What follows belongs to an exercise in optimizing a design on an open flow for small area, a short achievable clock period and few clock cycles; a production flow would make more cautious choices.
At most, simulation tests tie the RTL to the original design; equivalence was not proved.
Some runs may be left out. An edit can pass the tests and still lose a function that they never use.
Function not checked in runs 2 to 6 and 13 to 17: the RTL went through the layout flow alone.

[flow/design.v]
/*verilator lint_off MULTITOP*/
module std_div_pipe #(
    parameter WIDTH = 32
) (
    input                    reset,
    input                    clk,
    input                    go,
    input        [WIDTH-1:0] left,
    input        [WIDTH-1:0] right,
    output logic [WIDTH-1:0] out_remainder,
    output logic [WIDTH-1:0] out_quotient,
    output logic             done
);
  logic [WIDTH-1:0] dividend;
  logic [(WIDTH-1)*2:0] divisor;
  logic [WIDTH-1:0] quotient;
  logic [WIDTH-1:0] quotient_msk;
  logic start, running, finished, dividend_is_zero;
  assign start = go && !running;
  assign finished = quotient_msk == 0 && running;
  assign dividend_is_zero = start && left == 0;
  always_ff @(posedge clk) begin
    if (finished || dividend_is_zero)
      done <= 1;
    else
      done <= 0;
  end
  always_ff @(posedge clk) begin
    if (reset || finished || dividend_is_zero)
      running <= 0;
    else if (start)
      running <= 1;
    else
      running <= running;
  end
  always_ff @(posedge clk) begin
    if (dividend_is_zero || start) begin
      out_quotient <= 0;
      out_remainder <= 0;
    end else if (finished) begin
      out_quotient <= quotient;
      out_remainder <= dividend;
    end else begin
      out_quotient <= out_quotient;
      out_remainder <= out_remainder;
    end
  end
  always_ff @(posedge clk) begin
    if (start)
      quotient_msk <= 1 << WIDTH - 1;
    else if (running)
      quotient_msk <= quotient_msk >> 1;
    else
      quotient_msk <= quotient_msk;
  end
  always_ff @(posedge clk) begin
    if (start)
      quotient <= 0;
    else if (divisor <= dividend)
      quotient <= quotient | quotient_msk;
    else
      quotient <= quotient;
  end
  always_ff @(posedge clk) begin
    if (start)
      dividend <= left;
    else if (divisor <= dividend)
      dividend <= dividend - divisor;
    else
      dividend <= dividend;
  end
  always_ff @(posedge clk) begin
    if (start) begin
      divisor <= right << WIDTH - 1;
    end else if (finished) begin
      divisor <= 0;
    end else begin
      divisor <= divisor >> 1;
    end
  end
endmodule
/*verilator lint_off WIDTH*/
module std_sdiv_pipe #(
    parameter WIDTH = 32
) (
    input                           reset,
    input                           clk,
    input                           go,
    input  logic signed [WIDTH-1:0] left,
    input  logic signed [WIDTH-1:0] right,
    output logic signed [WIDTH-1:0] out_quotient,
    output logic signed [WIDTH-1:0] out_remainder,
    output logic                    done
);
  logic signed [WIDTH-1:0] left_abs, right_abs, comp_out_q, comp_out_r, right_save, out_rem_intermediate;
  logic different_signs, left_sign, right_sign;
  always_ff @(posedge clk) begin
    if (go) begin
      right_save <= right_abs;
      left_sign <= left[WIDTH-1];
      right_sign <= right[WIDTH-1];
    end else begin
      left_sign <= left_sign;
      right_save <= right_save;
      right_sign <= right_sign;
    end
  end
  assign right_abs = right[WIDTH-1] ? -right : right;
  assign left_abs = left[WIDTH-1] ? -left : left;
  assign different_signs = left_sign ^ right_sign;
  assign out_quotient = different_signs ? -comp_out_q : comp_out_q;
  assign out_rem_intermediate = different_signs & |comp_out_r ? $signed(right_save - comp_out_r) : comp_out_r;
  assign out_remainder = right_sign ? -out_rem_intermediate : out_rem_intermediate;
  std_div_pipe #(
    .WIDTH(WIDTH)
  ) comp (
    .reset(reset),
    .clk(clk),
    .done(done),
    .go(go),
    .left(left_abs),
    .right(right_abs),
    .out_quotient(comp_out_q),
    .out_remainder(comp_out_r)
  );
endmodule
[flow/run.sh]
#!/bin/bash
# synth_recipe.tcl (not shown) runs the flow's synth.tcl, then flattens the netlist and writes it again
# the make line also repeats each setting of config.mk as NAME=value (left out here)
make -C /OpenROAD-flow-scripts/flow DESIGN_CONFIG=/design/flow/config.mk WORK_HOME=/design/flow/orfs CLKGATE_MAP_FILE= SYNTH_SCRIPT=/design/flow/synth_recipe.tcl finish
[flow/config.mk]
export PLATFORM = sky130hd
export DESIGN_NAME = std_sdiv_pipe
export DESIGN_NICKNAME = std_sdiv_pipe
export VERILOG_FILES = /design/flow/design.v
export SDC_FILE = /design/flow/constraint.sdc
export NUM_CORES = 4
export LEC_CHECK = 0
export CAP_MARGIN = 20
export CORE_MARGIN = 2
export CORE_UTILIZATION = 40
export PLACE_DENSITY = 0.6
export SLEW_MARGIN = 20
[flow/constraint.sdc]
create_clock -name core_clock -period 6.0 [get_ports {clk}]
set_input_delay 1.2000 -clock core_clock [delete_from_list [all_inputs] [get_ports {clk}]]
set_output_delay 1.2000 -clock core_clock [all_outputs]
set_load 0.01 [all_outputs]
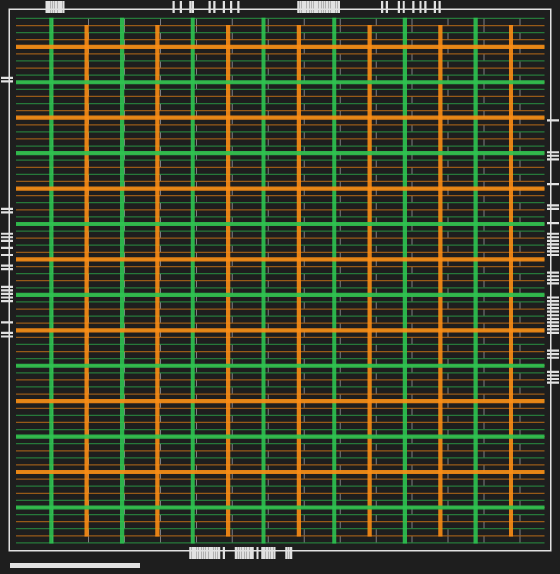
*PDN straps and rails, run 1*
The bar under the picture is 50 um long. Pins as bars on the die edge. Tap cells in grey.
colour	net
orange	VDD
green	VSS
met5 straps	14
rows	74
tap cells	532
met4 straps	14
signal pins	132

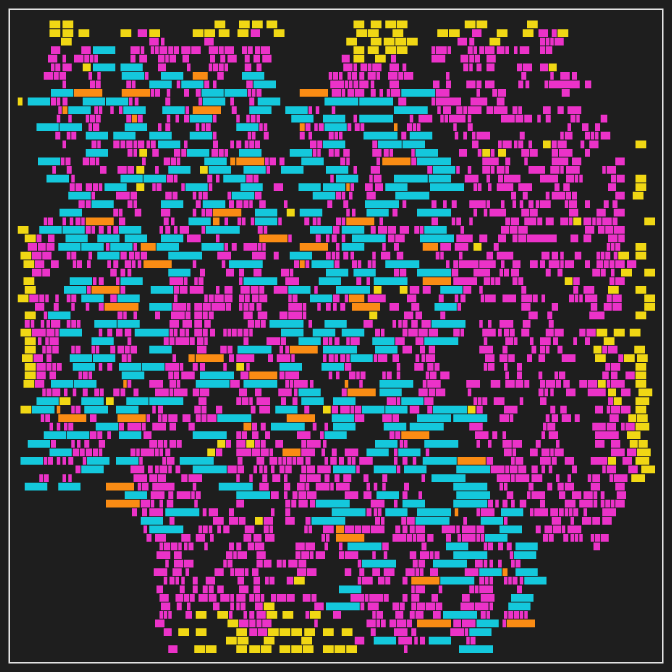
*Cells coloured by class, run 1*
colour	class	cells	share of their area
cyan	flops	259	31%
orange	clock drivers and dummy loads	52	5.0%
yellow	other buffers and delay cells	162	8.3%
magenta	all other logic	1,709	56%

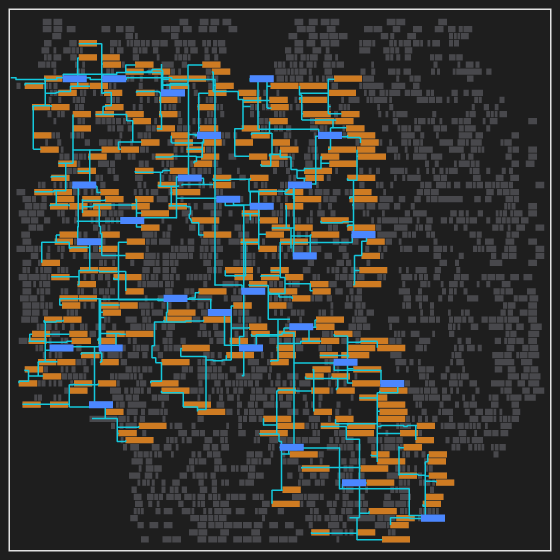
*Clock distribution, run 1*
[orange] flip-flops | count: 259
[blue] cells driving clock nets | count: 28
[cyan] clock wires | length: 3,240 um
routed clock nets	29

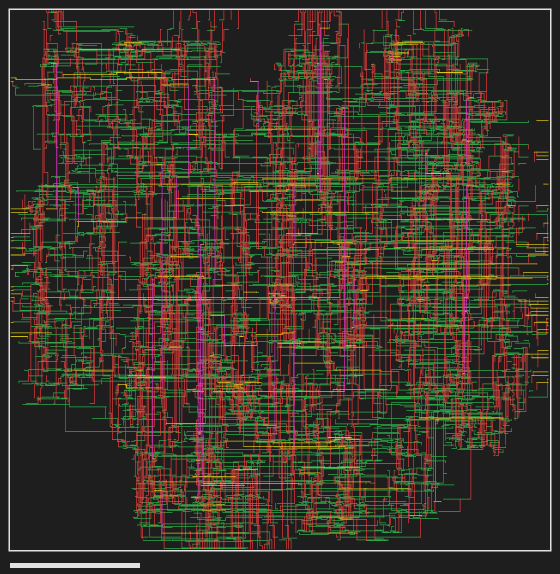
*Signal wires by layer, run 1*
The bar under the picture is 50 um long.
colour	layer	wire length
yellow	met3	2,420 um
magenta	met4	1,570 um
red	met2	23.1 mm
green	met1	23.1 mm

==> impl_results.md, run 1 <==
* Most instantiated cells after synthesis: 316 x nand2_1, 200 x a21oi_1, 193 x dfxtp_1, 134 x nor2_1, 130 x inv_1
* Input/output buffers at 131
* Hold crit path type: register to register
* Die area at 43,000 sq um
* Hold Vio Cnt, Final at 0
* Avg Synthesized Cell Area at 7.98 sq um
* Via Count at 15,000
* Top reg by flops: comp.divisor
* Largest family of logic cells by synthesized area: simple AND/OR/NAND/NOR gates
* Compound-Gate Fraction of Synth Area at 0.212
* Placer Congestion at 0.928
* CTS Buf Count at 28
* All-layer global routing usage at 0.224
* Status: no timing/DRC/antenna violations
* Inst Count DP at 2,656
* Cell Rows at 74
* Wire length per cell at 18.5 um
* CP Capture Type: primary output
* Global-route wire length before repair at 78.8 mm
* Relative slew slack at 0.297
* Worst Skew at 0.00813 ns
Testbench counts for the RTL of run 1, summed over its fixed seeds: cycles 52,758.
-- run 1: through the flow --
step / hold WS [ns] / worst slack [ns] / cell area [sq um]
floorplan: 0.430 / 1.33 / 16500
global placement: 0.441 / 0.415 / 18300
detailed placement: 0.442 / 0.330 / 18300
CTS: 0.451 / 0.0174 / 19300
global route: 0.473 / 0.0370 / 19400
finish: 0.452 / 0.199 / 19400
-- run 1: critical path, stage by stage, from the launching register on --
cell,delay [ns]
dfxtp_1,0.41
inv_1,0.07
ha_2,0.40
o21a_1,0.16
o31a_1,0.27
o21ai_1,0.11
o211ai_1,0.35
buf_4,0.24
mux2i_1,0.09
o31ai_1,0.38
a21oi_1,0.17
o21ai_1,0.39
buf_4,0.20
o21ai_0,0.10
xor2_1,0.17
clkdlybuf4s50_1,0.55
-- run 1: layout make-up --
type | instances | area share
Inverter | 131 | 0.0253
Clock inverter | 16 | 0.00882
Tap cell | 532 | 0.0342
Clock buffer | 36 | 0.0396
Timing Repair Buffer | 162 | 0.0801
Multi-Input combinational cell | 1578 | 0.511
Sequential cell | 259 | 0.301
--- run 2 (diff from run 1) ---
==> flow/design.v (replaced) <==
module std_sdiv_pipe #(
    parameter WIDTH = 32
) (
    input                           reset,
    input                           clk,
    input                           go,
    input  logic signed [WIDTH-1:0] left,
    input  logic signed [WIDTH-1:0] right,
    output logic signed [WIDTH-1:0] out_quotient,
    output logic signed [WIDTH-1:0] out_remainder,
    output logic                    done
);
  function automatic [5:0] clz32(input [31:0] x);
    logic [15:0] v1; logic [15:0]      c1;
    logic [7:0]  v2; logic [7:0][1:0]  c2;
    logic [3:0]  v4; logic [3:0][2:0]  c4;
    logic [1:0]  v8; logic [1:0][3:0]  c8;
    logic        v16; logic [4:0]      c16;
    integer i;
    begin
      for (i = 0; i < 16; i = i + 1) begin
        v1[i] = x[2*i+1] | x[2*i];
        c1[i] = ~x[2*i+1];
      end
      for (i = 0; i < 8; i = i + 1) begin
        v2[i] = v1[2*i+1] | v1[2*i];
        c2[i] = v1[2*i+1] ? {1'b0, c1[2*i+1]} : {1'b1, c1[2*i]};
      end
      for (i = 0; i < 4; i = i + 1) begin
        v4[i] = v2[2*i+1] | v2[2*i];
        c4[i] = v2[2*i+1] ? {1'b0, c2[2*i+1]} : {1'b1, c2[2*i]};
      end
      for (i = 0; i < 2; i = i + 1) begin
        v8[i] = v4[2*i+1] | v4[2*i];
        c8[i] = v4[2*i+1] ? {1'b0, c4[2*i+1]} : {1'b1, c4[2*i]};
      end
      v16 = v8[1] | v8[0];
      c16 = v8[1] ? {1'b0, c8[1]} : {1'b1, c8[0]};
      clz32 = v16 ? {1'b0, c16} : 6'd32;
    end
  endfunction
  logic        busy, align;
  logic [31:0] P, D, Q;
  logic [4:0]  cnt;
  logic        s, ls;
  wire start = go & ~busy;
  wire [31:0] abs_l = left[31] ? -left : left;
  wire [31:0] abs_r = right[31] ? -right : right;
  wire        l_nz = |left;
  wire        r_nz = |right;
  wire [5:0] clz_p = clz32(P);
  wire [5:0] clz_d = clz32(D);
  wire [5:0] sh = clz_d - clz_p;
  wire       sh_pos = ~sh[5] & (sh != 0);
  wire [31:0] d_al = D << sh[4:0];
  wire        iter = busy & (~align | ~sh_pos);
  wire        last = align | (cnt == 0);
  wire [32:0] diff = {1'b0, P} - {1'b0, D};
  wire        ge = ~diff[32];
  wire [32:0] diff2 = {1'b0, P} - {D, 1'b0};
  wire        eq_d = (P == D);
  wire        eq_0 = (P == 0);
  wire [31:0] p_ge = (last & s & ~eq_d) ? diff2[31:0] : diff[31:0];
  wire [31:0] p_lt = (last & s & ~eq_0) ? diff[31:0] : P;
  always_ff @(posedge clk) begin
    if (reset) begin
      busy <= 1'b0;
      done <= 1'b0;
    end else if (start) begin
      P <= abs_l;
      D <= abs_r;
      Q <= {32{l_nz & ~r_nz}};
      s <= left[31] ^ right[31];
      ls <= left[31];
      busy <= l_nz & r_nz;
      align <= 1'b1;
      done <= ~(l_nz & r_nz);
    end else if (busy) begin
      if (align & sh_pos) begin
        D <= d_al;
        cnt <= sh[4:0];
        align <= 1'b0;
        done <= 1'b0;
      end else begin
        P <= ge ? p_ge : p_lt;
        Q <= {Q[30:0], ge};
        D <= {1'b0, D[31:1]};
        cnt <= cnt - 5'd1;
        align <= 1'b0;
        busy <= ~last;
        done <= last;
      end
    end else begin
      done <= 1'b0;
    end
  end
  assign out_quotient = s ? -Q : Q;
  assign out_remainder = ls ? -P : P;
endmodule
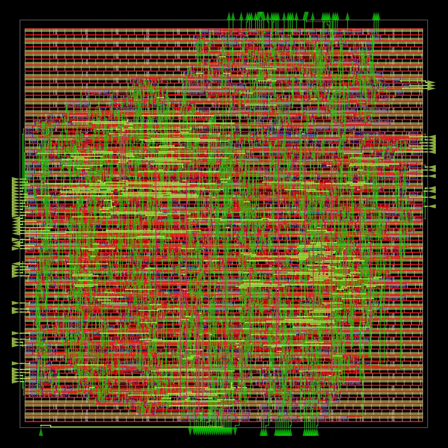
*Routing view, run 2*
met2 WL post-DR: 20.3 mm
drt total wl: 44.5 mm

==> impl_results.md, run 2 <==
* Status: no timing/DRC/antenna violations
* Cell Rows at 65 (-12%)
* Relative slew slack at 0.251 (-0.0466)
* Hold Vio Cnt, Final at 0 (unchanged)
* FF+latch count at 106 (-59%)
* Mapped cell area at 12,900 sq um
* Die Span X at 183 um
* Total of max-cap violations at 0
* Largest delay share family, worst path: simple AND/OR/NAND/NOR gates
* Die area at 33,700 sq um (-22%)
* CP peak stage delay at 0.68 ns (+0.13 ns)
* Synth top area share at 0.242
* WP buf/inv at 2 (-2)
* Input/output buffers at 131 (unchanged)
* CTS Buf Count at 9 (-68%)
* Non-CTS inverters at 75 (-43%)
* Placer Congestion at 0.961 (+3.5%)
* Tapcell count at 402 (-24%)
* Levels on crit path at 17 (+2)
* Hold_ws at 0.511 ns (+0.0592 ns)
* Most common cell after layout, fill and taps aside: nand2_1
* Wire length per cell at 21.1 um (+14%)
* Crit-path slowest cell: fa_2
* Multi-input gate area at 9160 sq um
* Data required, critical path at 6.01 ns
* Most frequent cells in the layout: 236 x nand2_1, 131 x clkdlybuf4s50_1, 117 x o21ai_0, 114 x nor2_1, 111 x xnor2_1
* Cell Chain, Critical Path: nor4_1 > and2_1 > nand4_1 > a311oi_1 > nor3_1 > nor3_1 > o311ai_0 > a2111oi_0 > buf_4 > fa_2 > nor2_1 > nand2_1 > o31ai_1 > nor3_2 > o21bai_1 > a21oi_4 > buf_4
* Pin count of the biggest net entering global routing at 57
* #MultiIn Comb at 1,353 (-14%)
* Non-Clock Buffer Count at 158 (-2.5%)
* Hold crit path type: register to register
* Buffering overhead at 0.102 (+0.0220)
* Seq/total area at 0.212 (-0.0892)
* Antenna diodes at 0
* # clk buffers at 9 (-75%)
* Worst Skew at 0.0174 ns (+0.00931 ns)
* Global-route wire length before repair at 68.9 mm (-13%)
* Via Count at 12,900 (-14%)
* Avg Synthesized Cell Area at 7.99 sq um (+0.14%)
* Clock buffer depth at 2
* Hold_sp: busy$_SDFF_PP0_
* Most instantiated cells after synthesis: 236 x nand2_1, 117 x o21ai_0, 114 x nor2_1, 113 x xnor2_1, 106 x a21oi_1
* All-layer global routing usage at 0.262 (+0.0378)
* Vias in the first global route at 12,300
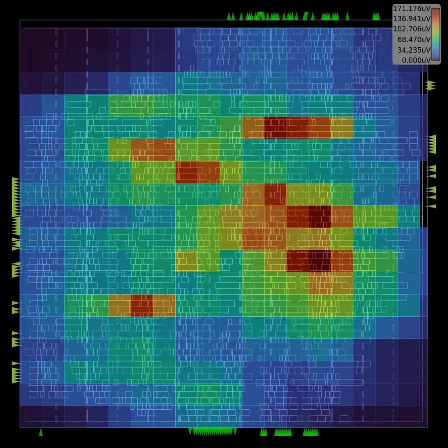
*IR drop over the die, run 2*

## run 2: per-stage QoR
step / utilization / setup WS [ns] / cell area [sq um] / instances
floorplan: - / 0.414 / 12900 / 1612
global placement: 0.462 / 0.756 / 14600 / 2094
detailed placement: 0.462 / 0.667 / 14600 / 2094
CTS: 0.472 / 0.623 / 14900 / 2110
global route: 0.472 / 0.0811 / 14900 / 2110
finish: 0.472 / 0.614 / 14900 / 2110
## run 2: cell families (layout without fill, tap and decap cells)
kind of cell | Yosys count | in the layout | share of synthesized area
adders and majority gates | 75 | 75 | 0.0746
DFF | 106 | 106 | 0.245
AOI/OAI and AO/OA | 476 | 476 | 0.245
xor gates and xnor gates | 177 | 177 | 0.120
and+or+nand+nor | 565 | 565 | 0.207
buffers and inverters | 153 | 249 | 0.0485
muxes | 60 | 60 | 0.0597
## run 2: worst reg2reg max path, delay by kind of cell, from the launching register on
family | cells | cell delay, ns
flip-flops | 1 | 0.52
AO/OA/AOI/OAI | 6 | 1.54
buffers and inverters | 2 | 0.65
AND/OR/NAND/NOR | 8 | 1.63
adder cells (fa/ha/maj) | 1 | 0.68
--- run 3 (diff from run 2) ---
==> flow/design.v (replaced) <==
module sdiv_sub32 (
    input  logic [31:0] a,
    input  logic [31:0] b,
    output logic [31:0] diff,
    output logic        ge
);
  logic [32:0] g [0:6];
  logic [32:0] p [0:6];
  logic [31:0] x;
  assign x = a ^ ~b;
  assign g[0][0] = 1'b1;
  assign p[0][0] = 1'b0;
  genvar i, l;
  generate
    for (i = 0; i < 32; i = i + 1) begin : gen_gp
      assign g[0][i+1] = a[i] & ~b[i];
      assign p[0][i+1] = x[i];
    end
    for (l = 0; l < 6; l = l + 1) begin : gen_lvl
      for (i = 0; i < 33; i = i + 1) begin : gen_node
        if (((i >> l) & 1) == 1) begin : gen_op
          localparam integer J = ((i >> l) << l) - 1;
          assign g[l+1][i] = g[l][i] | (p[l][i] & g[l][J]);
          assign p[l+1][i] = p[l][i] & p[l][J];
        end else begin : gen_pass
          assign g[l+1][i] = g[l][i];
          assign p[l+1][i] = p[l][i];
        end
      end
    end
    for (i = 0; i < 32; i = i + 1) begin : gen_sum
      assign diff[i] = x[i] ^ g[6][i];
    end
  endgenerate
  assign ge = g[6][32];
endmodule
module std_sdiv_pipe #(
    parameter WIDTH = 32
) (
    input                           reset,
    input                           clk,
    input                           go,
    input  logic signed [WIDTH-1:0] left,
    input  logic signed [WIDTH-1:0] right,
    output logic signed [WIDTH-1:0] out_quotient,
    output logic signed [WIDTH-1:0] out_remainder,
    output logic                    done
);
  function automatic [5:0] clz32(input [31:0] x);
    logic [15:0] v1; logic [15:0]      c1;
    logic [7:0]  v2; logic [7:0][1:0]  c2;
    logic [3:0]  v4; logic [3:0][2:0]  c4;
    logic [1:0]  v8; logic [1:0][3:0]  c8;
    logic        v16; logic [4:0]      c16;
    integer i;
    begin
      for (i = 0; i < 16; i = i + 1) begin
        v1[i] = x[2*i+1] | x[2*i];
        c1[i] = ~x[2*i+1];
      end
      for (i = 0; i < 8; i = i + 1) begin
        v2[i] = v1[2*i+1] | v1[2*i];
        c2[i] = v1[2*i+1] ? {1'b0, c1[2*i+1]} : {1'b1, c1[2*i]};
      end
      for (i = 0; i < 4; i = i + 1) begin
        v4[i] = v2[2*i+1] | v2[2*i];
        c4[i] = v2[2*i+1] ? {1'b0, c2[2*i+1]} : {1'b1, c2[2*i]};
      end
      for (i = 0; i < 2; i = i + 1) begin
        v8[i] = v4[2*i+1] | v4[2*i];
        c8[i] = v4[2*i+1] ? {1'b0, c4[2*i+1]} : {1'b1, c4[2*i]};
      end
      v16 = v8[1] | v8[0];
      c16 = v8[1] ? {1'b0, c8[1]} : {1'b1, c8[0]};
      clz32 = v16 ? {1'b0, c16} : 6'd32;
    end
  endfunction
  localparam logic [1:0] IDLE = 2'd0, ALIGN = 2'd1, ITER = 2'd2, FIX = 2'd3;
  logic [1:0]  phase;
  logic [31:0] P, D, Q;
  logic [4:0]  cnt;
  logic        last;
  logic        s, ls;
  wire start = go & (phase == IDLE);
  wire [31:0] abs_l = left[31] ? -left : left;
  wire [31:0] abs_r = right[31] ? -right : right;
  wire        l_nz = |left;
  wire        r_nz = |right;
  wire [5:0]  sh = clz32(D) - clz32(P);
  wire        sh_pos = ~sh[5] & (sh[4:0] != 5'd0);
  wire [31:0] diff;
  wire        ge;
  sdiv_sub32 u_sub (.a(P), .b(D), .diff(diff), .ge(ge));
  wire        p_zero = (P == 32'd0);
  always_ff @(posedge clk) begin
    if (reset) begin
      phase <= IDLE;
      done <= 1'b0;
    end else begin
      done <= 1'b0;
      case (phase)
        IDLE: if (go) begin
          if (l_nz & r_nz) phase <= ALIGN;
          else done <= 1'b1;
        end
        ALIGN: phase <= ITER;
        ITER: if (last) begin
          if (s) phase <= FIX;
          else begin
            phase <= IDLE;
            done <= 1'b1;
          end
        end
        FIX: begin
          phase <= IDLE;
          done <= 1'b1;
        end
      endcase
    end
  end
  always_ff @(posedge clk) begin
    case (phase)
      IDLE: if (go) begin
        P <= abs_l;
        D <= abs_r;
        Q <= {32{l_nz & ~r_nz}};
        s <= left[31] ^ right[31];
        ls <= left[31];
      end
      ALIGN: begin
        if (sh_pos) D <= D << sh[4:0];
        cnt <= sh_pos ? sh[4:0] : 5'd0;
        last <= ~sh_pos;
      end
      ITER: begin
        if (ge) P <= diff;
        Q <= {Q[30:0], ge};
        if (!last) D <= {1'b0, D[31:1]};
        cnt <= cnt - 5'd1;
        last <= (cnt == 5'd1);
      end
      FIX: begin
        P <= p_zero ? 32'd0 : diff;
      end
    endcase
  end
  assign out_quotient = s ? -Q : Q;
  assign out_remainder = ls ? -P : P;
endmodule
==> impl_results.md, run 3 <==
* Avg Synthesized Cell Area at 8.70 sq um (+8.9%)
* Final WS setup at 0.747 ns (+0.132 ns)
* WP buf/inv at 2 (unchanged)
* Antenna diodes at 0 (unchanged)
* Pre-CTS WS at 0.732 ns (+0.0649 ns)
* Placer Congestion at 0.925 (-3.7%)
* Input/output buffers at 131 (unchanged)
* Levels on crit path at 15 (-2)
* Compound-Gate Fraction of Synth Area at 0.231 (-0.0139)
* Data required, critical path at 6.08 ns (+0.07 ns)
* Relative slew slack at 0.355 (+0.104)
* Largest family of logic cells by synthesized area: compound AO/OA/AOI/OAI gates
* Wire length per cell at 19.4 um (-7.9%)
* Post-Layout Cell Count at 1,695 (-20%)
* Most frequent cells in the layout: 131 x clkdlybuf4s50_1, 119 x nand2_1, 104 x edfxtp_1, 100 x inv_1, 92 x xnor2_1
* Largest delay share family, worst path: compound AO/OA/AOI/OAI gates
* Hold_sp: phase[1]$_SDFFE_PP0P_
* Worst Skew at 0.0136 ns (-0.00389 ns)
* Inst Count DP at 1,679 (-20%)
* Mapped cell area at 10,900 sq um (-15%)
* All-layer global routing usage at 0.226 (-0.0358)
* Most common cell after layout, fill and taps aside: clkdlybuf4s50_1
* Hold Vio Cnt, Final at 0 (unchanged)
* Pin count of the biggest net entering global routing at 62 (+8.8%)
* Most instantiated cells after synthesis: 119 x nand2_1, 104 x edfxtp_1, 100 x inv_1, 93 x xnor2_1, 90 x a21oi_1
* Cell Rows at 60 (-7.7%)
* Global-route wire length before repair at 51.3 mm (-25%)
* Drt total wl at 32.9 mm (-26%)
* Mux cell area share after synthesis at 0.0811 (+0.0214)
* Status: no timing/DRC/antenna violations
==> run 3: worst register-to-register path: cells and delay by family, from the launching register on <==
family / cells / cell delay (ns)
AO/OA/AOI/OAI: 7 / 1.43
AND/OR/NAND/NOR: 4 / 1.24
adder cells (fa/ha/maj): 1 / 0.78
buffers and inverters: 2 / 0.52
flip-flops: 1 / 0.50
multiplexers: 1 / 0.50
==> run 3: layout make-up <==
class | instances | area share
Clock buffer | 10 | 0.0178
Clock inverter | 6 | 0.00447
Inverter | 100 | 0.0292
Multi-Input combinational cell | 979 | 0.554
Sequential cell | 107 | 0.247
Tap cell | 341 | 0.0332
Timing Repair Buffer | 152 | 0.114
==> run 3: logic make-up after synthesis <==
family | Yosys count
and+or+nand+nor | 347
xor gates and xnor gates | 144
adders and majority gates | 52
AOI/OAI and AO/OA | 376
DFF | 107
muxes | 60
buffers and inverters | 167
==> run 3: routing by layer <==
layer | routed length, um | vias up | GRT usage
li1 | - | 4875 | -
met1 | 14500 | 4764 | 0.295
met2 | 15800 | 340 | 0.387
met3 | 1600 | 59 | 0.0288
met4 | 1010 | 0 | 0.0799
met5 | 0 | - | 0
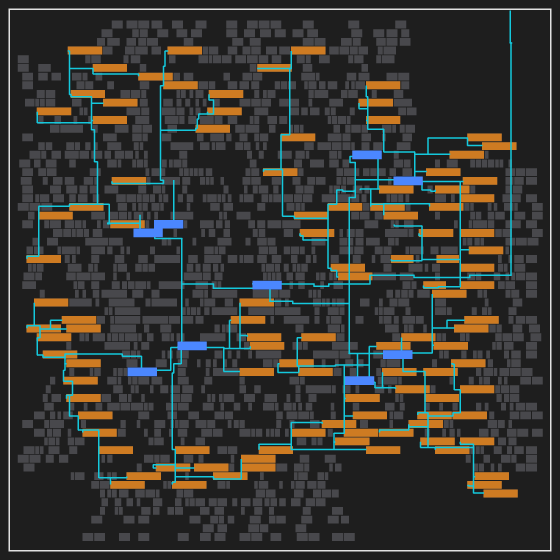
*Clock distribution, run 3*
[orange] flip-flops | count: 107
[cyan] clock wires | length: 1,710 um
[blue] cells driving clock nets | count: 9
flops lie	spread over the die

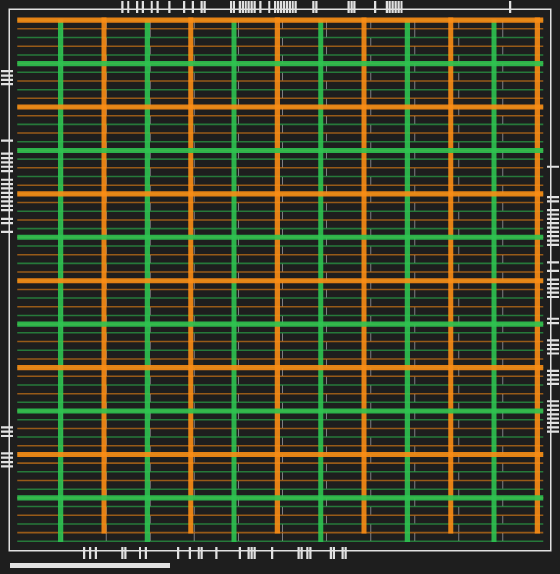
*PDN straps and rails, run 3*
The bar under the picture is 50 um long. Pins as bars on the die edge. Tap cells in grey.
colour	net
green	VSS
orange	VDD
met1 rails	61
met4 straps	12
signal pins	132

--- run 4 (diff from run 3) ---
--- a/flow/design.v
+++ b/flow/design.v
@@ -1,6 +1,7 @@
 module sdiv_sub32 (
     input  logic [31:0] a,
     input  logic [31:0] b,
+    input  logic        cin,
     output logic [31:0] diff,
     output logic        ge
 );
@@ -8,7 +9,7 @@
   logic [32:0] p [0:6];
   logic [31:0] x;
   assign x = a ^ ~b;
-  assign g[0][0] = 1'b1;
+  assign g[0][0] = cin;
   assign p[0][0] = 1'b0;
   genvar i, l;
   generate
@@ -79,18 +80,18 @@
   logic [1:0]  phase;
   logic [31:0] P, D, Q;
   logic [4:0]  cnt;
-  logic        last;
+  logic        last, cin;
   logic        s, ls;
-  wire start = go & (phase == IDLE);
   wire [31:0] abs_l = left[31] ? -left : left;
   wire [31:0] abs_r = right[31] ? -right : right;
   wire        l_nz = |left;
   wire        r_nz = |right;
   wire [5:0]  sh = clz32(D) - clz32(P);
   wire        sh_pos = ~sh[5] & (sh[4:0] != 5'd0);
+  wire [4:0]  sh_amt = sh_pos ? sh[4:0] : 5'd0;
   wire [31:0] diff;
   wire        ge;
-  sdiv_sub32 u_sub (.a(P), .b(D), .diff(diff), .ge(ge));
+  sdiv_sub32 u_sub (.a(P), .b(D), .cin(cin), .diff(diff), .ge(ge));
   wire        p_zero = (P == 32'd0);
   always_ff @(posedge clk) begin
     if (reset) begin
@@ -105,7 +106,7 @@
         end
         ALIGN: phase <= ITER;
         ITER: if (last) begin
-          if (s) phase <= FIX;
+          if (ls | s) phase <= FIX;
           else begin
             phase <= IDLE;
             done <= 1'b1;
@@ -121,29 +122,32 @@
   always_ff @(posedge clk) begin
     case (phase)
       IDLE: if (go) begin
-        P <= abs_l;
+        P <= r_nz ? abs_l : left;
         D <= abs_r;
         Q <= {32{l_nz & ~r_nz}};
         s <= left[31] ^ right[31];
         ls <= left[31];
       end
       ALIGN: begin
-        if (sh_pos) D <= D << sh[4:0];
-        cnt <= sh_pos ? sh[4:0] : 5'd0;
+        D <= D << sh_amt;
+        cnt <= sh_amt;
         last <= ~sh_pos;
+        cin <= 1'b1;
       end
       ITER: begin
         if (ge) P <= diff;
         Q <= {Q[30:0], ge};
         if (!last) D <= {1'b0, D[31:1]};
+        else if (!s) D <= 32'd0;
         cnt <= cnt - 5'd1;
         last <= (cnt == 5'd1);
+        cin <= ~(last & ls);
       end
       FIX: begin
-        P <= p_zero ? 32'd0 : diff;
+        P <= (s & p_zero) ? 32'd0 : (ls ? ~diff : diff);
       end
     endcase
   end
   assign out_quotient = s ? -Q : Q;
-  assign out_remainder = ls ? -P : P;
+  assign out_remainder = P;
 endmodule
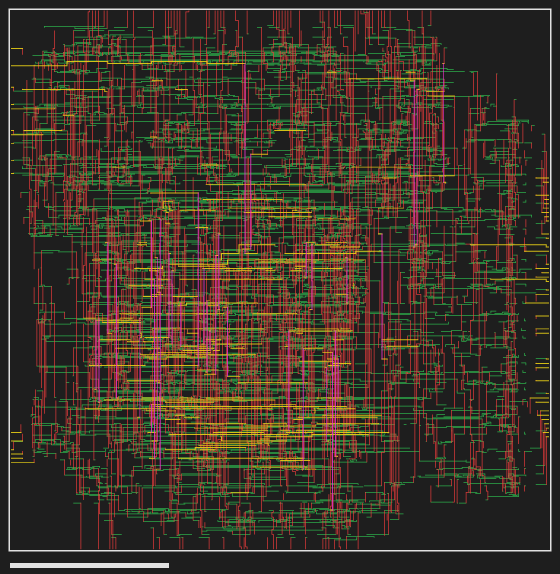
*Signal wires by layer, run 4*
The bar under the picture is 50 um long.
colour	layer	wire length
green	met1	16,700 um
yellow	met3	2,170 um
red	met2	18,400 um
magenta	met4	1,140 um

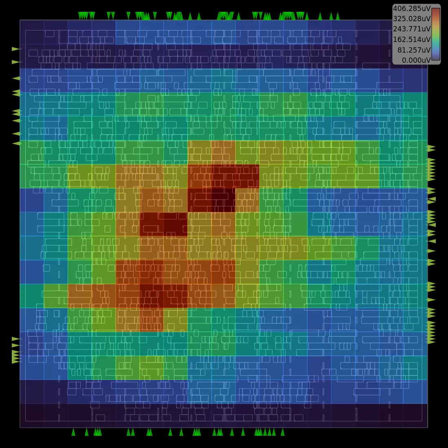
*IR drop over the die, run 4*

==> impl_results.md, run 4 <==
* Status: no timing/DRC/antenna violations
* Relative slew slack at 0.294 (-0.0610)
* Pin count of the biggest net entering global routing at 53 (-15%)
* Input/output buffers at 131 (unchanged)
* Avg Synthesized Cell Area at 8.05 sq um (-7.5%)
* # Post-CTS Setup Buffers at 0
* Final WS setup at 0.323 ns (-0.423 ns)
* Vias in the first global route at 10,500
* Largest delay share family, worst path: compound AO/OA/AOI/OAI gates
* # clk buffers at 9 (-1)
* Non-Clock Buffer Count at 182 (+20%)
* Mapped cell area at 11,100 sq um (+1.4%)
* Buffering overhead at 0.131 (+0.0164)
* Clk cell area share at 0.0220 (-0.000226)
* All-layer global routing usage at 0.264 (+0.0381)
* Hold_sp: phase[1]$_SDFFE_PP0P_
* Main area contributors after synthesis: edfxtp_1 29%, a21oi_1 5.8%, xnor2_1 5.6%
* Metal-1 WL at 16.7 mm (+15%)
* Met3 wire length at 2.17 mm (+35%)
* Crit path arrival time at 5.80 ns
* Data required, critical path at 6.12 ns (+0.04 ns)
* FF+latch count at 108 (+0.93%)
* Worst Skew at 0.0106 ns (-0.00299 ns)
* Antenna diodes at 0 (unchanged)
* Pre-CTS WS at 0.0382 ns (-0.694 ns)
* Placer Congestion at 0.972 (+5.1%)
* Leading cell kind: multi-input combinational cells
* Most common cell after layout, fill and taps aside: nand2_1
* Tapcell count at 341 (unchanged)
* Multi-input gate share of the layout cell area at 0.545 (-0.00832)
* Routing usage on met3 at 0.0314 (+0.00264)
* Most frequent cells in the layout: 142 x nand2_1, 131 x clkdlybuf4s50_1, 128 x a21oi_1, 108 x nor2_1, 105 x edfxtp_1
* Initial core utilization at 0.409
* Hold Vio Cnt, Final at 0 (unchanged)
* Cell Rows at 60 (unchanged)
* Most instantiated cells after synthesis: 143 x nand2_1, 129 x a21oi_1, 112 x nor2_1, 105 x edfxtp_1, 99 x o21ai_0
* Drt total wl at 38.4 mm (+17%)
* Global-route wire length before repair at 59.9 mm (+17%)
* #MultiIn Comb at 1,088 (+11%)
* Non-CTS inverters at 94 (-6.0%)
* Async set or reset register ratio after synthesis at 0
* Crit Path Max Fanout at 20
* Global-route met2 utilization at 0.438 (+0.0513)
* Cell accounting for the most synthesized area: edfxtp_1
* Wire length per cell at 21.0 um (+8.1%)
* Levels on crit path at 22 (+7)
* WP buf/inv at 3 (+1)
* Met1 Use GR at 0.359 (+0.0640)
-- run 4: cell count changes in the layout (fill, tap and decap cells not counted), moves of 22 or more --
cell,previous run,this run
mux4_2,22,0
nor2_1,64,108
nand2_1,119,142
a21oi_1,88,128
buf_4,21,49
o21ai_0,74,98
-- run 4: kinds of logic after synthesis --
group                      count (synthesis)  share of synthesized area
DFF                                      108                      0.291
adders and majority gates                 52                     0.0636
muxes                                     31                     0.0284
xor gates and xnor gates                 121                     0.0986
and+or+nand+nor                          426                      0.184
AOI/OAI and AO/OA                        458                      0.272
buffers and inverters                    177                     0.0634
-- run 4: metrics by stage --
stage,area [sq um],util,instances
2_1_floorplan,11100,-,1373
3_3_place_gp,12900,0.477,1812
3_5_place_dp,12900,0.477,1812
4_1_cts,13200,0.487,1828
5_1_grt,13200,0.489,1829
6_report,13200,0.489,1829
--- run 5 (diff from run 4) ---
--- a/flow/config.mk
+++ b/flow/config.mk
@@ -9,4 +9,5 @@
 export CORE_MARGIN = 2
 export CORE_UTILIZATION = 40
 export PLACE_DENSITY = 0.6
+export SETUP_SLACK_MARGIN = 2.0
 export SLEW_MARGIN = 20
==> impl_results.md, run 5 <==
* Status: no timing/DRC/antenna violations
* Global-route wire length before repair at 64.5 mm (+7.7%)
* Initial core utilization at 0.409 (unchanged)
* All-layer global routing usage at 0.284 (+0.0198)
* Metal-1 WL at 17.9 mm (+6.9%)
* Levels on crit path at 19 (-14%)
* Largest family of logic cells by synthesized area: compound AO/OA/AOI/OAI gates
* Vias in the first global route at 11,500 (+10%)
* Seq cells post-synth at 108
* Synth Area in Simple Gates at 0.184 (unchanged)
* Antenna diodes at 0 (unchanged)
* Inst Count DP at 1,809 (-0.17%)
* Compound-Gate Fraction of Synth Area at 0.272 (unchanged)
* Post-layout instance area at 16,400 sq um (+24%)
* Data required, critical path at 6.14 ns (+0.02 ns)
* Drt total wl at 44.7 mm (+17%)
* Final WS setup at 0.847 ns (+0.523 ns)
* Most instantiated cells after synthesis: 143 x nand2_1, 129 x a21oi_1, 112 x nor2_1, 105 x edfxtp_1, 99 x o21ai_0
* Hold Vio Cnt, Final at 0 (unchanged)
* Wire length per cell at 22.5 um (+7.1%)
* Hold_sp: phase[0]$_SDFFE_PP0P_
* Relative slew slack at 0.252 (-0.0411)
* Routing usage on met3 at 0.0453 (+0.0140)
* Main area contributors after synthesis: edfxtp_1 29%, a21oi_1 5.8%, xnor2_1 5.6%
* Pin count of the biggest net entering global routing at 53 (unchanged)
* Most frequent cells in the layout: 140 x buf_4, 125 x nand2_1, 108 x a21oi_1, 105 x edfxtp_1, 102 x clkdlybuf4s50_1
* Async set or reset register ratio after synthesis at 0 (unchanged)
* Cell Rows at 60 (unchanged)
* Area Overhead vs Synth at 47.9%
* Met3 wire length at 3.56 mm (+64%)
* Crit path arrival time at 5.29 ns (-0.51 ns)
* Synth Area in XOR/XNOR at 0.0986 (unchanged)
* Global-route met2 utilization at 0.476 (+0.0375)
* Mapped cell area at 11,100 sq um (unchanged)
* Critical Path End: D[28]$_DFFE_PP_
* Worst Skew at 0.0100 ns (-0.000562 ns)
* Final setup fails at 0
* Total of max-cap violations at 0
* Most common cell after layout, fill and taps aside: buf_4
* Pre-CTS WS at 0.241 ns (+0.202 ns)
* Mux cell area share after synthesis at 0.0284 (unchanged)
* Avg Synthesized Cell Area at 8.05 sq um (unchanged)
* Area post-placement at 13,000 sq um (+0.65%)
* WP buf/inv at 5 (+2)
* Cell accounting for the most synthesized area: edfxtp_1
* Placer Congestion at 0.987 (+1.6%)
* Post-Layout Cell Count at 1,990 (+8.8%)
* Antenna violations before repair at 1
==> run 5: metrics by stage <==
stage	utilization
after global routing	0.605
after floorplan	-
final	0.605
after CTS	0.558
after global placement	0.479
after detailed placement	0.480
==> run 5: cells by family (layout without fill, tap and decap cells) <==
family | after synthesis | after routing
adders and majority gates | 52 | 52
and+or+nand+nor | 426 | 428
xor gates and xnor gates | 121 | 121
buffers and inverters | 177 | 451
muxes | 31 | 31
DFF | 108 | 108
AOI/OAI and AO/OA | 458 | 458
==> run 5: timing repair <==
| item | 4_1_cts | 5_1_grt |
|---|---|---|
| cloned | 4 | 5 |
| resized for setup | 245 | 176 |
| setup endpoints to repair | 154 | 152 |
| pin swaps | 87 | 93 |
| setup buffers | 99 | 57 |
==> run 5: area by class of cell <==
cell class | instances | area, sq um | area share
timing repair buffer | 341 | 3370 | 0.206
tap | 341 | 427 | 0.0261
multi-input combinational | 1090 | 8670 | 0.530
sequential | 108 | 3210 | 0.196
clock inverter | 7 | 93.8 | 0.00574
clock buffer | 9 | 225 | 0.0138
inverter | 94 | 353 | 0.0216
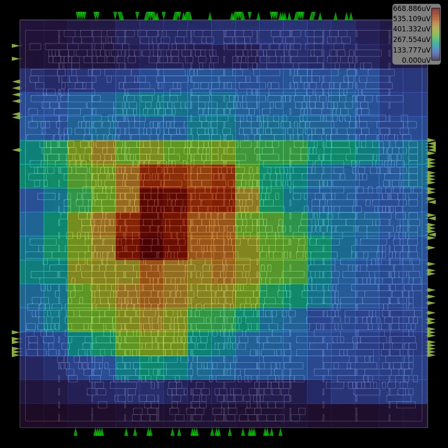
*IR drop over the die, run 5*

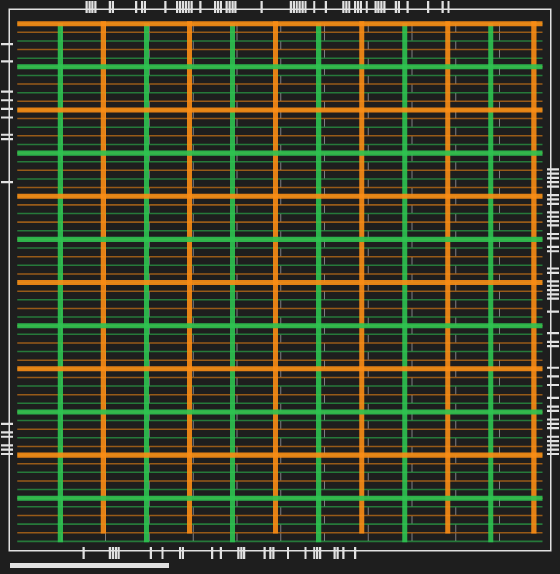
*PDN straps and rails, run 5*
The bar under the picture is 50 um long. Pins as bars on the die edge. Tap cells in grey.
colour	net
orange	VDD
green	VSS
met5 straps	12
met1 rails	61

--- run 6 (diff from run 5) ---
--- a/flow/design.v
+++ b/flow/design.v
@@ -86,9 +86,8 @@
   wire [31:0] abs_r = right[31] ? -right : right;
   wire        l_nz = |left;
   wire        r_nz = |right;
+  wire        sgn = left[31] ^ right[31];
   wire [5:0]  sh = clz32(D) - clz32(P);
-  wire        sh_pos = ~sh[5] & (sh[4:0] != 5'd0);
-  wire [4:0]  sh_amt = sh_pos ? sh[4:0] : 5'd0;
   wire [31:0] diff;
   wire        ge;
   sdiv_sub32 u_sub (.a(P), .b(D), .cin(cin), .diff(diff), .ge(ge));
@@ -104,7 +103,12 @@
           if (l_nz & r_nz) phase <= ALIGN;
           else done <= 1'b1;
         end
-        ALIGN: phase <= ITER;
+        ALIGN: if (!sh[5]) phase <= ITER;
+        else if (ls | s) phase <= FIX;
+        else begin
+          phase <= IDLE;
+          done <= 1'b1;
+        end
         ITER: if (last) begin
           if (ls | s) phase <= FIX;
           else begin
@@ -124,15 +128,17 @@
       IDLE: if (go) begin
         P <= r_nz ? abs_l : left;
         D <= abs_r;
-        Q <= {32{l_nz & ~r_nz}};
-        s <= left[31] ^ right[31];
+        Q <= (l_nz & ~r_nz) ? (sgn ? 32'd1 : 32'hffffffff) : 32'd0;
+        s <= sgn;
         ls <= left[31];
+        cin <= 1'b1;
       end
       ALIGN: begin
-        D <= D << sh_amt;
-        cnt <= sh_amt;
-        last <= ~sh_pos;
-        cin <= 1'b1;
+        if (!sh[5]) D <= D << sh[4:0];
+        else if (!s) D <= 32'd0;
+        cnt <= sh[4:0];
+        last <= (sh[4:0] == 5'd0);
+        cin <= ~(sh[5] & ls);
       end
       ITER: begin
         if (ge) P <= diff;
@@ -145,9 +151,10 @@
       end
       FIX: begin
         P <= (s & p_zero) ? 32'd0 : (ls ? ~diff : diff);
+        if (s) Q <= -Q;
       end
     endcase
   end
-  assign out_quotient = s ? -Q : Q;
+  assign out_quotient = Q;
   assign out_remainder = P;
 endmodule
--- a/flow/config.mk
+++ b/flow/config.mk
@@ -9,5 +9,4 @@
 export CORE_MARGIN = 2
 export CORE_UTILIZATION = 40
 export PLACE_DENSITY = 0.6
-export SETUP_SLACK_MARGIN = 2.0
 export SLEW_MARGIN = 20
==> impl_results.md, run 6 <==
* Placer Congestion at 0.908 (-8.1%)
* Met3 wire length at 2.64 mm (-26%)
* Data required, critical path at 6.12 ns (-0.02 ns)
* Status: no timing/DRC/antenna violations
* All-layer global routing usage at 0.247 (-0.0369)
* Synth Area in Simple Gates at 0.220 (+0.0360)
* Mapped cell area at 11,500 sq um (+3.9%)
* Leading cell kind: multi-input combinational cells
* Inst Count DP at 1,804 (-0.28%)
* Multi-input gate share of the layout cell area at 0.571 (+0.0402)
* Seq cells post-synth at 108 (unchanged)
* Worst Skew at 0.0134 ns (+0.00337 ns)
* Pre-CTS WS at 0.786 ns (+0.545 ns)
* Non-Clock Buffer Count at 164 (-52%)
* Most common cell after layout, fill and taps aside: nand2_1
* Crit path arrival time at 5.40 ns (+0.11 ns)
* Synth Area in XOR/XNOR at 0.0800 (-0.0186)
* Main area contributors after synthesis: edfxtp_1 27%, nand2_1 5.6%, mux2i_1 5.5%
* Routing usage on met3 at 0.0399 (-0.00544)
* Tapcell count at 384 (+13%)
* Post-Layout Cell Count at 1,820 (-8.5%)
* Wire length per cell at 20.7 um (-8.1%)
* Metal-1 WL at 16.4 mm (-8.3%)
* Drt total wl at 37.6 mm (-16%)
* Most instantiated cells after synthesis: 170 x nand2_1, 105 x edfxtp_1, 95 x o21ai_0, 88 x nor2_1, 82 x clkbuf_1
* Antenna diodes at 0 (unchanged)
* Vias in the first global route at 10,500 (-8.9%)
* Initial core utilization at 0.403 (-0.00558)
* Mux cell area share after synthesis at 0.0980 (+0.0696)
* FF+latch count at 108 (unchanged)
[run 6: how the worst max path moves through the flow]
| stage | start | to | slack (ns) |
|---|---|---|---|
| final | D[26]$_DFFE_PP_ | D[30]$_DFFE_PP_ | 0.72 |
| after global routing | D[26]$_DFFE_PP_ | D[30]$_DFFE_PP_ | 0.18 |
| after CTS | D[26]$_DFFE_PP_ | D[30]$_DFFE_PP_ | 0.74 |
| after detailed placement | D[26]$_DFFE_PP_ | D[30]$_DFFE_PP_ | 0.79 |
| after global placement | D[26]$_DFFE_PP_ | D[30]$_DFFE_PP_ | 0.79 |
| after floorplan | D[1]$_DFFE_PP_ | P[0]$_DFFE_PP_ | 0.50 |
[run 6: critical path: stages (launching register included)]
cell and delay, ns:
edfxtp_1 0.36, buf_4 0.18, nor4_1 0.77, nand3_1 0.26, nor2_1 0.22, o21a_1 0.20
o311ai_0 0.14, nand2_1 0.14, inv_1 0.07, fa_1 0.53, buf_4 0.42, mux2_2 0.39
nand2_1 0.06, o21ai_0 0.12, mux2i_1 0.33, mux2i_1 0.16, mux2i_1 0.15, mux2i_1 0.08
a222oi_1 0.28, mux2i_1 0.11
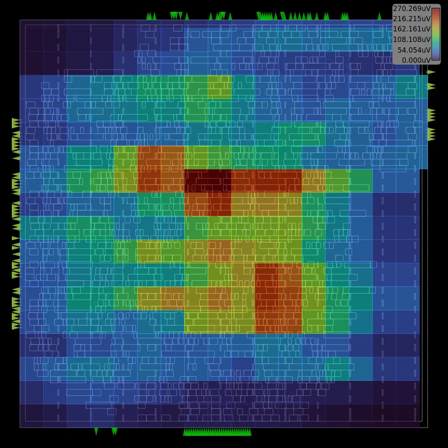
*IR drop over the die, run 6*

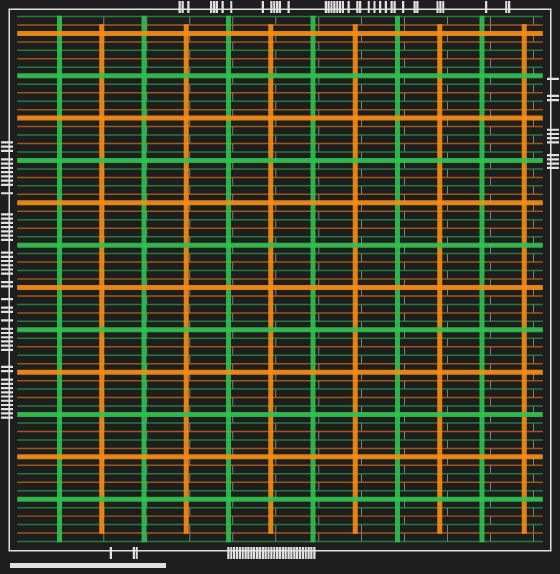
*PDN straps and rails, run 6*
The bar under the picture is 50 um long. Pins as bars on the die edge. Tap cells in grey.
colour	net
green	VSS
orange	VDD
tap cells	384
met4 straps	12
rows	62

### Signal wires by layer, run 6

The bar under the picture is 50 um long.
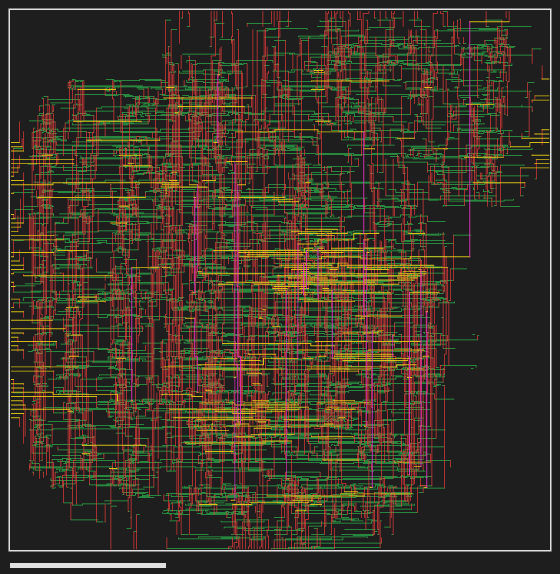

--- run 7 (diff from run 6) ---
--- a/flow/design.v
+++ b/flow/design.v
@@ -92,6 +92,7 @@
   wire        ge;
   sdiv_sub32 u_sub (.a(P), .b(D), .cin(cin), .diff(diff), .ge(ge));
   wire        p_zero = (P == 32'd0);
+  wire        skip = sh[5] | (s & ~ge);
   always_ff @(posedge clk) begin
     if (reset) begin
       phase <= IDLE;
@@ -103,7 +104,7 @@
           if (l_nz & r_nz) phase <= ALIGN;
           else done <= 1'b1;
         end
-        ALIGN: if (!sh[5]) phase <= ITER;
+        ALIGN: if (!skip) phase <= ITER;
         else if (ls | s) phase <= FIX;
         else begin
           phase <= IDLE;
@@ -136,13 +137,15 @@
       ALIGN: begin
         if (!sh[5]) D <= D << sh[4:0];
         else if (!s) D <= 32'd0;
+        if (s & ge) P <= diff;
+        Q <= {32{s & ~skip}};
         cnt <= sh[4:0];
         last <= (sh[4:0] == 5'd0);
-        cin <= ~(sh[5] & ls);
+        cin <= ~(skip & ls);
       end
       ITER: begin
         if (ge) P <= diff;
-        Q <= {Q[30:0], ge};
+        Q <= {Q[30:0], ge ^ s};
         if (!last) D <= {1'b0, D[31:1]};
         else if (!s) D <= 32'd0;
         cnt <= cnt - 5'd1;
@@ -151,7 +154,6 @@
       end
       FIX: begin
         P <= (s & p_zero) ? 32'd0 : (ls ? ~diff : diff);
-        if (s) Q <= -Q;
       end
     endcase
   end
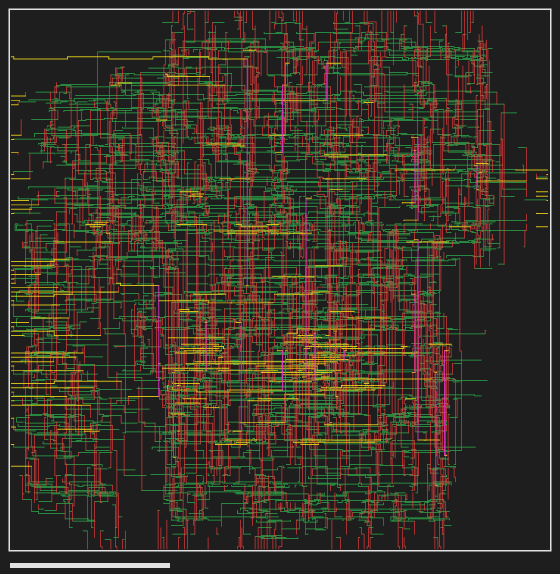
*Signal wires by layer, run 7*
The bar under the picture is 50 um long.
colour	layer	wire length
magenta	met4	677 um
red	met2	16,000 um
yellow	met3	1,810 um
green	met1	14,900 um

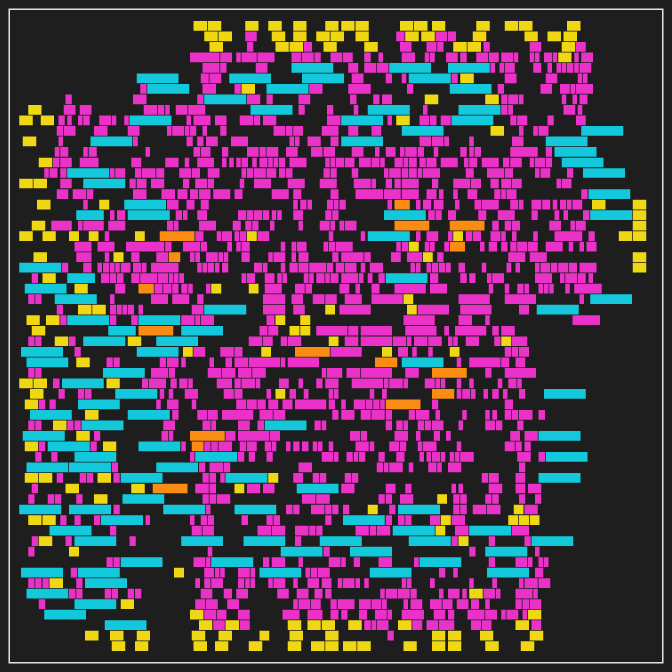
*Cells coloured by class, run 7*
colour	class	cells	share of their area
yellow	other buffers and delay cells	170	13%
magenta	all other logic	1,073	59%
orange	clock drivers and dummy loads	16	2.5%
cyan	flops	108	26%

==> impl_results.md, run 7 <==
* Worst Skew at 0.0131 ns (-0.000235 ns)
* CTS Buf Count at 9
* CP peak stage delay at 0.92 ns (+0.15 ns)
* Met3 wire length at 1.81 mm (-32%)
* Crit-path slowest cell: fa_2
* Inst Count DP at 1,692 (-6.2%)
* Largest registers: D (32), P (32), Q (32)
* Post-synthesis sequential area ratio at 0.296
* Pre-CTS WS at 0.387 ns (-0.399 ns)
* Unrepaired setup endpoints after global routing: false
* Most frequent cells in the layout: 132 x nand2_1, 131 x clkdlybuf4s50_1, 116 x a21oi_1, 105 x edfxtp_1, 99 x nor2_1
* TritonCTS clock tree: yes
* Clock buffer depth at 2
* Drt total wl at 33.4 mm (-11%)
* Reg area at 3210 sq um
* Antenna diodes at 0 (unchanged)
* Mux cell area share after synthesis at 0.0861 (-0.0120)
* Post-Layout Cell Count at 1,708 (-6.2%)
* Hold crit path type: register to register
* Data required, critical path at 6.11 ns (about the same)
* Utilization after layout at 0.478
* Wire length per cell at 19.6 um (-5.4%)
* Residual DRC count at 0
* Largest delay share family, worst path: compound AO/OA/AOI/OAI gates
* Main area contributors after synthesis: edfxtp_1 29%, a21oi_1 5.4%, ha_1 5.3%
* Synth Area in Simple Gates at 0.180 (-0.0396)
* Synth Area in Adders at 0.0660
* Crit path arrival time at 5.71 ns (+0.31 ns)
* Routing usage on met3 at 0.0299 (-0.00998)
* Cell Chain, Critical Path: nor4_1 > nand2_1 > nor4_1 > o21ai_0 > a211oi_1 > nor3_1 > nor3_1 > o311ai_0 > fa_2 > buf_4 > mux4_2 > nand2_1 > nand2_1 > o21ai_0 > a211oi_1 > a31o_1 > a222oi_1 > o21ai_1
* Io pins at 132
* Worst path most repeated cell: nand2_1
* Metal-1 WL at 14.9 mm (-9.1%)
* Seq cells post-synth at 108 (unchanged)
* Vias in the first global route at 9,810 (-6.6%)
* All-layer global routing usage at 0.233 (-0.0147)
* Placer Congestion at 0.967 (+6.5%)
* Initial core utilization at 0.405 (+0.00117)
* WP buf/inv at 1 (-2)
* Filler cells at 2,592
* Clock latency (worst-skew pair) at 0.37 ns
* Status: no timing/DRC/antenna violations
* Pin count of the biggest net entering global routing at 68
* Async set or reset register ratio after synthesis at 0
* Most instantiated cells after synthesis: 132 x nand2_1, 116 x a21oi_1, 105 x edfxtp_1, 100 x nor2_1, 91 x clkbuf_1
* Antenna violations before repair at 0
* Most common cell after layout, fill and taps aside: nand2_1
* Mapped cell area at 10,800 sq um (-5.6%)
* Synth Area in XOR/XNOR at 0.0727 (-0.00727)
Testbench counts for the RTL of run 7, summed over its fixed seeds: cycles 12,688.
-- run 7: cell count changes after synthesis, moves of 22 or more --
cell / change
a211oi_1: +26
a21oi_1: +54
a221oi_1: -22
a22oi_1: -27
and3_1: -25
mux2i_1: -24
nand2_1: -38
o21ai_0: -56
o21ai_1: +71
-- run 7: cell type report --
cell class              instances  area share
clock inverters                 7     0.00655
repair buffers                170       0.125
flip-flops and latches        108       0.251
well taps                     341      0.0333
clock buffers                   9      0.0176
inverters                      62      0.0182
multi-input cells            1011       0.548
-- run 7: final timing paths --
path                                            start                    end  depth (start not counted)
worst min-delay path            phase[0]$_SDFFE_PP0P_  phase[0]$_SDFFE_PP0P_                          2
worst max-delay path                   P[8]$_DFFE_PP_        D[28]$_DFFE_PP_                         18
worst min register to register  phase[0]$_SDFFE_PP0P_  phase[0]$_SDFFE_PP0P_                          2
worst max register to register         P[8]$_DFFE_PP_        D[28]$_DFFE_PP_                         18
--- run 8 (diff from run 7) ---
--- a/flow/config.mk
+++ b/flow/config.mk
@@ -5,8 +5,10 @@
 export SDC_FILE = /design/flow/constraint.sdc
 export NUM_CORES = 4
 export LEC_CHECK = 0
+export ABC_AREA = 1
 export CAP_MARGIN = 20
 export CORE_MARGIN = 2
 export CORE_UTILIZATION = 40
 export PLACE_DENSITY = 0.6
+export SETUP_SLACK_MARGIN = 1.0
 export SLEW_MARGIN = 20
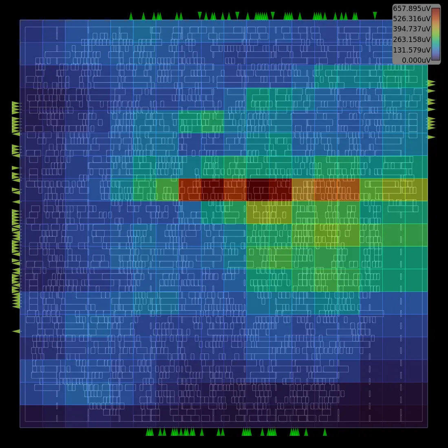
*IR drop over the die, run 8*

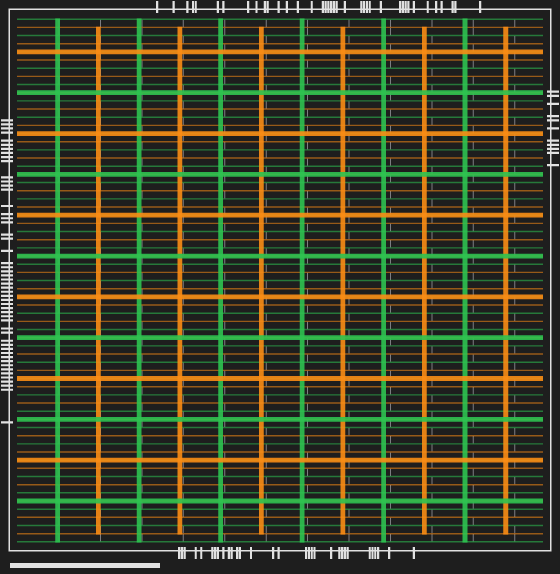
*PDN straps and rails, run 8*
The bar under the picture is 50 um long. Pins as bars on the die edge. Tap cells in grey.
colour	net
green	VSS
orange	VDD
rows	64
met5 straps	12

==> impl_results.md, run 8 <==
* Crit path arrival time at 4.43 ns (-1.28 ns)
* # clk buffers at 9 (unchanged)
* Seq/total area at 0.225 (-0.0259)
* Antenna diodes at 0 (unchanged)
* Filler cells at 3,228 (+25%)
* Clock latency (worst-skew pair) at 0.38 ns (about the same)
* Residual DRC count at 0 (unchanged)
* #MultiIn Comb at 1,651 (+63%)
* Mapped cell area at 12,400 sq um (+14%)
* Most frequent cells in the layout: 719 x nand2_1, 276 x nand3_1, 181 x inv_1, 161 x nor2_1, 131 x clkdlybuf4s50_1
* Non-CTS inverters at 193 (+210%)
* Clock buffer depth at 2 (unchanged)
* FF+latch count at 108 (unchanged)
* Post-Layout Cell Count at 2,517 (+47%)
* Async set or reset register ratio after synthesis at 0 (unchanged)
* Io pins at 132 (unchanged)
* Post-synthesis sequential area ratio at 0.260 (-0.0366)
* Vias in the first global route at 13,000 (+33%)
* Cell Chain, Critical Path: nor2_1 > o21ai_0 > nand2_1 > o211ai_1 > a2111oi_0 > fa_1 > xnor2_2 > buf_4 > inv_2 > nand3_1 > nand2_1 > o21ai_0 > nand2_1 > nand2_1 > nand2_1 > nand3_1 > a21oi_1
* Mux cell area share after synthesis at 0 (-0.0861)
* Status: no timing/DRC/antenna violations
* CTS Buf Count at 9 (unchanged)
## run 8: changes by cell type after synthesis, moves of 19 or more
cell,before,now
mux4_2,22,0
a211oi_1,36,17
nand4_1,4,26
o31ai_1,29,1
a222oi_1,25,0
nor2_1,100,163
clkbuf_1,91,50
inv_1,62,181
nand3_1,41,276
mux2i_1,39,0
o21ai_0,39,104
xnor2_1,60,9
o21ai_1,71,13
nand2_1,132,719
## run 8: path summary, 6_finish.rpt
| check | end | slack (ns) | startpoint |
|---|---|---|---|
| max reg2reg | D[30]$_DFFE_PP_ | 1.68 | D[2]$_DFFE_PP_ |
| min reg2reg | phase[1]$_SDFFE_PP0P_ | 0.55 | phase[1]$_SDFFE_PP0P_ |
| min | phase[1]$_SDFFE_PP0P_ | 0.55 | phase[1]$_SDFFE_PP0P_ |
| max | D[30]$_DFFE_PP_ | 1.68 | D[2]$_DFFE_PP_ |
## run 8: metal layers
layer  vias up  global-route usage  share of wire
li1       6922                   -              -
met1      6527               0.369           0.43
met2       546               0.458           0.46
met3        78              0.0476          0.079
met4         0              0.0894          0.029
met5         -                   0              0
## run 8: logic make-up after synthesis
group	after synthesis
fa+ha+maj	53
xor+xnor	27
compound gates	303
flops	108
simple gates	1268
buf+inv	288
### Routing view, run 8

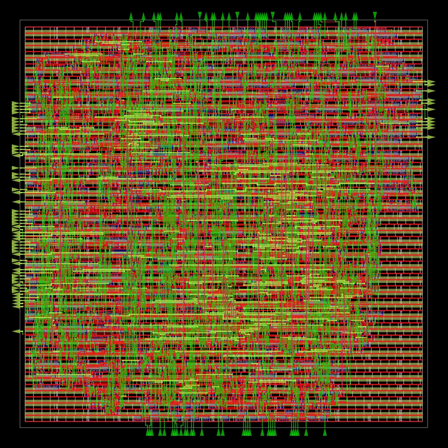

--- run 9 (diff from run 8) ---
--- a/flow/config.mk
+++ b/flow/config.mk
@@ -10,5 +10,5 @@
 export CORE_MARGIN = 2
 export CORE_UTILIZATION = 40
 export PLACE_DENSITY = 0.6
-export SETUP_SLACK_MARGIN = 1.0
+export SETUP_SLACK_MARGIN = 2.5
 export SLEW_MARGIN = 20
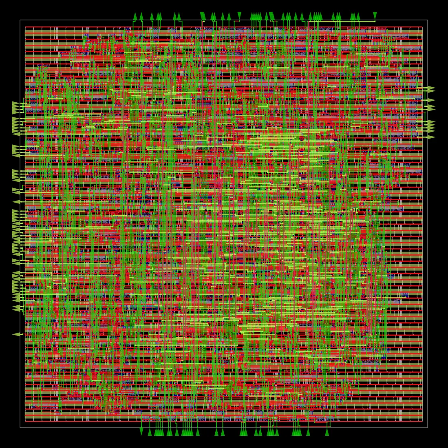
*Routing view, run 9*
met2 WL post-DR: 24.2 mm
top sig layer: met4

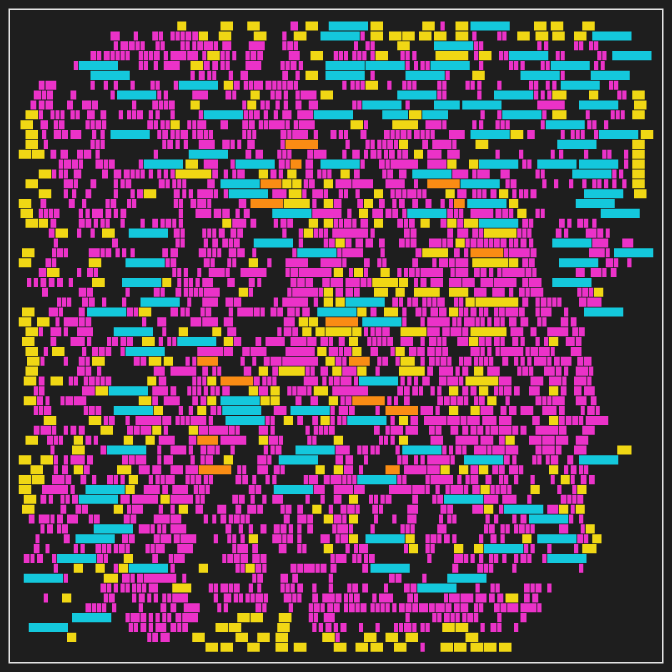
*Cells coloured by class, run 9*
colour	class	cells	share of their area
orange	clock drivers and dummy loads	16	2.0%
yellow	other buffers and delay cells	303	18%
cyan	flops	108	20%
magenta	all other logic	1,849	60%

==> impl_results.md, run 9 <==
* WP buf/inv at 6
* Cell accounting for the most synthesized area: edfxtp_1
* Mapped cell area at 12,400 sq um (unchanged)
* Non-CTS inverters at 193 (unchanged)
* TritonCTS clock tree: yes
* Wire length per cell at 19.4 um
* Hold_sp: phase[1]$_SDFFE_PP0P_
* Layout cell share with drive strength beyond 1 at 0.195
* Cell Chain, Critical Path: nor2_1 > nand3_1 > nor2_2 > buf_4 > buf_4 > a221oi_2 > o211ai_1 > buf_4 > fa_2 > inv_4 > buf_12 > buf_16 > nand3_4 > nand3_1 > a21oi_1 > nor2_2 > o21ai_2 > nand3_1 > a21oi_2
* CTS Buf Count at 9 (unchanged)
* Most frequent cells in the layout: 682 x nand2_1, 204 x nand3_1, 168 x inv_1, 143 x buf_4, 133 x nor2_1
* Post-DRT Antenna Nets at 0
* #MultiIn Comb at 1,656 (+0.30%)
* Worst Hold End: phase[1]$_SDFFE_PP0P_
* Reg2Reg Setup Slack at 2.37 ns (+0.70 ns)
* Synth top area share at 0.255
* FMAX at 0.276 GHz
* Hold crit path type: register to register
* Nets at 2,391
* Post-Layout Cell Count at 2,672 (+6.2%)
* CP startpoint: P[11]$_DFFE_PP_
* First-pass DRT Iterations at 9
* Async set or reset register ratio after synthesis at 0 (unchanged)
* Status: no timing/DRC/antenna violations
* Antenna diodes at 0 (unchanged)
* Io pins at 132 (unchanged)
* Vias in the first global route at 13,900 (+6.4%)
* # clk buffers at 9 (unchanged)
* Filler cells at 3,014 (-6.6%)
* Residual DRC count at 0 (unchanged)
* Seq cells post-synth at 108
* Critical Path End: D[19]$_DFFE_PP_
* Total of max-cap violations at 0
* FF+latch count at 108 (unchanged)
* Synth warn at 4
* Buffering overhead at 0.173
* Area Overhead vs Synth at 35.7%
* Clock buffer depth at 2 (unchanged)
* Reg2reg end: D[19]$_DFFE_PP_
* Clock latency (worst-skew pair) at 0.39 ns (about the same)
* RR Startpoint: P[11]$_DFFE_PP_
* Reg area at 3210 sq um
* Crit path arrival time at 3.86 ns (-0.57 ns)
* Slew @ Worst Pin at 1.04 ns
* Seq/total area at 0.191 (-0.0339)
* Post-synthesis sequential area ratio at 0.260 (unchanged)
* CP peak stage delay at 0.61 ns
## run 9: cell counts after synthesis
No cell type changed its count.
## run 9: per-stage QoR
step                      hold WS [ns]   util  area, sq um  setup slack (ns)
final                            0.549  0.551        16800              2.37
after global routing             0.576  0.551        16800              2.28
after CTS                        0.549  0.512        15600              2.45
after detailed placement         0.533  0.458        14000              1.64
after global placement           0.525  0.458        14000              1.51
after floorplan                  0.486      -        12400              2.52
## run 9: routing by layer
layer | vias to the layer above | GRT usage | share of wire
li1 | 7266 | - | -
met1 | 7158 | 0.388 | 0.41
met2 | 698 | 0.494 | 0.47
met3 | 138 | 0.0517 | 0.080
met4 | 0 | 0.116 | 0.044
met5 | - | 0 | 0
## run 9: cell families (layout without fill, tap and decap cells)
kind of cell	after synthesis	count (layout)	synth area share
adder cells (fa/ha/maj)	53	53	0.0578
AO/OA/AOI/OAI	303	303	0.135
flip-flops	108	108	0.260
buffers and inverters	288	512	0.0933
AND/OR/NAND/NOR	1268	1273	0.435
XOR/XNOR	27	27	0.0191
## run 9: tightest hold or removal path: cells and delay by family, from the launching register on
family | cells | cell delay [ns]
AO/OA/AOI/OAI | 1 | 0.06
flip-flops | 1 | 0.37
AND/OR/NAND/NOR | 1 | 0.08
--- run 10 (diff from run 9) ---
--- a/flow/config.mk
+++ b/flow/config.mk
@@ -10,5 +10,4 @@
 export CORE_MARGIN = 2
 export CORE_UTILIZATION = 40
 export PLACE_DENSITY = 0.6
-export SETUP_SLACK_MARGIN = 2.5
 export SLEW_MARGIN = 20
==> impl_results.md, run 10 <==
* Status: no timing/DRC/antenna violations
* Post-synthesis sequential area ratio at 0.260 (unchanged)
* Synth Area in Simple Gates at 0.435 (unchanged)
* CP startpoint: D[2]$_DFFE_PP_
* Buffering overhead at 0.103 (-0.0697)
* Antenna diodes at 0 (unchanged)
* Critical Path End: D[30]$_DFFE_PP_
* Global-route met2 utilization at 0.458 (-0.0360)
* Hold crit path type: register to register
* First-pass DRT Iterations at 6 (-3)
* Synth top area share at 0.255 (unchanged)
* Non-CTS inverters at 193 (unchanged)
* Compound-Gate Fraction of Synth Area at 0.135 (unchanged)
* Slew @ Worst Pin at 0.922 ns (-0.115 ns)
* Synth warn at 4 (unchanged)
* # clk buffers at 9 (unchanged)
* Final WS setup at 1.68 ns (-0.695 ns)
* Reg2Reg Setup Slack at 1.68 ns (-0.70 ns)
* CP peak stage delay at 0.81 ns (+0.20 ns)
* Total of max-cap violations at 0 (unchanged)
* Seq cells post-synth at 108 (unchanged)
* Seq/total area at 0.225 (+0.0339)
* #MultiIn Comb at 1,651 (-0.30%)
* CTS Buf Count at 9 (unchanged)
* Post-DRT Antenna Nets at 0 (unchanged)
* Cell accounting for the most synthesized area: edfxtp_1
* Crit path arrival time at 4.43 ns (+0.57 ns)
* Pre-CTS WS at 1.79 ns (+0.149 ns)
* GR peak layer: met2
* Mux cell area share after synthesis at 0 (unchanged)
* Mapped cell area at 12,400 sq um (unchanged)
* Layout cell share with drive strength beyond 1 at 0.0434 (-0.152)
* FMAX at 0.231 GHz (-16%)
* Residual DRC count at 0 (unchanged)
[run 10: changes by cell type in the layout (fill, tap and decap cells not counted), sizes merged]
cell,change
buf,-146
clkbuf,-3
nand2,-3
clkinvlp,-2
inv,+2
bufbuf,-1
nand4,-1
nor2,-1
[run 10: stage by stage]
| stage | util | hold WS [ns] | instances |
|---|---|---|---|
| after detailed placement | 0.457 | 0.526 | 2501 |
| after global routing | 0.468 | 0.581 | 2517 |
| after global placement | 0.457 | 0.521 | 2501 |
| after CTS | 0.468 | 0.539 | 2517 |
| after floorplan | - | 0.486 | 2047 |
| final | 0.468 | 0.547 | 2517 |
[run 10: worst min path at each step]
| stage | end | cells after the start |
|---|---|---|
| 6_report | phase[1]$_SDFFE_PP0P_ | 2 |
| 5_1_grt | phase[1]$_SDFFE_PP0P_ | 2 |
| 4_1_cts | phase[1]$_SDFFE_PP0P_ | 2 |
| 3_5_place_dp | phase[1]$_SDFFE_PP0P_ | 2 |
| 3_3_place_gp | phase[1]$_SDFFE_PP0P_ | 2 |
| 2_1_floorplan | phase[1]$_SDFFE_PP0P_ | 2 |
[run 10: metal layers]
metal,routed length (um),up-vias
met1,19700,6527
li1,-,6922
met2,21000,546
met3,3600,78
met4,1310,0
met5,0,-
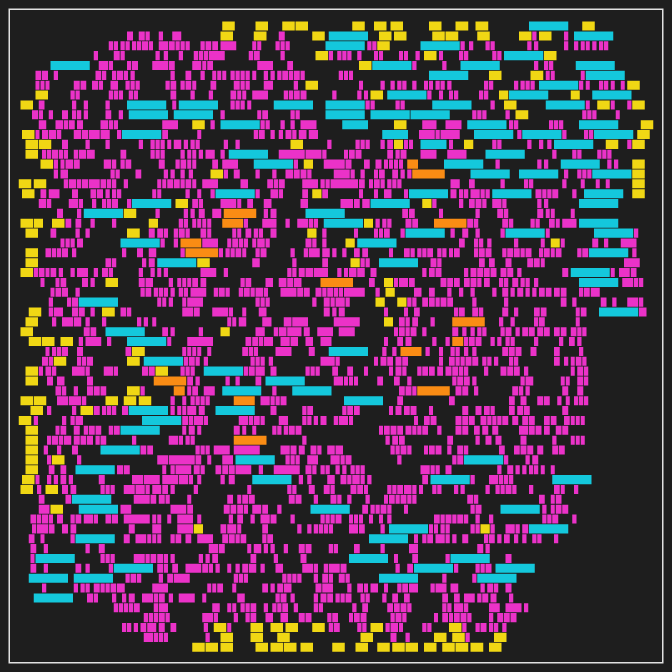
*Cells coloured by class, run 10*
colour	class	cells	share of their area
magenta	all other logic	1,844	64%
cyan	flops	108	23%
yellow	other buffers and delay cells	153	11%
orange	clock drivers and dummy loads	16	2.3%

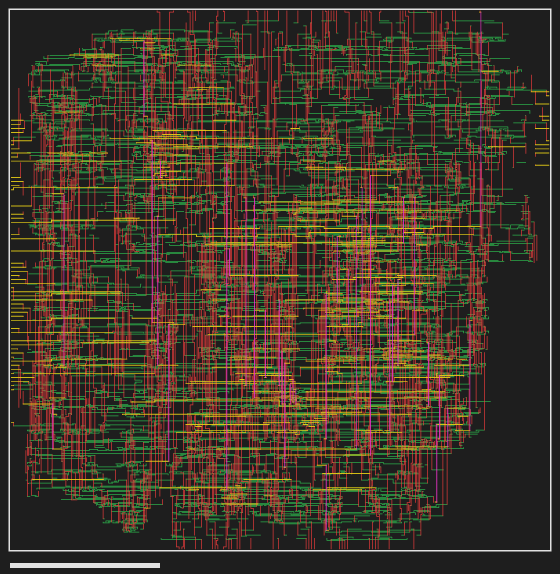
*Signal wires by layer, run 10*
The bar under the picture is 50 um long.
colour	layer	wire length
magenta	met4	1,310 um
green	met1	19,700 um
red	met2	21.0 mm
yellow	met3	3,600 um

### Clock distribution, run 10

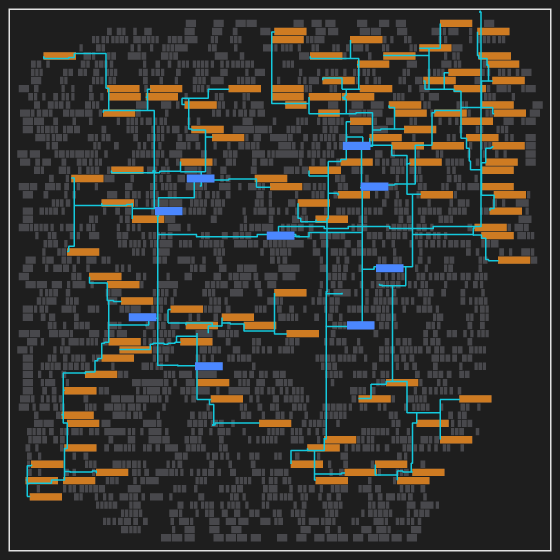

--- run 11 (diff from run 10) ---
--- a/flow/config.mk
+++ b/flow/config.mk
@@ -10,4 +10,5 @@
 export CORE_MARGIN = 2
 export CORE_UTILIZATION = 40
 export PLACE_DENSITY = 0.6
+export SETUP_SLACK_MARGIN = 2.0
 export SLEW_MARGIN = 20
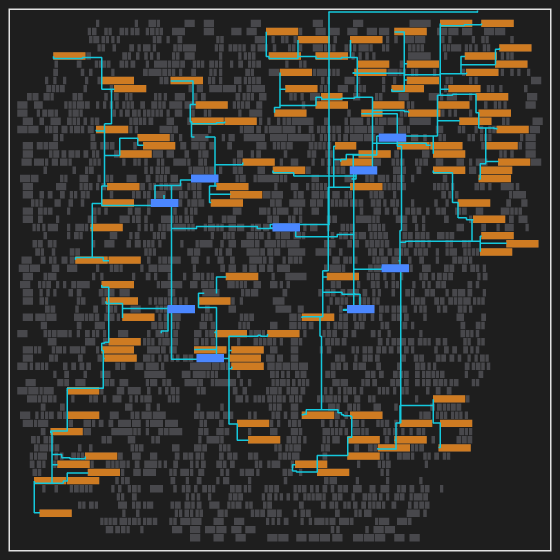
*Clock distribution, run 11*
[cyan] clock wires | length: 1,820 um
[blue] cells driving clock nets | count: 9
[orange] flip-flops | count: 108
routed clock nets	10
flops lie	spread over the die

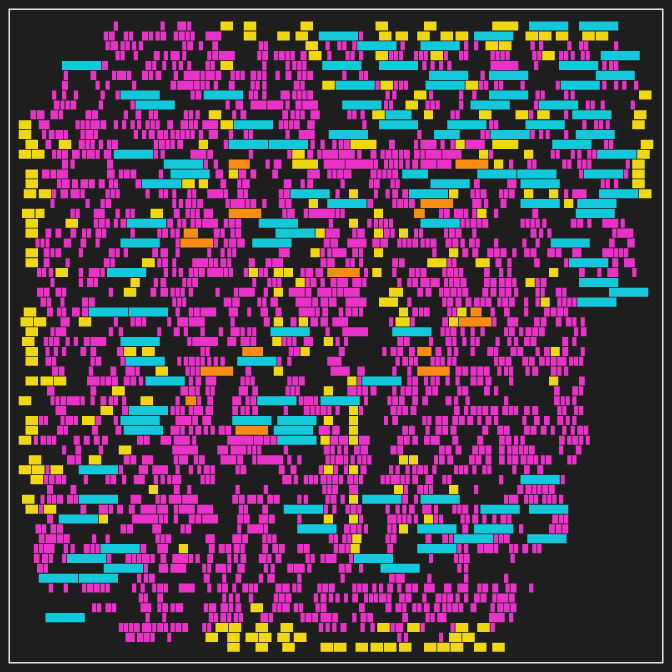
*Cells coloured by class, run 11*
colour	class	cells	share of their area
cyan	flops	108	22%
yellow	other buffers and delay cells	209	14%
orange	clock drivers and dummy loads	16	2.1%
magenta	all other logic	1,845	62%

==> impl_results.md, run 11 <==
* Hold_ws at 0.534 ns (-0.0132 ns)
* Critical Path End: D[31]$_DFFE_PP_
* Reg2Reg Setup Slack at 2.19 ns (+0.51 ns)
* Hold Vio Cnt, Final at 0
* Pre-CTS WS at 1.81 ns (+0.0230 ns)
* Input/output buffers at 131
* Total of max-cap violations at 0 (unchanged)
* Worst Hold End: phase[1]$_SDFFE_PP0P_
* Hold path cells at 2 (unchanged)
* Mapped cell area at 12,400 sq um (unchanged)
* Synth top area share at 0.255 (unchanged)
* Crit path arrival time at 3.95 ns (-0.48 ns)
* Final WS setup at 2.19 ns (+0.513 ns)
* Non-CTS inverters at 193 (unchanged)
* FMAX at 0.262 GHz (+13%)
* Layout cell share with drive strength beyond 1 at 0.0776 (+0.0342)
* Post-DRT Antenna Nets at 0 (unchanged)
* Seq cells post-synth at 108 (unchanged)
* Post-Layout Cell Count at 2,574 (+2.3%)
* Antenna diodes at 0 (unchanged)
* Status: no timing/DRC/antenna violations
* Hold crit path type: register to register
* CP startpoint: D[10]$_DFFE_PP_
* CP peak stage delay at 0.49 ns (-0.32 ns)
* Cell accounting for the most synthesized area: edfxtp_1
* #MultiIn Comb at 1,652 (+0.061%)
* # clk buffers at 9 (unchanged)
* Seq/total area at 0.216 (-0.00884)
* Clk root buf: clkbuf_16
* Buffering overhead at 0.133 (+0.0294)
* First-pass DRT Iterations at 8 (+2)
* Slew @ Worst Pin at 0.999 ns (+0.0769 ns)
-- run 11: cell count changes in the layout (fill, tap and decap cells not counted), moves of 4 or more --
cell	delta
o21ai_1	+4
buf_4	+47
buf_12	+4
o21ai_0	-4
nor2_1	-7
nor2_2	+7
-- run 11: kinds of logic (layout without fill, tap and decap cells) --
| family | Yosys count | count (layout) | share of synthesized area |
|---|---|---|---|
| adder cells (fa/ha/maj) | 53 | 53 | 0.0578 |
| AND/OR/NAND/NOR | 1268 | 1269 | 0.435 |
| XOR/XNOR | 27 | 27 | 0.0191 |
| buffers and inverters | 288 | 418 | 0.0933 |
| AO/OA/AOI/OAI | 303 | 303 | 0.135 |
| flip-flops | 108 | 108 | 0.260 |
-- run 11: layer usage --
| layer | wire length, um | vias to the layer above | share of wire | track usage |
|---|---|---|---|---|
| met5 | 0 | - | 0 | 0 |
| met2 | 21300 | 602 | 0.46 | 0.456 |
| li1 | - | 7041 | - | - |
| met3 | 3840 | 97 | 0.083 | 0.0484 |
| met4 | 1570 | 0 | 0.034 | 0.108 |
| met1 | 19400 | 6605 | 0.42 | 0.368 |
--- run 12 (diff from run 11) ---
--- a/flow/config.mk
+++ b/flow/config.mk
@@ -8,7 +8,6 @@
 export ABC_AREA = 1
 export CAP_MARGIN = 20
 export CORE_MARGIN = 2
-export CORE_UTILIZATION = 40
-export PLACE_DENSITY = 0.6
-export SETUP_SLACK_MARGIN = 2.0
+export CORE_UTILIZATION = 65
+export PLACE_DENSITY = 0.75
 export SLEW_MARGIN = 20
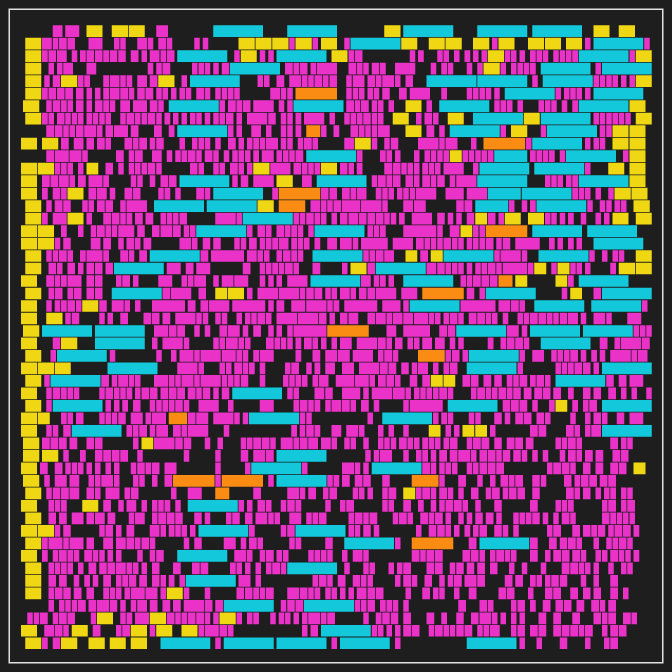
*Cells coloured by class, run 12*
colour	class	cells	share of their area
yellow	other buffers and delay cells	153	11%
magenta	all other logic	1,844	64%
cyan	flops	108	23%
orange	clock drivers and dummy loads	16	2.3%

==> impl_results.md, run 12 <==
* Total of max-cap violations at 0 (unchanged)
* Routing usage on met3 at 0.116 (+0.0680)
* Slew @ Worst Pin at 1.09 ns (+0.0857 ns)
* CP peak stage delay at 0.57 ns (+0.08 ns)
* Final WS setup at 1.32 ns (-0.870 ns)
* Hold path cells at 2 (unchanged)
* Reg2Reg Setup Slack at 1.32 ns (-0.87 ns)
* FMAX at 0.214 GHz (-19%)
* Synth top area share at 0.255 (unchanged)
* Hold crit path type: register to register
* Post-DRT Antenna Nets at 0 (unchanged)
* Mapped cell area at 12,400 sq um (unchanged)
* Mux cell area share after synthesis at 0 (unchanged)
* GR peak layer: met2
* Top sig layer: met5
* Layout cell share with drive strength beyond 1 at 0.0434 (-0.0342)
* Input/output buffers at 131 (unchanged)
* Cell accounting for the most synthesized area: edfxtp_1
* Status: no timing/DRC/antenna violations
* First-pass DRT Iterations at 7 (-1)
* Global-route met2 utilization at 0.638 (+0.182)
* Largest family of logic cells by synthesized area: simple AND/OR/NAND/NOR gates
* Hold Vio Cnt, Final at 0 (unchanged)
* Clk root buf: clkbuf_16
* Synth Area in Adders at 0.0578 (unchanged)
* Worst Hold End: phase[1]$_SDFFE_PP0P_
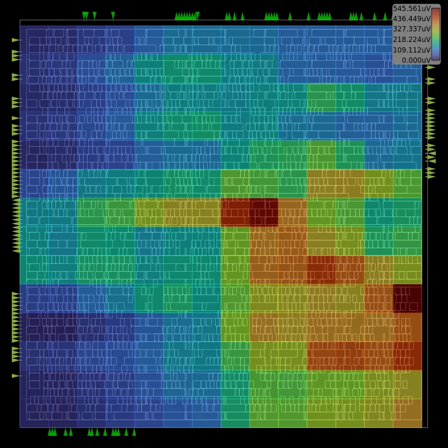
*IR drop over the die, run 12*

==> run 12: through the flow <==
| stage | std cells |
|---|---|
| finish | 2356 |
| global route | 2355 |
| CTS | 2355 |
| detailed placement | 2339 |
| global placement | 2339 |
| floorplan | 2047 |
==> run 12: area by class of cell <==
class                      count  share of cell area
multi-input combinational   1651               0.572
sequential                   108               0.229
antenna                        1            0.000178
timing repair buffer         153               0.105
clock inverter                 7             0.00614
inverter                     193              0.0515
tap                          234              0.0208
clock buffer                   9              0.0160
==> run 12: worst max path at each step <==
stage	end	startpoint	slack (ns)
floorplan	P[0]$_DFFE_PP_	D[0]$_DFFE_PP_	1.51
global placement	P[12]$_DFFE_PP_	D[0]$_DFFE_PP_	1.81
detailed placement	D[10]$_DFFE_PP_	D[7]$_DFFE_PP_	1.60
CTS	D[10]$_DFFE_PP_	D[7]$_DFFE_PP_	1.58
global route	D[10]$_DFFE_PP_	D[12]$_DFFE_PP_	1.05
finish	D[10]$_DFFE_PP_	D[9]$_DFFE_PP_	1.32
--- run 13 (diff from run 12) ---
--- a/flow/design.v
+++ b/flow/design.v
@@ -87,7 +87,20 @@
   wire        l_nz = |left;
   wire        r_nz = |right;
   wire        sgn = left[31] ^ right[31];
-  wire [5:0]  sh = clz32(D) - clz32(P);
+  function automatic ones_below(input [31:0] x);
+    integer i;
+    begin
+      ones_below = 1'b1;
+      for (i = 0; i < 31; i = i + 1)
+        if (x[i+1] & ~x[i]) ones_below = 1'b0;
+    end
+  endfunction
+  wire [31:0] l_x = left ^ {32{left[31]}};
+  wire [31:0] r_x = right ^ {32{right[31]}};
+  logic [5:0] cl, cr;
+  logic       zl, zr;
+  wire [6:0]  sh7 = {1'b0, cr} - {1'b0, cl} + {6'd0, zl} - {6'd0, zr};
+  wire [5:0]  sh = sh7[5:0];
   wire [31:0] diff;
   wire        ge;
   sdiv_sub32 u_sub (.a(P), .b(D), .cin(cin), .diff(diff), .ge(ge));
@@ -133,6 +146,10 @@
         s <= sgn;
         ls <= left[31];
         cin <= 1'b1;
+        cl <= clz32(l_x);
+        cr <= clz32(r_x);
+        zl <= left[31] & ones_below(l_x);
+        zr <= right[31] & ones_below(r_x);
       end
       ALIGN: begin
         if (!sh[5]) D <= D << sh[4:0];
--- a/flow/config.mk
+++ b/flow/config.mk
@@ -8,6 +8,6 @@
 export ABC_AREA = 1
 export CAP_MARGIN = 20
 export CORE_MARGIN = 2
-export CORE_UTILIZATION = 65
-export PLACE_DENSITY = 0.75
+export CORE_UTILIZATION = 40
+export PLACE_DENSITY = 0.6
 export SLEW_MARGIN = 20
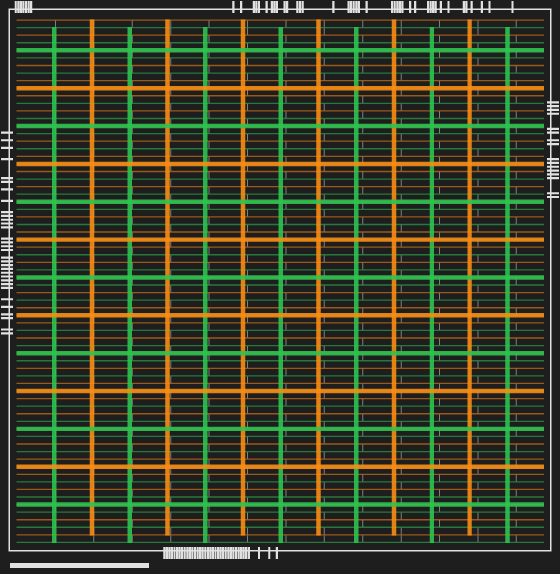
*PDN straps and rails, run 13*
The bar under the picture is 50 um long. Pins as bars on the die edge. Tap cells in grey.
colour	net
orange	VDD
green	VSS
signal pins	132
tap cells	461
rows	69

==> impl_results.md, run 13 <==
* Post-Layout Cell Count at 2,846 (+21%)
* CP startpoint: cr[0]$_SDFFCE_PP0P_
* CP peak stage delay at 0.65 ns (+0.08 ns)
* Slew @ Worst Pin at 1.06 ns (-0.0290 ns)
* Hold path cells at 2 (unchanged)
* Status: no timing/DRC/antenna violations
* GR peak layer: met2
* Remaining global-route overflow at 0
* Total of max-cap violations at 0 (unchanged)
* Hold crit path type: register to register
* Synth top area share at 0.247 (-0.00741)
* Layout cell share with drive strength beyond 1 at 0.0545 (+0.0111)
* Antenna diodes at 0 (-1)
* Input/output buffers at 131 (unchanged)
* Final WS setup at 1.78 ns (+0.463 ns)
* Routing usage on met3 at 0.0445 (-0.0719)
* Post-DRT Antenna Nets at 0 (unchanged)
* FMAX at 0.237 GHz (+11%)
* Mapped cell area at 14,400 sq um (+17%)
* Global-route met2 utilization at 0.448 (-0.190)
* Worst Hold End: phase[1]$_SDFFE_PP0P_
* Clk root buf: clkbuf_16
* Top sig layer: met4
* Reg2Reg Setup Slack at 1.78 ns (+0.46 ns)
* Residual DRC count at 0
* Slew Limit Fails at 0
* Global-route wire length before repair at 84.5 mm
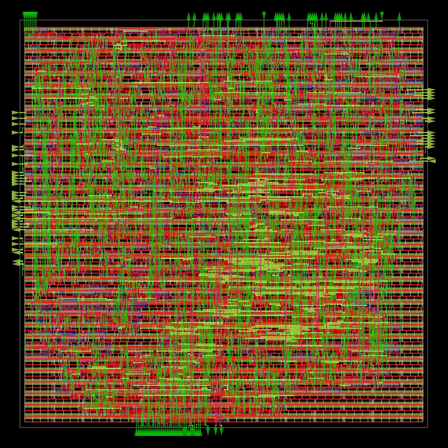
*Routing view, run 13*
wire length per cell: 19.1 um
met3 wire length: 4.08 mm
all-layer global routing usage: 0.286
Via Count: 15,700

==> run 13: cell count changes after synthesis, moves of 17 or more <==
cell and change:
nand3_1 -46, inv_1 +44, nand2_1 +126, o211ai_1 +17, a21oi_1 -31, xor2_1 +20, xnor2_1 +25
==> run 13: cells by family after synthesis <==
kind of cell / Yosys count / share of synthesized area
and+or+nand+nor: 1370 / 0.402
buffers and inverters: 347 / 0.100
AOI/OAI and AO/OA: 315 / 0.124
DFF: 122 / 0.252
xor gates and xnor gates: 88 / 0.0617
adders and majority gates: 62 / 0.0584
muxes: 2 / 0.00139
==> run 13: layout make-up <==
cell class,count,share of cell area
multi-input cells,1837,0.567
flip-flops and latches,122,0.220
repair buffers,152,0.0890
inverters,242,0.0550
well taps,461,0.0349
clock buffers,18,0.0259
clock inverters,14,0.00832
==> run 13: worst max-delay path by stage <==
stage | to | cells after the start
floorplan | D[0]$_DFFE_PP_ | 2
global placement | D[16]$_DFFE_PP_ | 16
detailed placement | D[16]$_DFFE_PP_ | 15
CTS | D[16]$_DFFE_PP_ | 15
global route | Q[8]$_DFFE_PP_ | 21
finish | D[16]$_DFFE_PP_ | 15
### Cells coloured by class, run 13

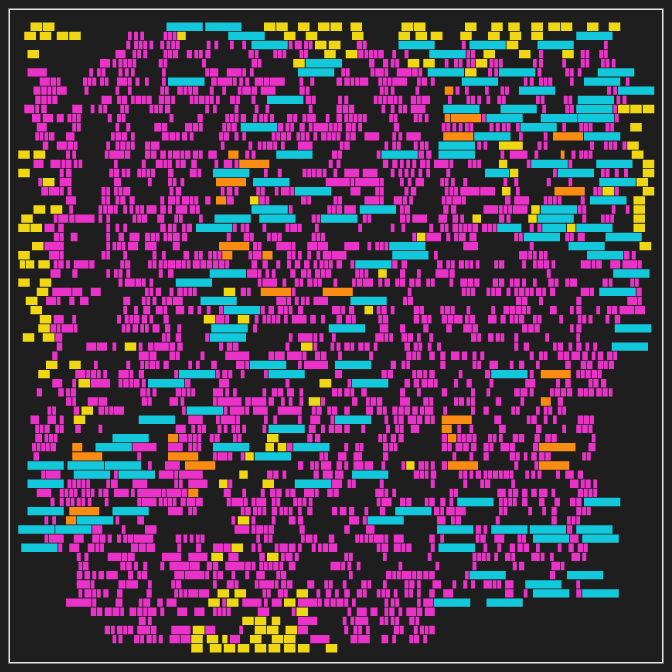

--- run 14 (diff from run 13) ---
--- a/flow/design.v
+++ b/flow/design.v
@@ -77,30 +77,31 @@
     end
   endfunction
   localparam logic [1:0] IDLE = 2'd0, ALIGN = 2'd1, ITER = 2'd2, FIX = 2'd3;
+  function automatic [31:0] shl_fill(input [31:0] x, input [4:0] amt, input f);
+    logic [31:0] y;
+    begin
+      y = x;
+      if (amt[0]) y = {y[30:0], f};
+      if (amt[1]) y = {y[29:0], {2{f}}};
+      if (amt[2]) y = {y[27:0], {4{f}}};
+      if (amt[3]) y = {y[23:0], {8{f}}};
+      if (amt[4]) y = {y[15:0], {16{f}}};
+      shl_fill = y;
+    end
+  endfunction
   logic [1:0]  phase;
   logic [31:0] P, D, Q;
   logic [4:0]  cnt;
   logic        last, cin;
   logic        s, ls;
+  wire        rs = s ^ ls;
   wire [31:0] abs_l = left[31] ? -left : left;
-  wire [31:0] abs_r = right[31] ? -right : right;
+  wire [31:0] r_x = right ^ {32{right[31]}};
   wire        l_nz = |left;
   wire        r_nz = |right;
   wire        sgn = left[31] ^ right[31];
-  function automatic ones_below(input [31:0] x);
-    integer i;
-    begin
-      ones_below = 1'b1;
-      for (i = 0; i < 31; i = i + 1)
-        if (x[i+1] & ~x[i]) ones_below = 1'b0;
-    end
-  endfunction
-  wire [31:0] l_x = left ^ {32{left[31]}};
-  wire [31:0] r_x = right ^ {32{right[31]}};
-  logic [5:0] cl, cr;
-  logic       zl, zr;
-  wire [6:0]  sh7 = {1'b0, cr} - {1'b0, cl} + {6'd0, zl} - {6'd0, zr};
-  wire [5:0]  sh = sh7[5:0];
+  wire [5:0]  clz_d = clz32(D);
+  wire [5:0]  sh = (clz_d[5] ? 6'd31 : clz_d) - clz32(P);
   wire [31:0] diff;
   wire        ge;
   sdiv_sub32 u_sub (.a(P), .b(D), .cin(cin), .diff(diff), .ge(ge));
@@ -141,24 +142,20 @@
     case (phase)
       IDLE: if (go) begin
         P <= r_nz ? abs_l : left;
-        D <= abs_r;
+        D <= r_x;
         Q <= (l_nz & ~r_nz) ? (sgn ? 32'd1 : 32'hffffffff) : 32'd0;
         s <= sgn;
         ls <= left[31];
-        cin <= 1'b1;
-        cl <= clz32(l_x);
-        cr <= clz32(r_x);
-        zl <= left[31] & ones_below(l_x);
-        zr <= right[31] & ones_below(r_x);
+        cin <= ~right[31];
       end
       ALIGN: begin
-        if (!sh[5]) D <= D << sh[4:0];
+        if (!sh[5]) D <= shl_fill(D, sh[4:0], rs);
         else if (!s) D <= 32'd0;
         if (s & ge) P <= diff;
         Q <= {32{s & ~skip}};
         cnt <= sh[4:0];
         last <= (sh[4:0] == 5'd0);
-        cin <= ~(skip & ls);
+        cin <= ~(skip | rs);
       end
       ITER: begin
         if (ge) P <= diff;
@@ -167,10 +164,10 @@
         else if (!s) D <= 32'd0;
         cnt <= cnt - 5'd1;
         last <= (cnt == 5'd1);
-        cin <= ~(last & ls);
+        cin <= ~(last | rs);
       end
       FIX: begin
-        P <= (s & p_zero) ? 32'd0 : (ls ? ~diff : diff);
+        if (!(s & p_zero)) P <= ls ? ~diff : diff;
       end
     endcase
   end
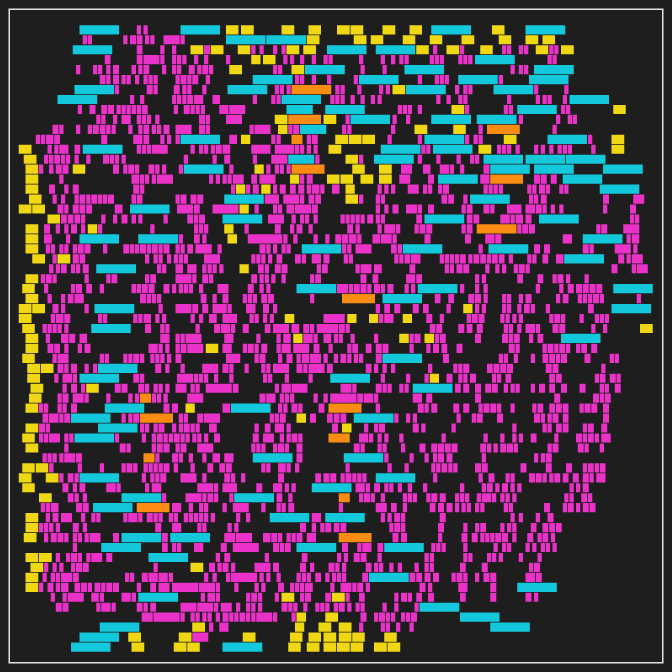
*Cells coloured by class, run 14*
colour	class	cells	share of their area
orange	clock drivers and dummy loads	16	2.5%
magenta	all other logic	1,812	63%
yellow	other buffers and delay cells	158	11%
cyan	flops	108	24%

==> impl_results.md, run 14 <==
* FMAX at 0.204 GHz (-14%)
* Synth Area in Simple Gates at 0.442 (+0.0395)
* Worst Hold End: phase[1]$_SDFFE_PP0P_
* Post-Layout Cell Count at 2,485 (-13%)
* Slew @ Worst Pin at 1.02 ns (-0.0376 ns)
* Synth top area share at 0.260 (+0.0125)
* Status: no timing/DRC/antenna violations
* Synth Area in Adders at 0.0600 (+0.00165)
* Post-DRT Antenna Nets at 0 (unchanged)
* Mapped cell area at 12,100 sq um (-16%)
* Compound-Gate Fraction of Synth Area at 0.117 (-0.00751)
* Mux cell area share after synthesis at 0 (-0.00139)
* CP startpoint: D[27]$_DFFE_PP_
* Global-route wire length before repair at 68.8 mm (-19%)
* Wire length per cell at 17.6 um (-8.1%)
* Remaining global-route overflow at 0 (unchanged)
* Total of max-cap violations at 0 (unchanged)
* Levels on crit path at 22 (+7)
* All-layer global routing usage at 0.277 (-0.00933)
* Input/output buffers at 131 (unchanged)
* Slew Limit Fails at 0 (unchanged)
* Reg2Reg Setup Slack at 1.10 ns (-0.68 ns)
* Critical Path End: D[13]$_DFFE_PP_
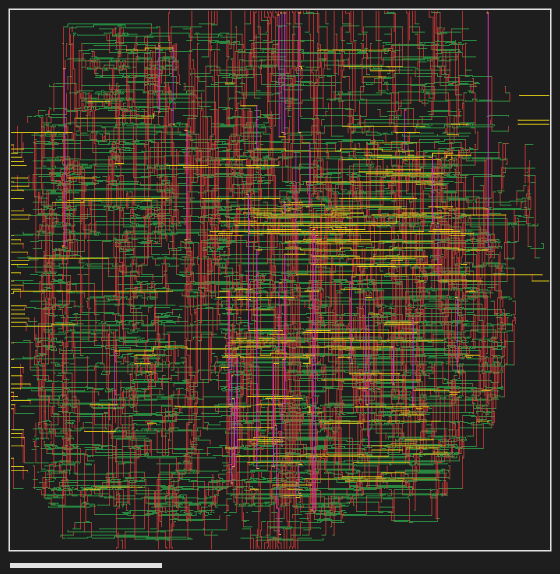
*Signal wires by layer, run 14*
The bar under the picture is 50 um long.
colour	layer	wire length
yellow	met3	3,000 um
red	met2	19,900 um
green	met1	19,400 um
magenta	met4	1,300 um

==> run 14: area by class of cell <==
class / instances / area, sq um / share of cell area
timing repair buffer: 158 / 1510 / 0.107
multi-input combinational: 1621 / 7830 / 0.555
sequential: 108 / 3210 / 0.228
clock inverter: 7 / 111 / 0.00790
clock buffer: 9 / 225 / 0.0160
inverter: 191 / 717 / 0.0509
tap: 390 / 488 / 0.0346
antenna: 1 / 2.50 / 0.000178
==> run 14: per-layer routing <==
layer	global-route usage	wire [um]	vias up
met2	0.447	19900	512
met3	0.0384	3000	78
met4	0.0932	1300	0
met5	0	0	-
met1	0.380	19400	6250
li1	-	-	6783
==> run 14: logic make-up (layout without fill, tap and decap cells) <==
logic type | Yosys count | in the layout
AO/OA/AOI/OAI | 256 | 256
XOR/XNOR | 30 | 30
adder cells (fa/ha/maj) | 54 | 54
buffers and inverters | 290 | 365
flip-flops | 108 | 108
other | 0 | 1
AND/OR/NAND/NOR | 1281 | 1281
==> run 14: through the flow <==
stage / utilization / setup slack [ns]
global placement: 0.463 / 1.40
finish: 0.474 / 1.10
detailed placement: 0.463 / 1.37
global route: 0.474 / 0.566
floorplan: - / 0.623
CTS: 0.474 / 1.36
--- run 15 (diff from run 14) ---
--- a/flow/config.mk
+++ b/flow/config.mk
@@ -10,4 +10,5 @@
 export CORE_MARGIN = 2
 export CORE_UTILIZATION = 40
 export PLACE_DENSITY = 0.6
+export SETUP_SLACK_MARGIN = 2.0
 export SLEW_MARGIN = 20
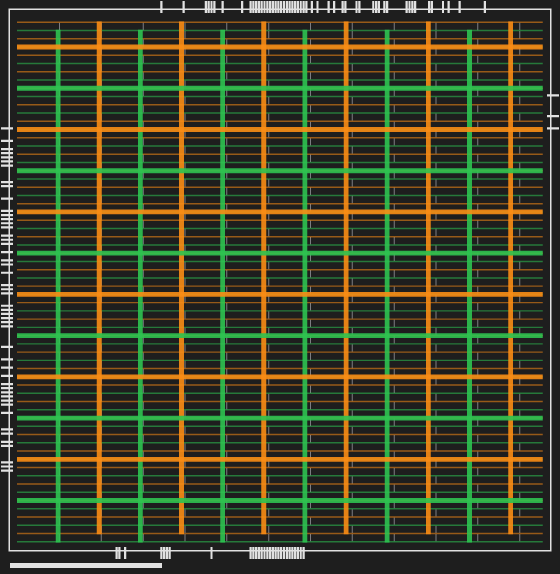
*PDN straps and rails, run 15*
The bar under the picture is 50 um long. Pins as bars on the die edge. Tap cells in grey.
colour	net
green	VSS
orange	VDD
met4 straps	12
tap cells	390
met1 rails	64
met5 straps	12
signal pins	132

==> impl_results.md, run 15 <==
* FF+latch count at 108 (unchanged)
* Input/output buffers at 131 (unchanged)
* Tapcell count at 390 (unchanged)
* Multi-input gate share of the layout cell area at 0.542 (-0.0127)
* Synth Area in Adders at 0.0600 (unchanged)
* Slew @ Worst Pin at 0.995 ns (-0.0239 ns)
* Clk cell area share at 0.0193 (-0.00454)
* Worst Hold End: phase[1]$_SDFFE_PP0P_
* Compound-Gate Fraction of Synth Area at 0.117 (unchanged)
* Post-Layout Cell Count at 2,538 (+2.1%)
* Post-DRT Antenna Nets at 0 (unchanged)
* Antenna diodes at 0 (-1)
* Reg2Reg Setup Slack at 2.10 ns (+1.00 ns)
* FMAX at 0.257 GHz (+26%)
* Critical Path End: D[31]$_DFFE_PP_
* CP startpoint: D[21]$_DFFE_PP_
* Final WS setup at 2.10 ns (+1.00 ns)
* #MultiIn Comb at 1,621 (unchanged)
* Synth Area in Simple Gates at 0.442 (unchanged)
* Nets at 2,264
* Status: no timing/DRC/antenna violations
* Seq/total area at 0.218 (-0.0102)
* Pre-CTS WS at 1.16 ns (-0.208 ns)
* Utilization after layout at 0.497 (+0.0222)
* Global-route wire length before repair at 68.8 mm (about the same)
* Non-Clock Buffer Count at 210 (+33%)
* Mapped cell area at 12,100 sq um (unchanged)
* Levels on crit path at 22 (unchanged)
* Buffering overhead at 0.137 (+0.0301)
* Synth top area share at 0.260 (unchanged)
* All-layer global routing usage at 0.278 (+0.00103)
* Reg area at 3210 sq um (unchanged)
* Wire length per cell at 17.9 um (+1.7%)
* Non-CTS inverters at 193 (+1.0%)
* Remaining global-route overflow at 0 (unchanged)
* Total of max-cap violations at 0 (unchanged)
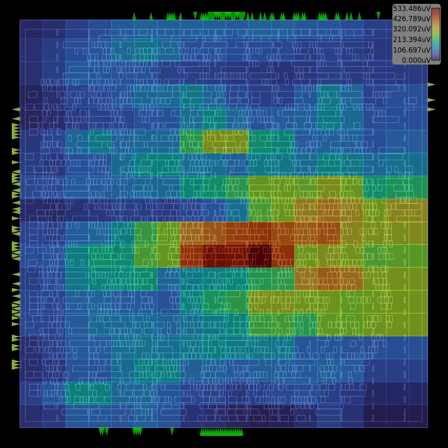
*IR drop over the die, run 15*

run 15: cell counts after synthesis:
Identical to the previous run, type by type.
run 15: what timing repair did:
action / in CTS / in global routing
endpoints found under the setup margin: 67 / 100
gates cloned: 1 / 4
setup buffers: 10 / 38
pin swaps: 0 / 22
gates resized for setup: 10 / 69
run 15: cells by family (layout without fill, tap and decap cells):
logic type | after synthesis | count (layout)
xor+xnor | 30 | 30
flops | 108 | 108
compound gates | 256 | 256
simple gates | 1281 | 1281
fa+ha+maj | 54 | 54
buf+inv | 290 | 419
run 15: through the flow:
step	hold WS, ns	area, sq um
after floorplan	0.486	12100
after global placement	0.534	13800
final	0.547	14800
after CTS	0.544	14200
after global routing	0.591	14800
after detailed placement	0.533	13800
run 15: routing by layer:
metal	wire (um)	vias up	GRT usage
met2	20800	642	0.446
met5	0	-	0
met4	1550	0	0.0960
met3	3360	91	0.0379
met1	19600	6437	0.383
li1	-	6899	-
--- run 16 (diff from run 15) ---
--- a/flow/design.v
+++ b/flow/design.v
@@ -31,6 +31,37 @@
     end
     for (i = 0; i < 32; i = i + 1) begin : gen_sum
       assign diff[i] = x[i] ^ g[6][i];
+    end
+  endgenerate
+  assign ge = g[6][32];
+endmodule
+module sdiv_ge32 (
+    input  logic [31:0] a,
+    input  logic [31:0] b,
+    input  logic        cin,
+    output logic        ge
+);
+  logic [32:0] g [0:6];
+  logic [32:0] t [0:6];
+  assign g[0][0] = cin;
+  assign t[0][0] = 1'b0;
+  genvar i, l;
+  generate
+    for (i = 0; i < 32; i = i + 1) begin : gen_gt
+      assign g[0][i+1] = a[i] & ~b[i];
+      assign t[0][i+1] = a[i] | ~b[i];
+    end
+    for (l = 0; l < 6; l = l + 1) begin : gen_lvl
+      for (i = 0; i < 33; i = i + 1) begin : gen_node
+        if (((i >> l) & 1) == 1) begin : gen_op
+          localparam integer J = ((i >> l) << l) - 1;
+          assign g[l+1][i] = g[l][i] | (t[l][i] & g[l][J]);
+          assign t[l+1][i] = t[l][i] & t[l][J];
+        end else begin : gen_pass
+          assign g[l+1][i] = g[l][i];
+          assign t[l+1][i] = t[l][i];
+        end
+      end
     end
   endgenerate
   assign ge = g[6][32];
@@ -92,7 +123,8 @@
   logic [1:0]  phase;
   logic [31:0] P, D, Q;
   logic [4:0]  cnt;
-  logic        last, cin;
+  wire         last = (cnt == 5'd0);
+  logic        cin, skp;
   logic        s, ls;
   wire        rs = s ^ ls;
   wire [31:0] abs_l = left[31] ? -left : left;
@@ -104,7 +136,9 @@
   wire [5:0]  sh = (clz_d[5] ? 6'd31 : clz_d) - clz32(P);
   wire [31:0] diff;
   wire        ge;
-  sdiv_sub32 u_sub (.a(P), .b(D), .cin(cin), .diff(diff), .ge(ge));
+  wire        ge_unused;
+  sdiv_sub32 u_sub (.a(P), .b(D), .cin(cin), .diff(diff), .ge(ge_unused));
+  sdiv_ge32 u_ge (.a(P), .b(D), .cin(cin), .ge(ge));
   wire        p_zero = (P == 32'd0);
   wire        skip = sh[5] | (s & ~ge);
   always_ff @(posedge clk) begin
@@ -152,9 +186,9 @@
         if (!sh[5]) D <= shl_fill(D, sh[4:0], rs);
         else if (!s) D <= 32'd0;
         if (s & ge) P <= diff;
-        Q <= {32{s & ~skip}};
+        Q <= {32{s}};
+        skp <= skip;
         cnt <= sh[4:0];
-        last <= (sh[4:0] == 5'd0);
         cin <= ~(skip | rs);
       end
       ITER: begin
@@ -163,11 +197,12 @@
         if (!last) D <= {1'b0, D[31:1]};
         else if (!s) D <= 32'd0;
         cnt <= cnt - 5'd1;
-        last <= (cnt == 5'd1);
         cin <= ~(last | rs);
+        skp <= 1'b0;
       end
       FIX: begin
         if (!(s & p_zero)) P <= ls ? ~diff : diff;
+        if (skp) Q <= 32'd0;
       end
     endcase
   end
--- a/flow/config.mk
+++ b/flow/config.mk
@@ -10,5 +10,5 @@
 export CORE_MARGIN = 2
 export CORE_UTILIZATION = 40
 export PLACE_DENSITY = 0.6
-export SETUP_SLACK_MARGIN = 2.0
+export SETUP_SLACK_MARGIN = 2.5
 export SLEW_MARGIN = 20
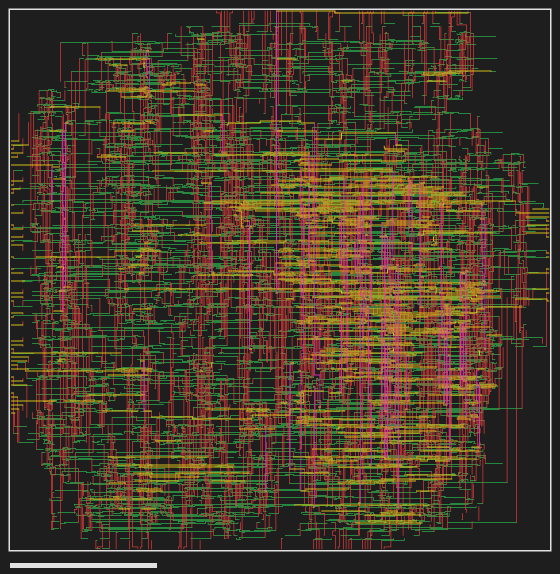
*Signal wires by layer, run 16*
The bar under the picture is 50 um long.
colour	layer	wire length
yellow	met3	4,970 um
magenta	met4	2,010 um
green	met1	22.1 mm
red	met2	23.4 mm

==> impl_results.md, run 16 <==
* Status: no timing/DRC/antenna violations
* Global-route met2 utilization at 0.477 (+0.0312)
* Utilization after layout at 0.552 (+0.0552)
* GR peak layer: met2
* Worst Hold End: phase[1]$_SDFFE_PP0P_
* Clk cell area share at 0.0171 (-0.00227)
* Input/output buffers at 131 (unchanged)
* Slew @ Worst Pin at 1.11 ns (+0.112 ns)
* Synth top area share at 0.244 (-0.0156)
* Reg2Reg Setup Slack at 2.31 ns (+0.21 ns)
* Metal-1 WL at 22.1 mm (+13%)
* Final WS setup at 2.31 ns (+0.211 ns)
* # Post-CTS Setup Buffers at 65 (+55)
* Hold_ws at 0.546 ns (-0.000884 ns)
* Pre-CTS WS at 1.22 ns (+0.0537 ns)
* CP startpoint: D[25]$_DFFE_PP_
* Met2 WL post-DR at 23.4 mm (+13%)
* Cts repair resizes at 116 (+106)
* Non-CTS inverters at 274 (+42%)
* Tapcell count at 402 (+3.1%)
* Seq/total area at 0.184 (-0.0337)
* Routing usage on met3 at 0.0475 (+0.00961)
* FF+latch count at 108 (unchanged)
* Critical Path End: D[29]$_DFFE_PP_
* Met3 wire length at 4.97 mm (+48%)
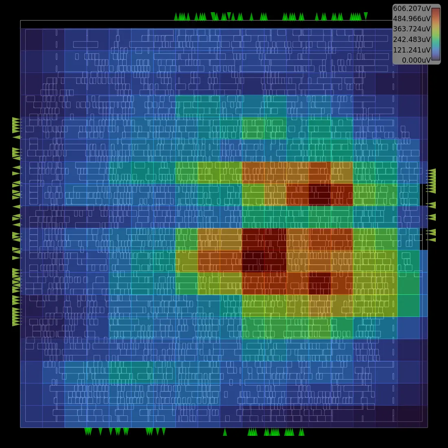
*IR drop over the die, run 16*

## run 16: cell count changes in the layout (fill, tap and decap cells not counted), sizes merged, moves of 31 or more
| cell | previous run | this run |
|---|---|---|
| nand3 | 303 | 345 |
| inv | 189 | 272 |
| buf | 76 | 152 |
| nand2 | 774 | 717 |
| ha | 47 | 78 |
| o21ai | 77 | 108 |
## run 16: worst max-delay path, stage by stage, from the launching register on
cell and delay (ns):
edfxtp_1 0.59, inv_1 0.18, nand4_1 0.16, inv_1 0.07
nand2_2 0.09, nor2_4 0.05, inv_2 0.07, nand4_1 0.14
nand2_1 0.11, inv_2 0.05, ha_4 0.15, fa_2 0.58
buf_8 0.17, buf_6 0.12, clkinvlp_4 0.12, buf_8 0.18
nand3_1 0.08, nand3_1 0.12, nand3_2 0.11, nand3_2 0.09
nand3_2 0.08, nand3_2 0.06, a21oi_2 0.16
## run 16: logic make-up (layout without fill, tap and decap cells)
| group | count (synthesis) | in the layout |
|---|---|---|
| and+or+nand+nor | 1290 | 1291 |
| buffers and inverters | 359 | 578 |
| AOI/OAI and AO/OA | 254 | 254 |
| DFF | 108 | 108 |
| adders and majority gates | 84 | 84 |
| xor gates and xnor gates | 37 | 38 |
### Routing view, run 16

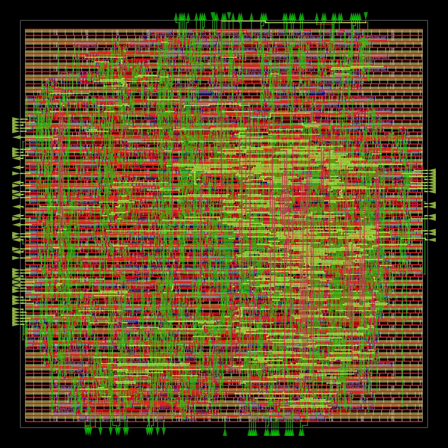

--- run 17 (diff from run 16) ---
--- a/flow/config.mk
+++ b/flow/config.mk
@@ -10,5 +10,5 @@
 export CORE_MARGIN = 2
 export CORE_UTILIZATION = 40
 export PLACE_DENSITY = 0.6
-export SETUP_SLACK_MARGIN = 2.5
+export SETUP_SLACK_MARGIN = 2.0
 export SLEW_MARGIN = 20
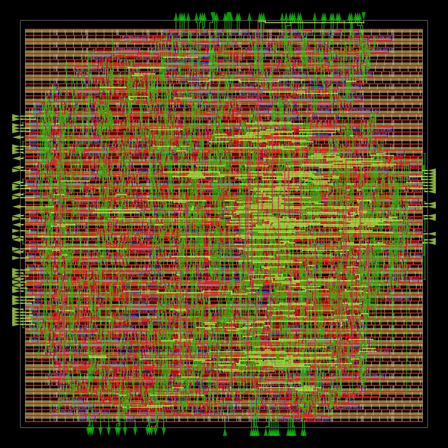
*Routing view, run 17*
met2 WL post-DR: 21.5 mm
drt total wl: 47.6 mm
Metal-1 WL: 21.1 mm
met3 wire length: 3.73 mm
all-layer global routing usage: 0.276

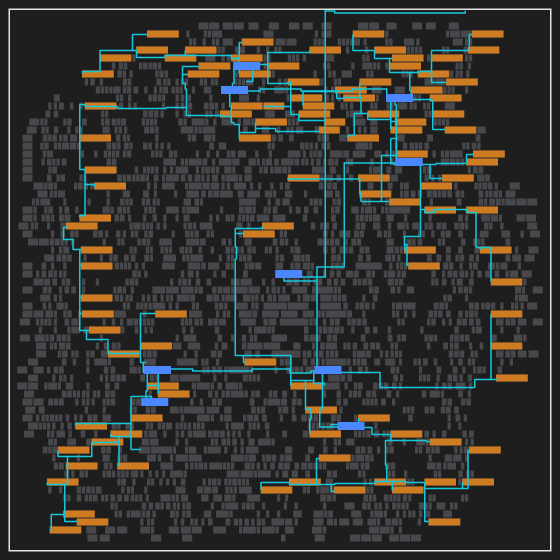
*Clock distribution, run 17*
[blue] cells driving clock nets | count: 9
[cyan] clock wires | length: 1,870 um
[orange] flip-flops | count: 108
routed clock nets	10

==> impl_results.md, run 17 <==
* Status: no timing/DRC/antenna violations
* Crit path arrival time at 4.01 ns
* Final WS setup at 2.14 ns (-0.175 ns)
* Pre-CTS WS at 1.26 ns (+0.0371 ns)
* Synth warn at 7
* Global-route met2 utilization at 0.448 (-0.0296)
* Cell Chain, Critical Path: inv_2 > nand2_1 > nor3_4 > nand4_1 > inv_1 > nand2_1 > nor2_4 > inv_1 > nand4_1 > nand2_1 > inv_1 > ha_2 > fa_2 > clkinvlp_4 > buf_12 > nand3_1 > nand3_1 > nand2_1 > o21ai_1 > nand2_1 > nand3_1 > nand3_1 > nand2_1 > inv_1
* Input/output buffers at 131 (unchanged)
* Reg2Reg Setup Slack at 2.14 ns (-0.18 ns)
* WP buf/inv at 7 (-1)
* Hold Vio Cnt, Final at 0
* Utilization after layout at 0.487 (-0.0643)
* # Post-CTS Setup Buffers at 1 (-98%)
* Synth top area share at 0.244 (unchanged)
* Levels on crit path at 24 (+9.1%)
* Cts repair resizes at 18 (-84%)
* Data required, critical path at 6.15 ns
* Hold_ws at 0.546 ns (+0.000436 ns)
* Largest delay share family, worst path: simple AND/OR/NAND/NOR gates
* Seq cells post-synth at 108
* Main area contributors after synthesis: edfxtp_1 24%, nand2_1 21%, nand3_1 13%
* CP startpoint: D[30]$_DFFE_PP_
* Cell accounting for the most synthesized area: edfxtp_1
* CP peak stage delay at 0.53 ns (-0.06 ns)
* GR peak layer: met2
* Critical Path End: D[6]$_DFFE_PP_
* Cell variety after synth at 45
* Synth Area in Simple Gates at 0.424
* Worst Skew at 0.0151 ns
* Routing usage on met3 at 0.0402 (-0.00733)
* Crit-path slowest cell: fa_2
* Worst path most repeated cell: nand2_1
* Area Overhead vs Synth at 19.5%
* Slew @ Worst Pin at 1.05 ns (-0.0590 ns)
* Ys flop type: edfxtp_1
* Area post-placement at 14,500 sq um
==> run 17: cell types whose count changed in the layout (fill, tap and decap cells not counted), sizes merged <==
cell      previous run  this run
clkinv               5         6
clkinvlp             4         3
clkbuf              15        10
buf                152        64
xor2                21        20
==> run 17: worst min-delay path by stage <==
stage | start | slack (ns) | cells after the start | to
after floorplan | phase[1]$_SDFFE_PP0P_ | 0.48 | 2 | phase[1]$_SDFFE_PP0P_
final | phase[1]$_SDFFE_PP0P_ | 0.55 | 2 | phase[1]$_SDFFE_PP0P_
after global placement | phase[1]$_SDFFE_PP0P_ | 0.51 | 2 | phase[1]$_SDFFE_PP0P_
after detailed placement | phase[1]$_SDFFE_PP0P_ | 0.53 | 2 | phase[1]$_SDFFE_PP0P_
after global routing | phase[1]$_SDFFE_PP0P_ | 0.58 | 2 | phase[1]$_SDFFE_PP0P_
after CTS | phase[1]$_SDFFE_PP0P_ | 0.54 | 2 | phase[1]$_SDFFE_PP0P_
==> run 17: final cells by class <==
cell class	instances	share of cell area
multi-input cells	1666	0.549
inverters	273	0.0667
clock inverters	7	0.00487
well taps	402	0.0326
clock buffers	9	0.0146
repair buffers	195	0.123
flip-flops and latches	108	0.208
repair inverters	1	0.000487

## Gallery

Clock distribution.
picture 1
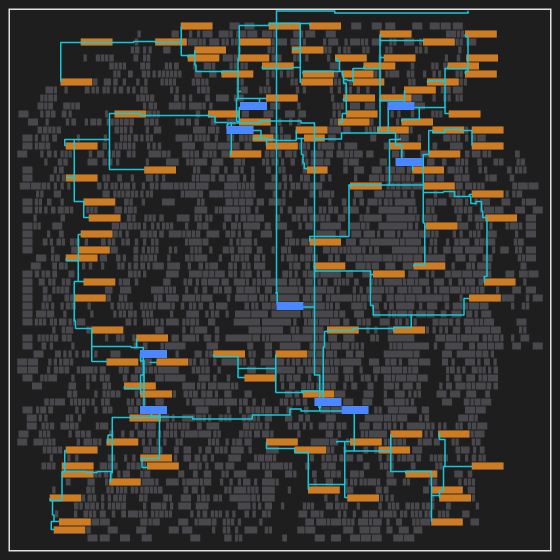
picture 2
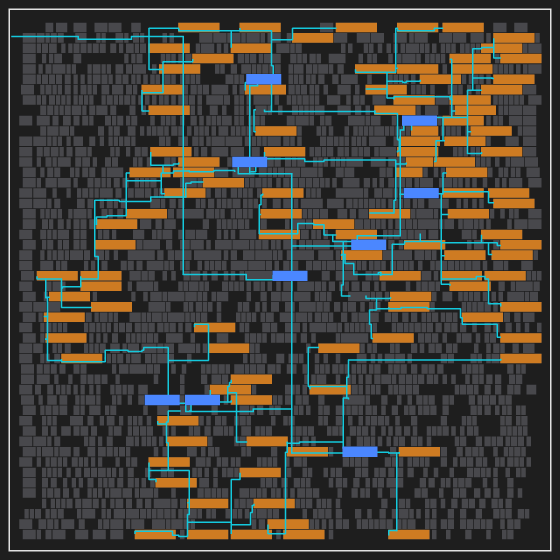
picture 3
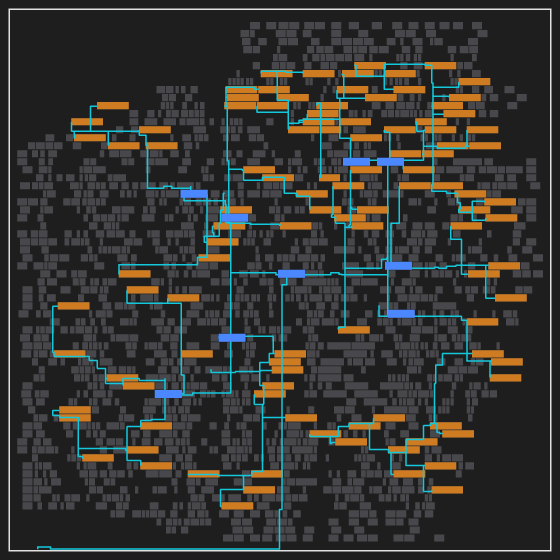
picture 4
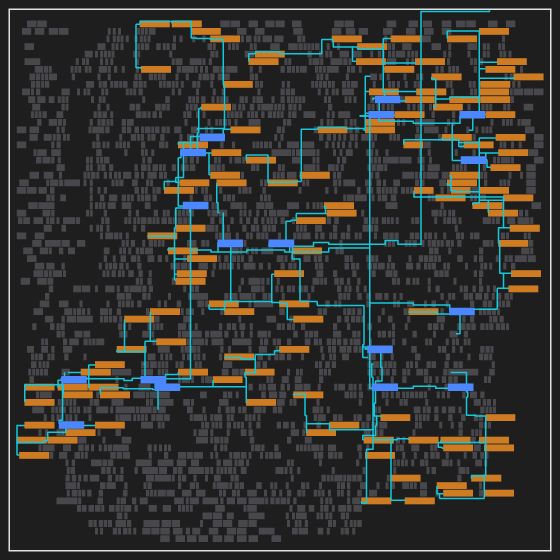
picture 5
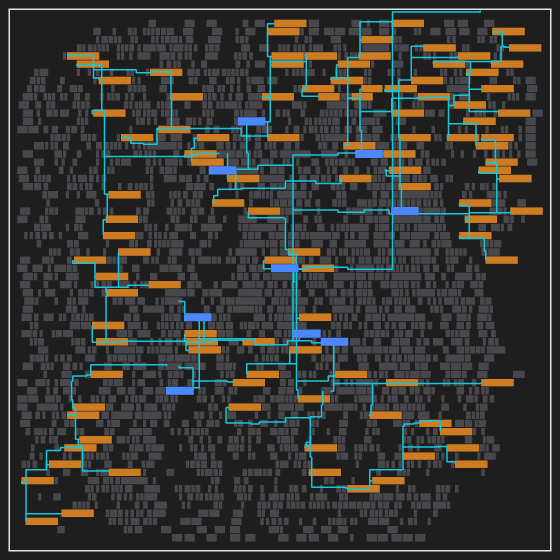
picture 6
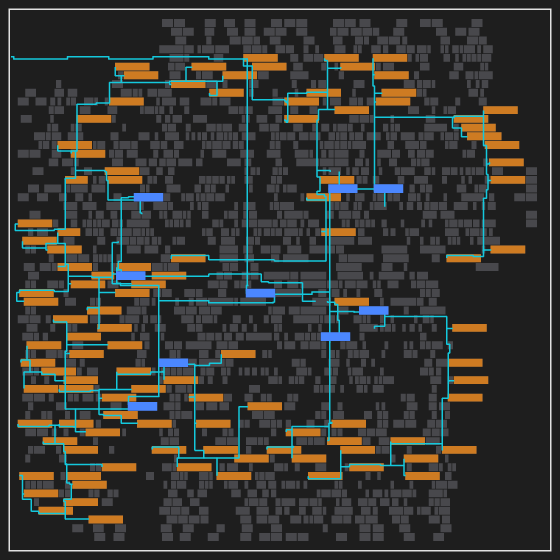
run 12 -> picture 2
run 16 -> picture 1
run 2 -> picture 3
run 7 -> picture 6
run 13 -> picture 4
run 9 -> picture 5


## Gallery

Signal wires by layer.
The bar under the picture is 50 um long.
Plate I
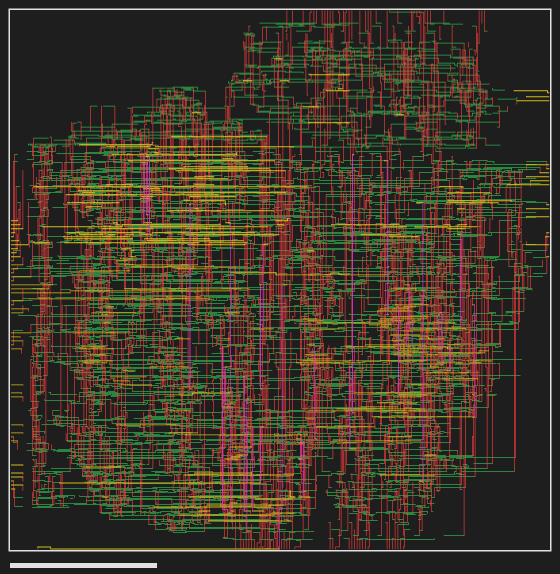
Plate II
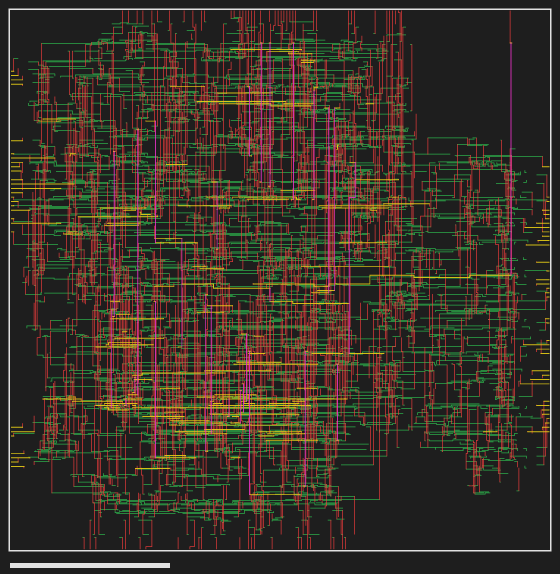
Plate III
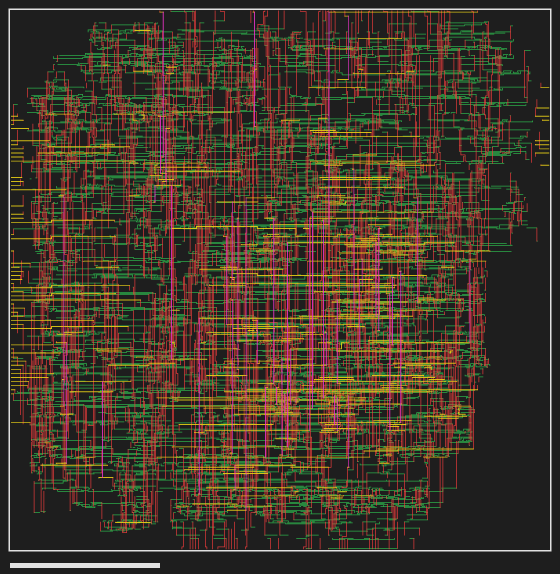
Plate IV
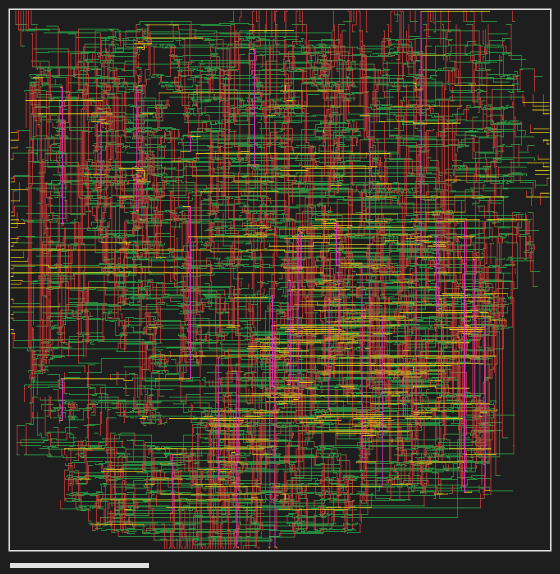
Plate V
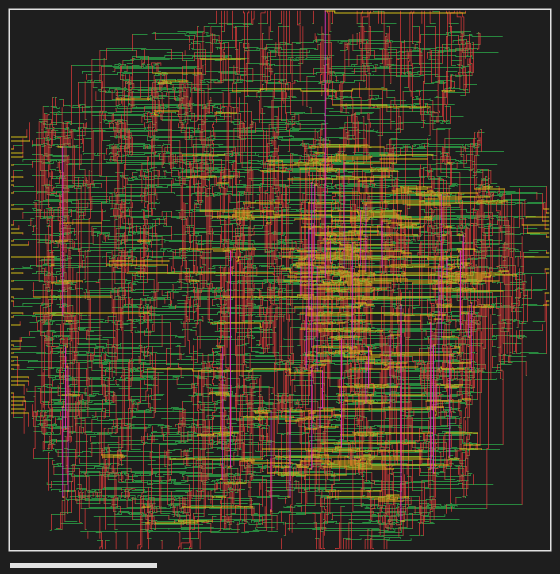
Plate VI
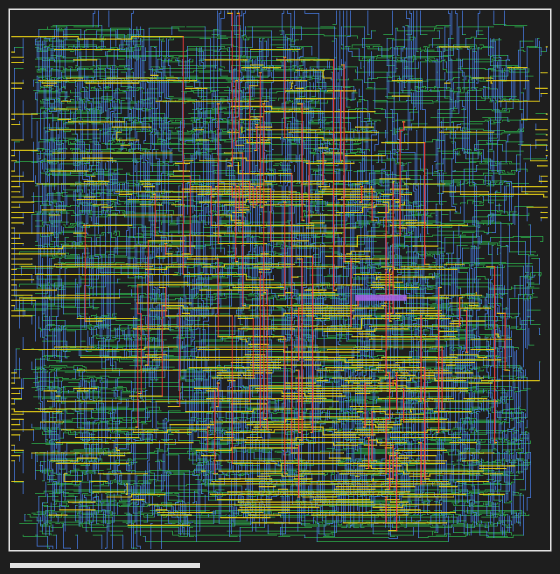
Of these, least wire: Plate II
Of these, smallest die: Plate VI
Plate II: run 3
Plate VI: run 12
Plate IV: run 13
Plate I: run 2
Plate III: run 11
Plate V: run 17

[port drivers added, routing unchanged]
In the flow no input, the clock included, has a driving cell. The finished layouts below were timed again as built, in two steps. Step 1 (the two cells are an assumption about what drives the block):
set clk [get_ports {clk}]
set_driving_cell -lib_cell sky130_fd_sc_hd__clkbuf_16 $clk
set_driving_cell -lib_cell sky130_fd_sc_hd__buf_2 [delete_from_list [all_inputs] $clk]
Step 2 moves the port delays by t, midway between the first and last clock arrival at a register: inputs arrive t later, outputs are due t later. That takes back most of the time a late clock gives input paths. Three values: ideal, step 1, step 2; two values: the first two.
run	shift t [ns]	slack for setup (ns)	worst register clock-pin slew, ns	cell pins on the clock port's net
run 1	0.596	0.199 / 0.148 / 0.744	0.06 / 0.06	1
run 2	0.420	0.614 / 0.614 / 0.614	0.10 / 0.10	1
run 3	0.407	0.747 / 0.747 / 0.747	0.08 / 0.08	1
run 4	0.410	0.323 / 0.323 / 0.323	0.08 / 0.08	1
run 5	0.424	0.847 / 0.847 / 0.847	0.09 / 0.09	1
run 6	0.418	0.725 / 0.725 / 0.725	0.09 / 0.09	1
run 7	0.411	0.396 / 0.396 / 0.396	0.09 / 0.09	1
run 8	0.421	1.676 / 1.676 / 1.676	0.10 / 0.10	1
run 9	0.429	2.371 / 2.371 / 2.127	0.11 / 0.11	1
run 10	0.421	1.676 / 1.676 / 1.676	0.10 / 0.10	1
run 11	0.414	2.189 / 2.189 / 1.950	0.10 / 0.10	1
run 12	0.418	1.319 / 1.319 / 1.319	0.09 / 0.09	1
run 13	0.499	1.782 / 1.782 / 1.782	0.07 / 0.07	1
run 14	0.424	1.102 / 1.102 / 1.102	0.09 / 0.09	1
run 15	0.424	2.103 / 2.103 / 1.960	0.09 / 0.09	1
run 16	0.428	2.314 / 2.314 / 2.219	0.10 / 0.10	1
run 17	0.424	2.139 / 2.139 / 2.061	0.09 / 0.09	1
After both steps every run listed still meets setup and hold. The setup slack of run 9, which loses most, moves by 0.000 ns with the drivers and by -0.244 ns with both steps.
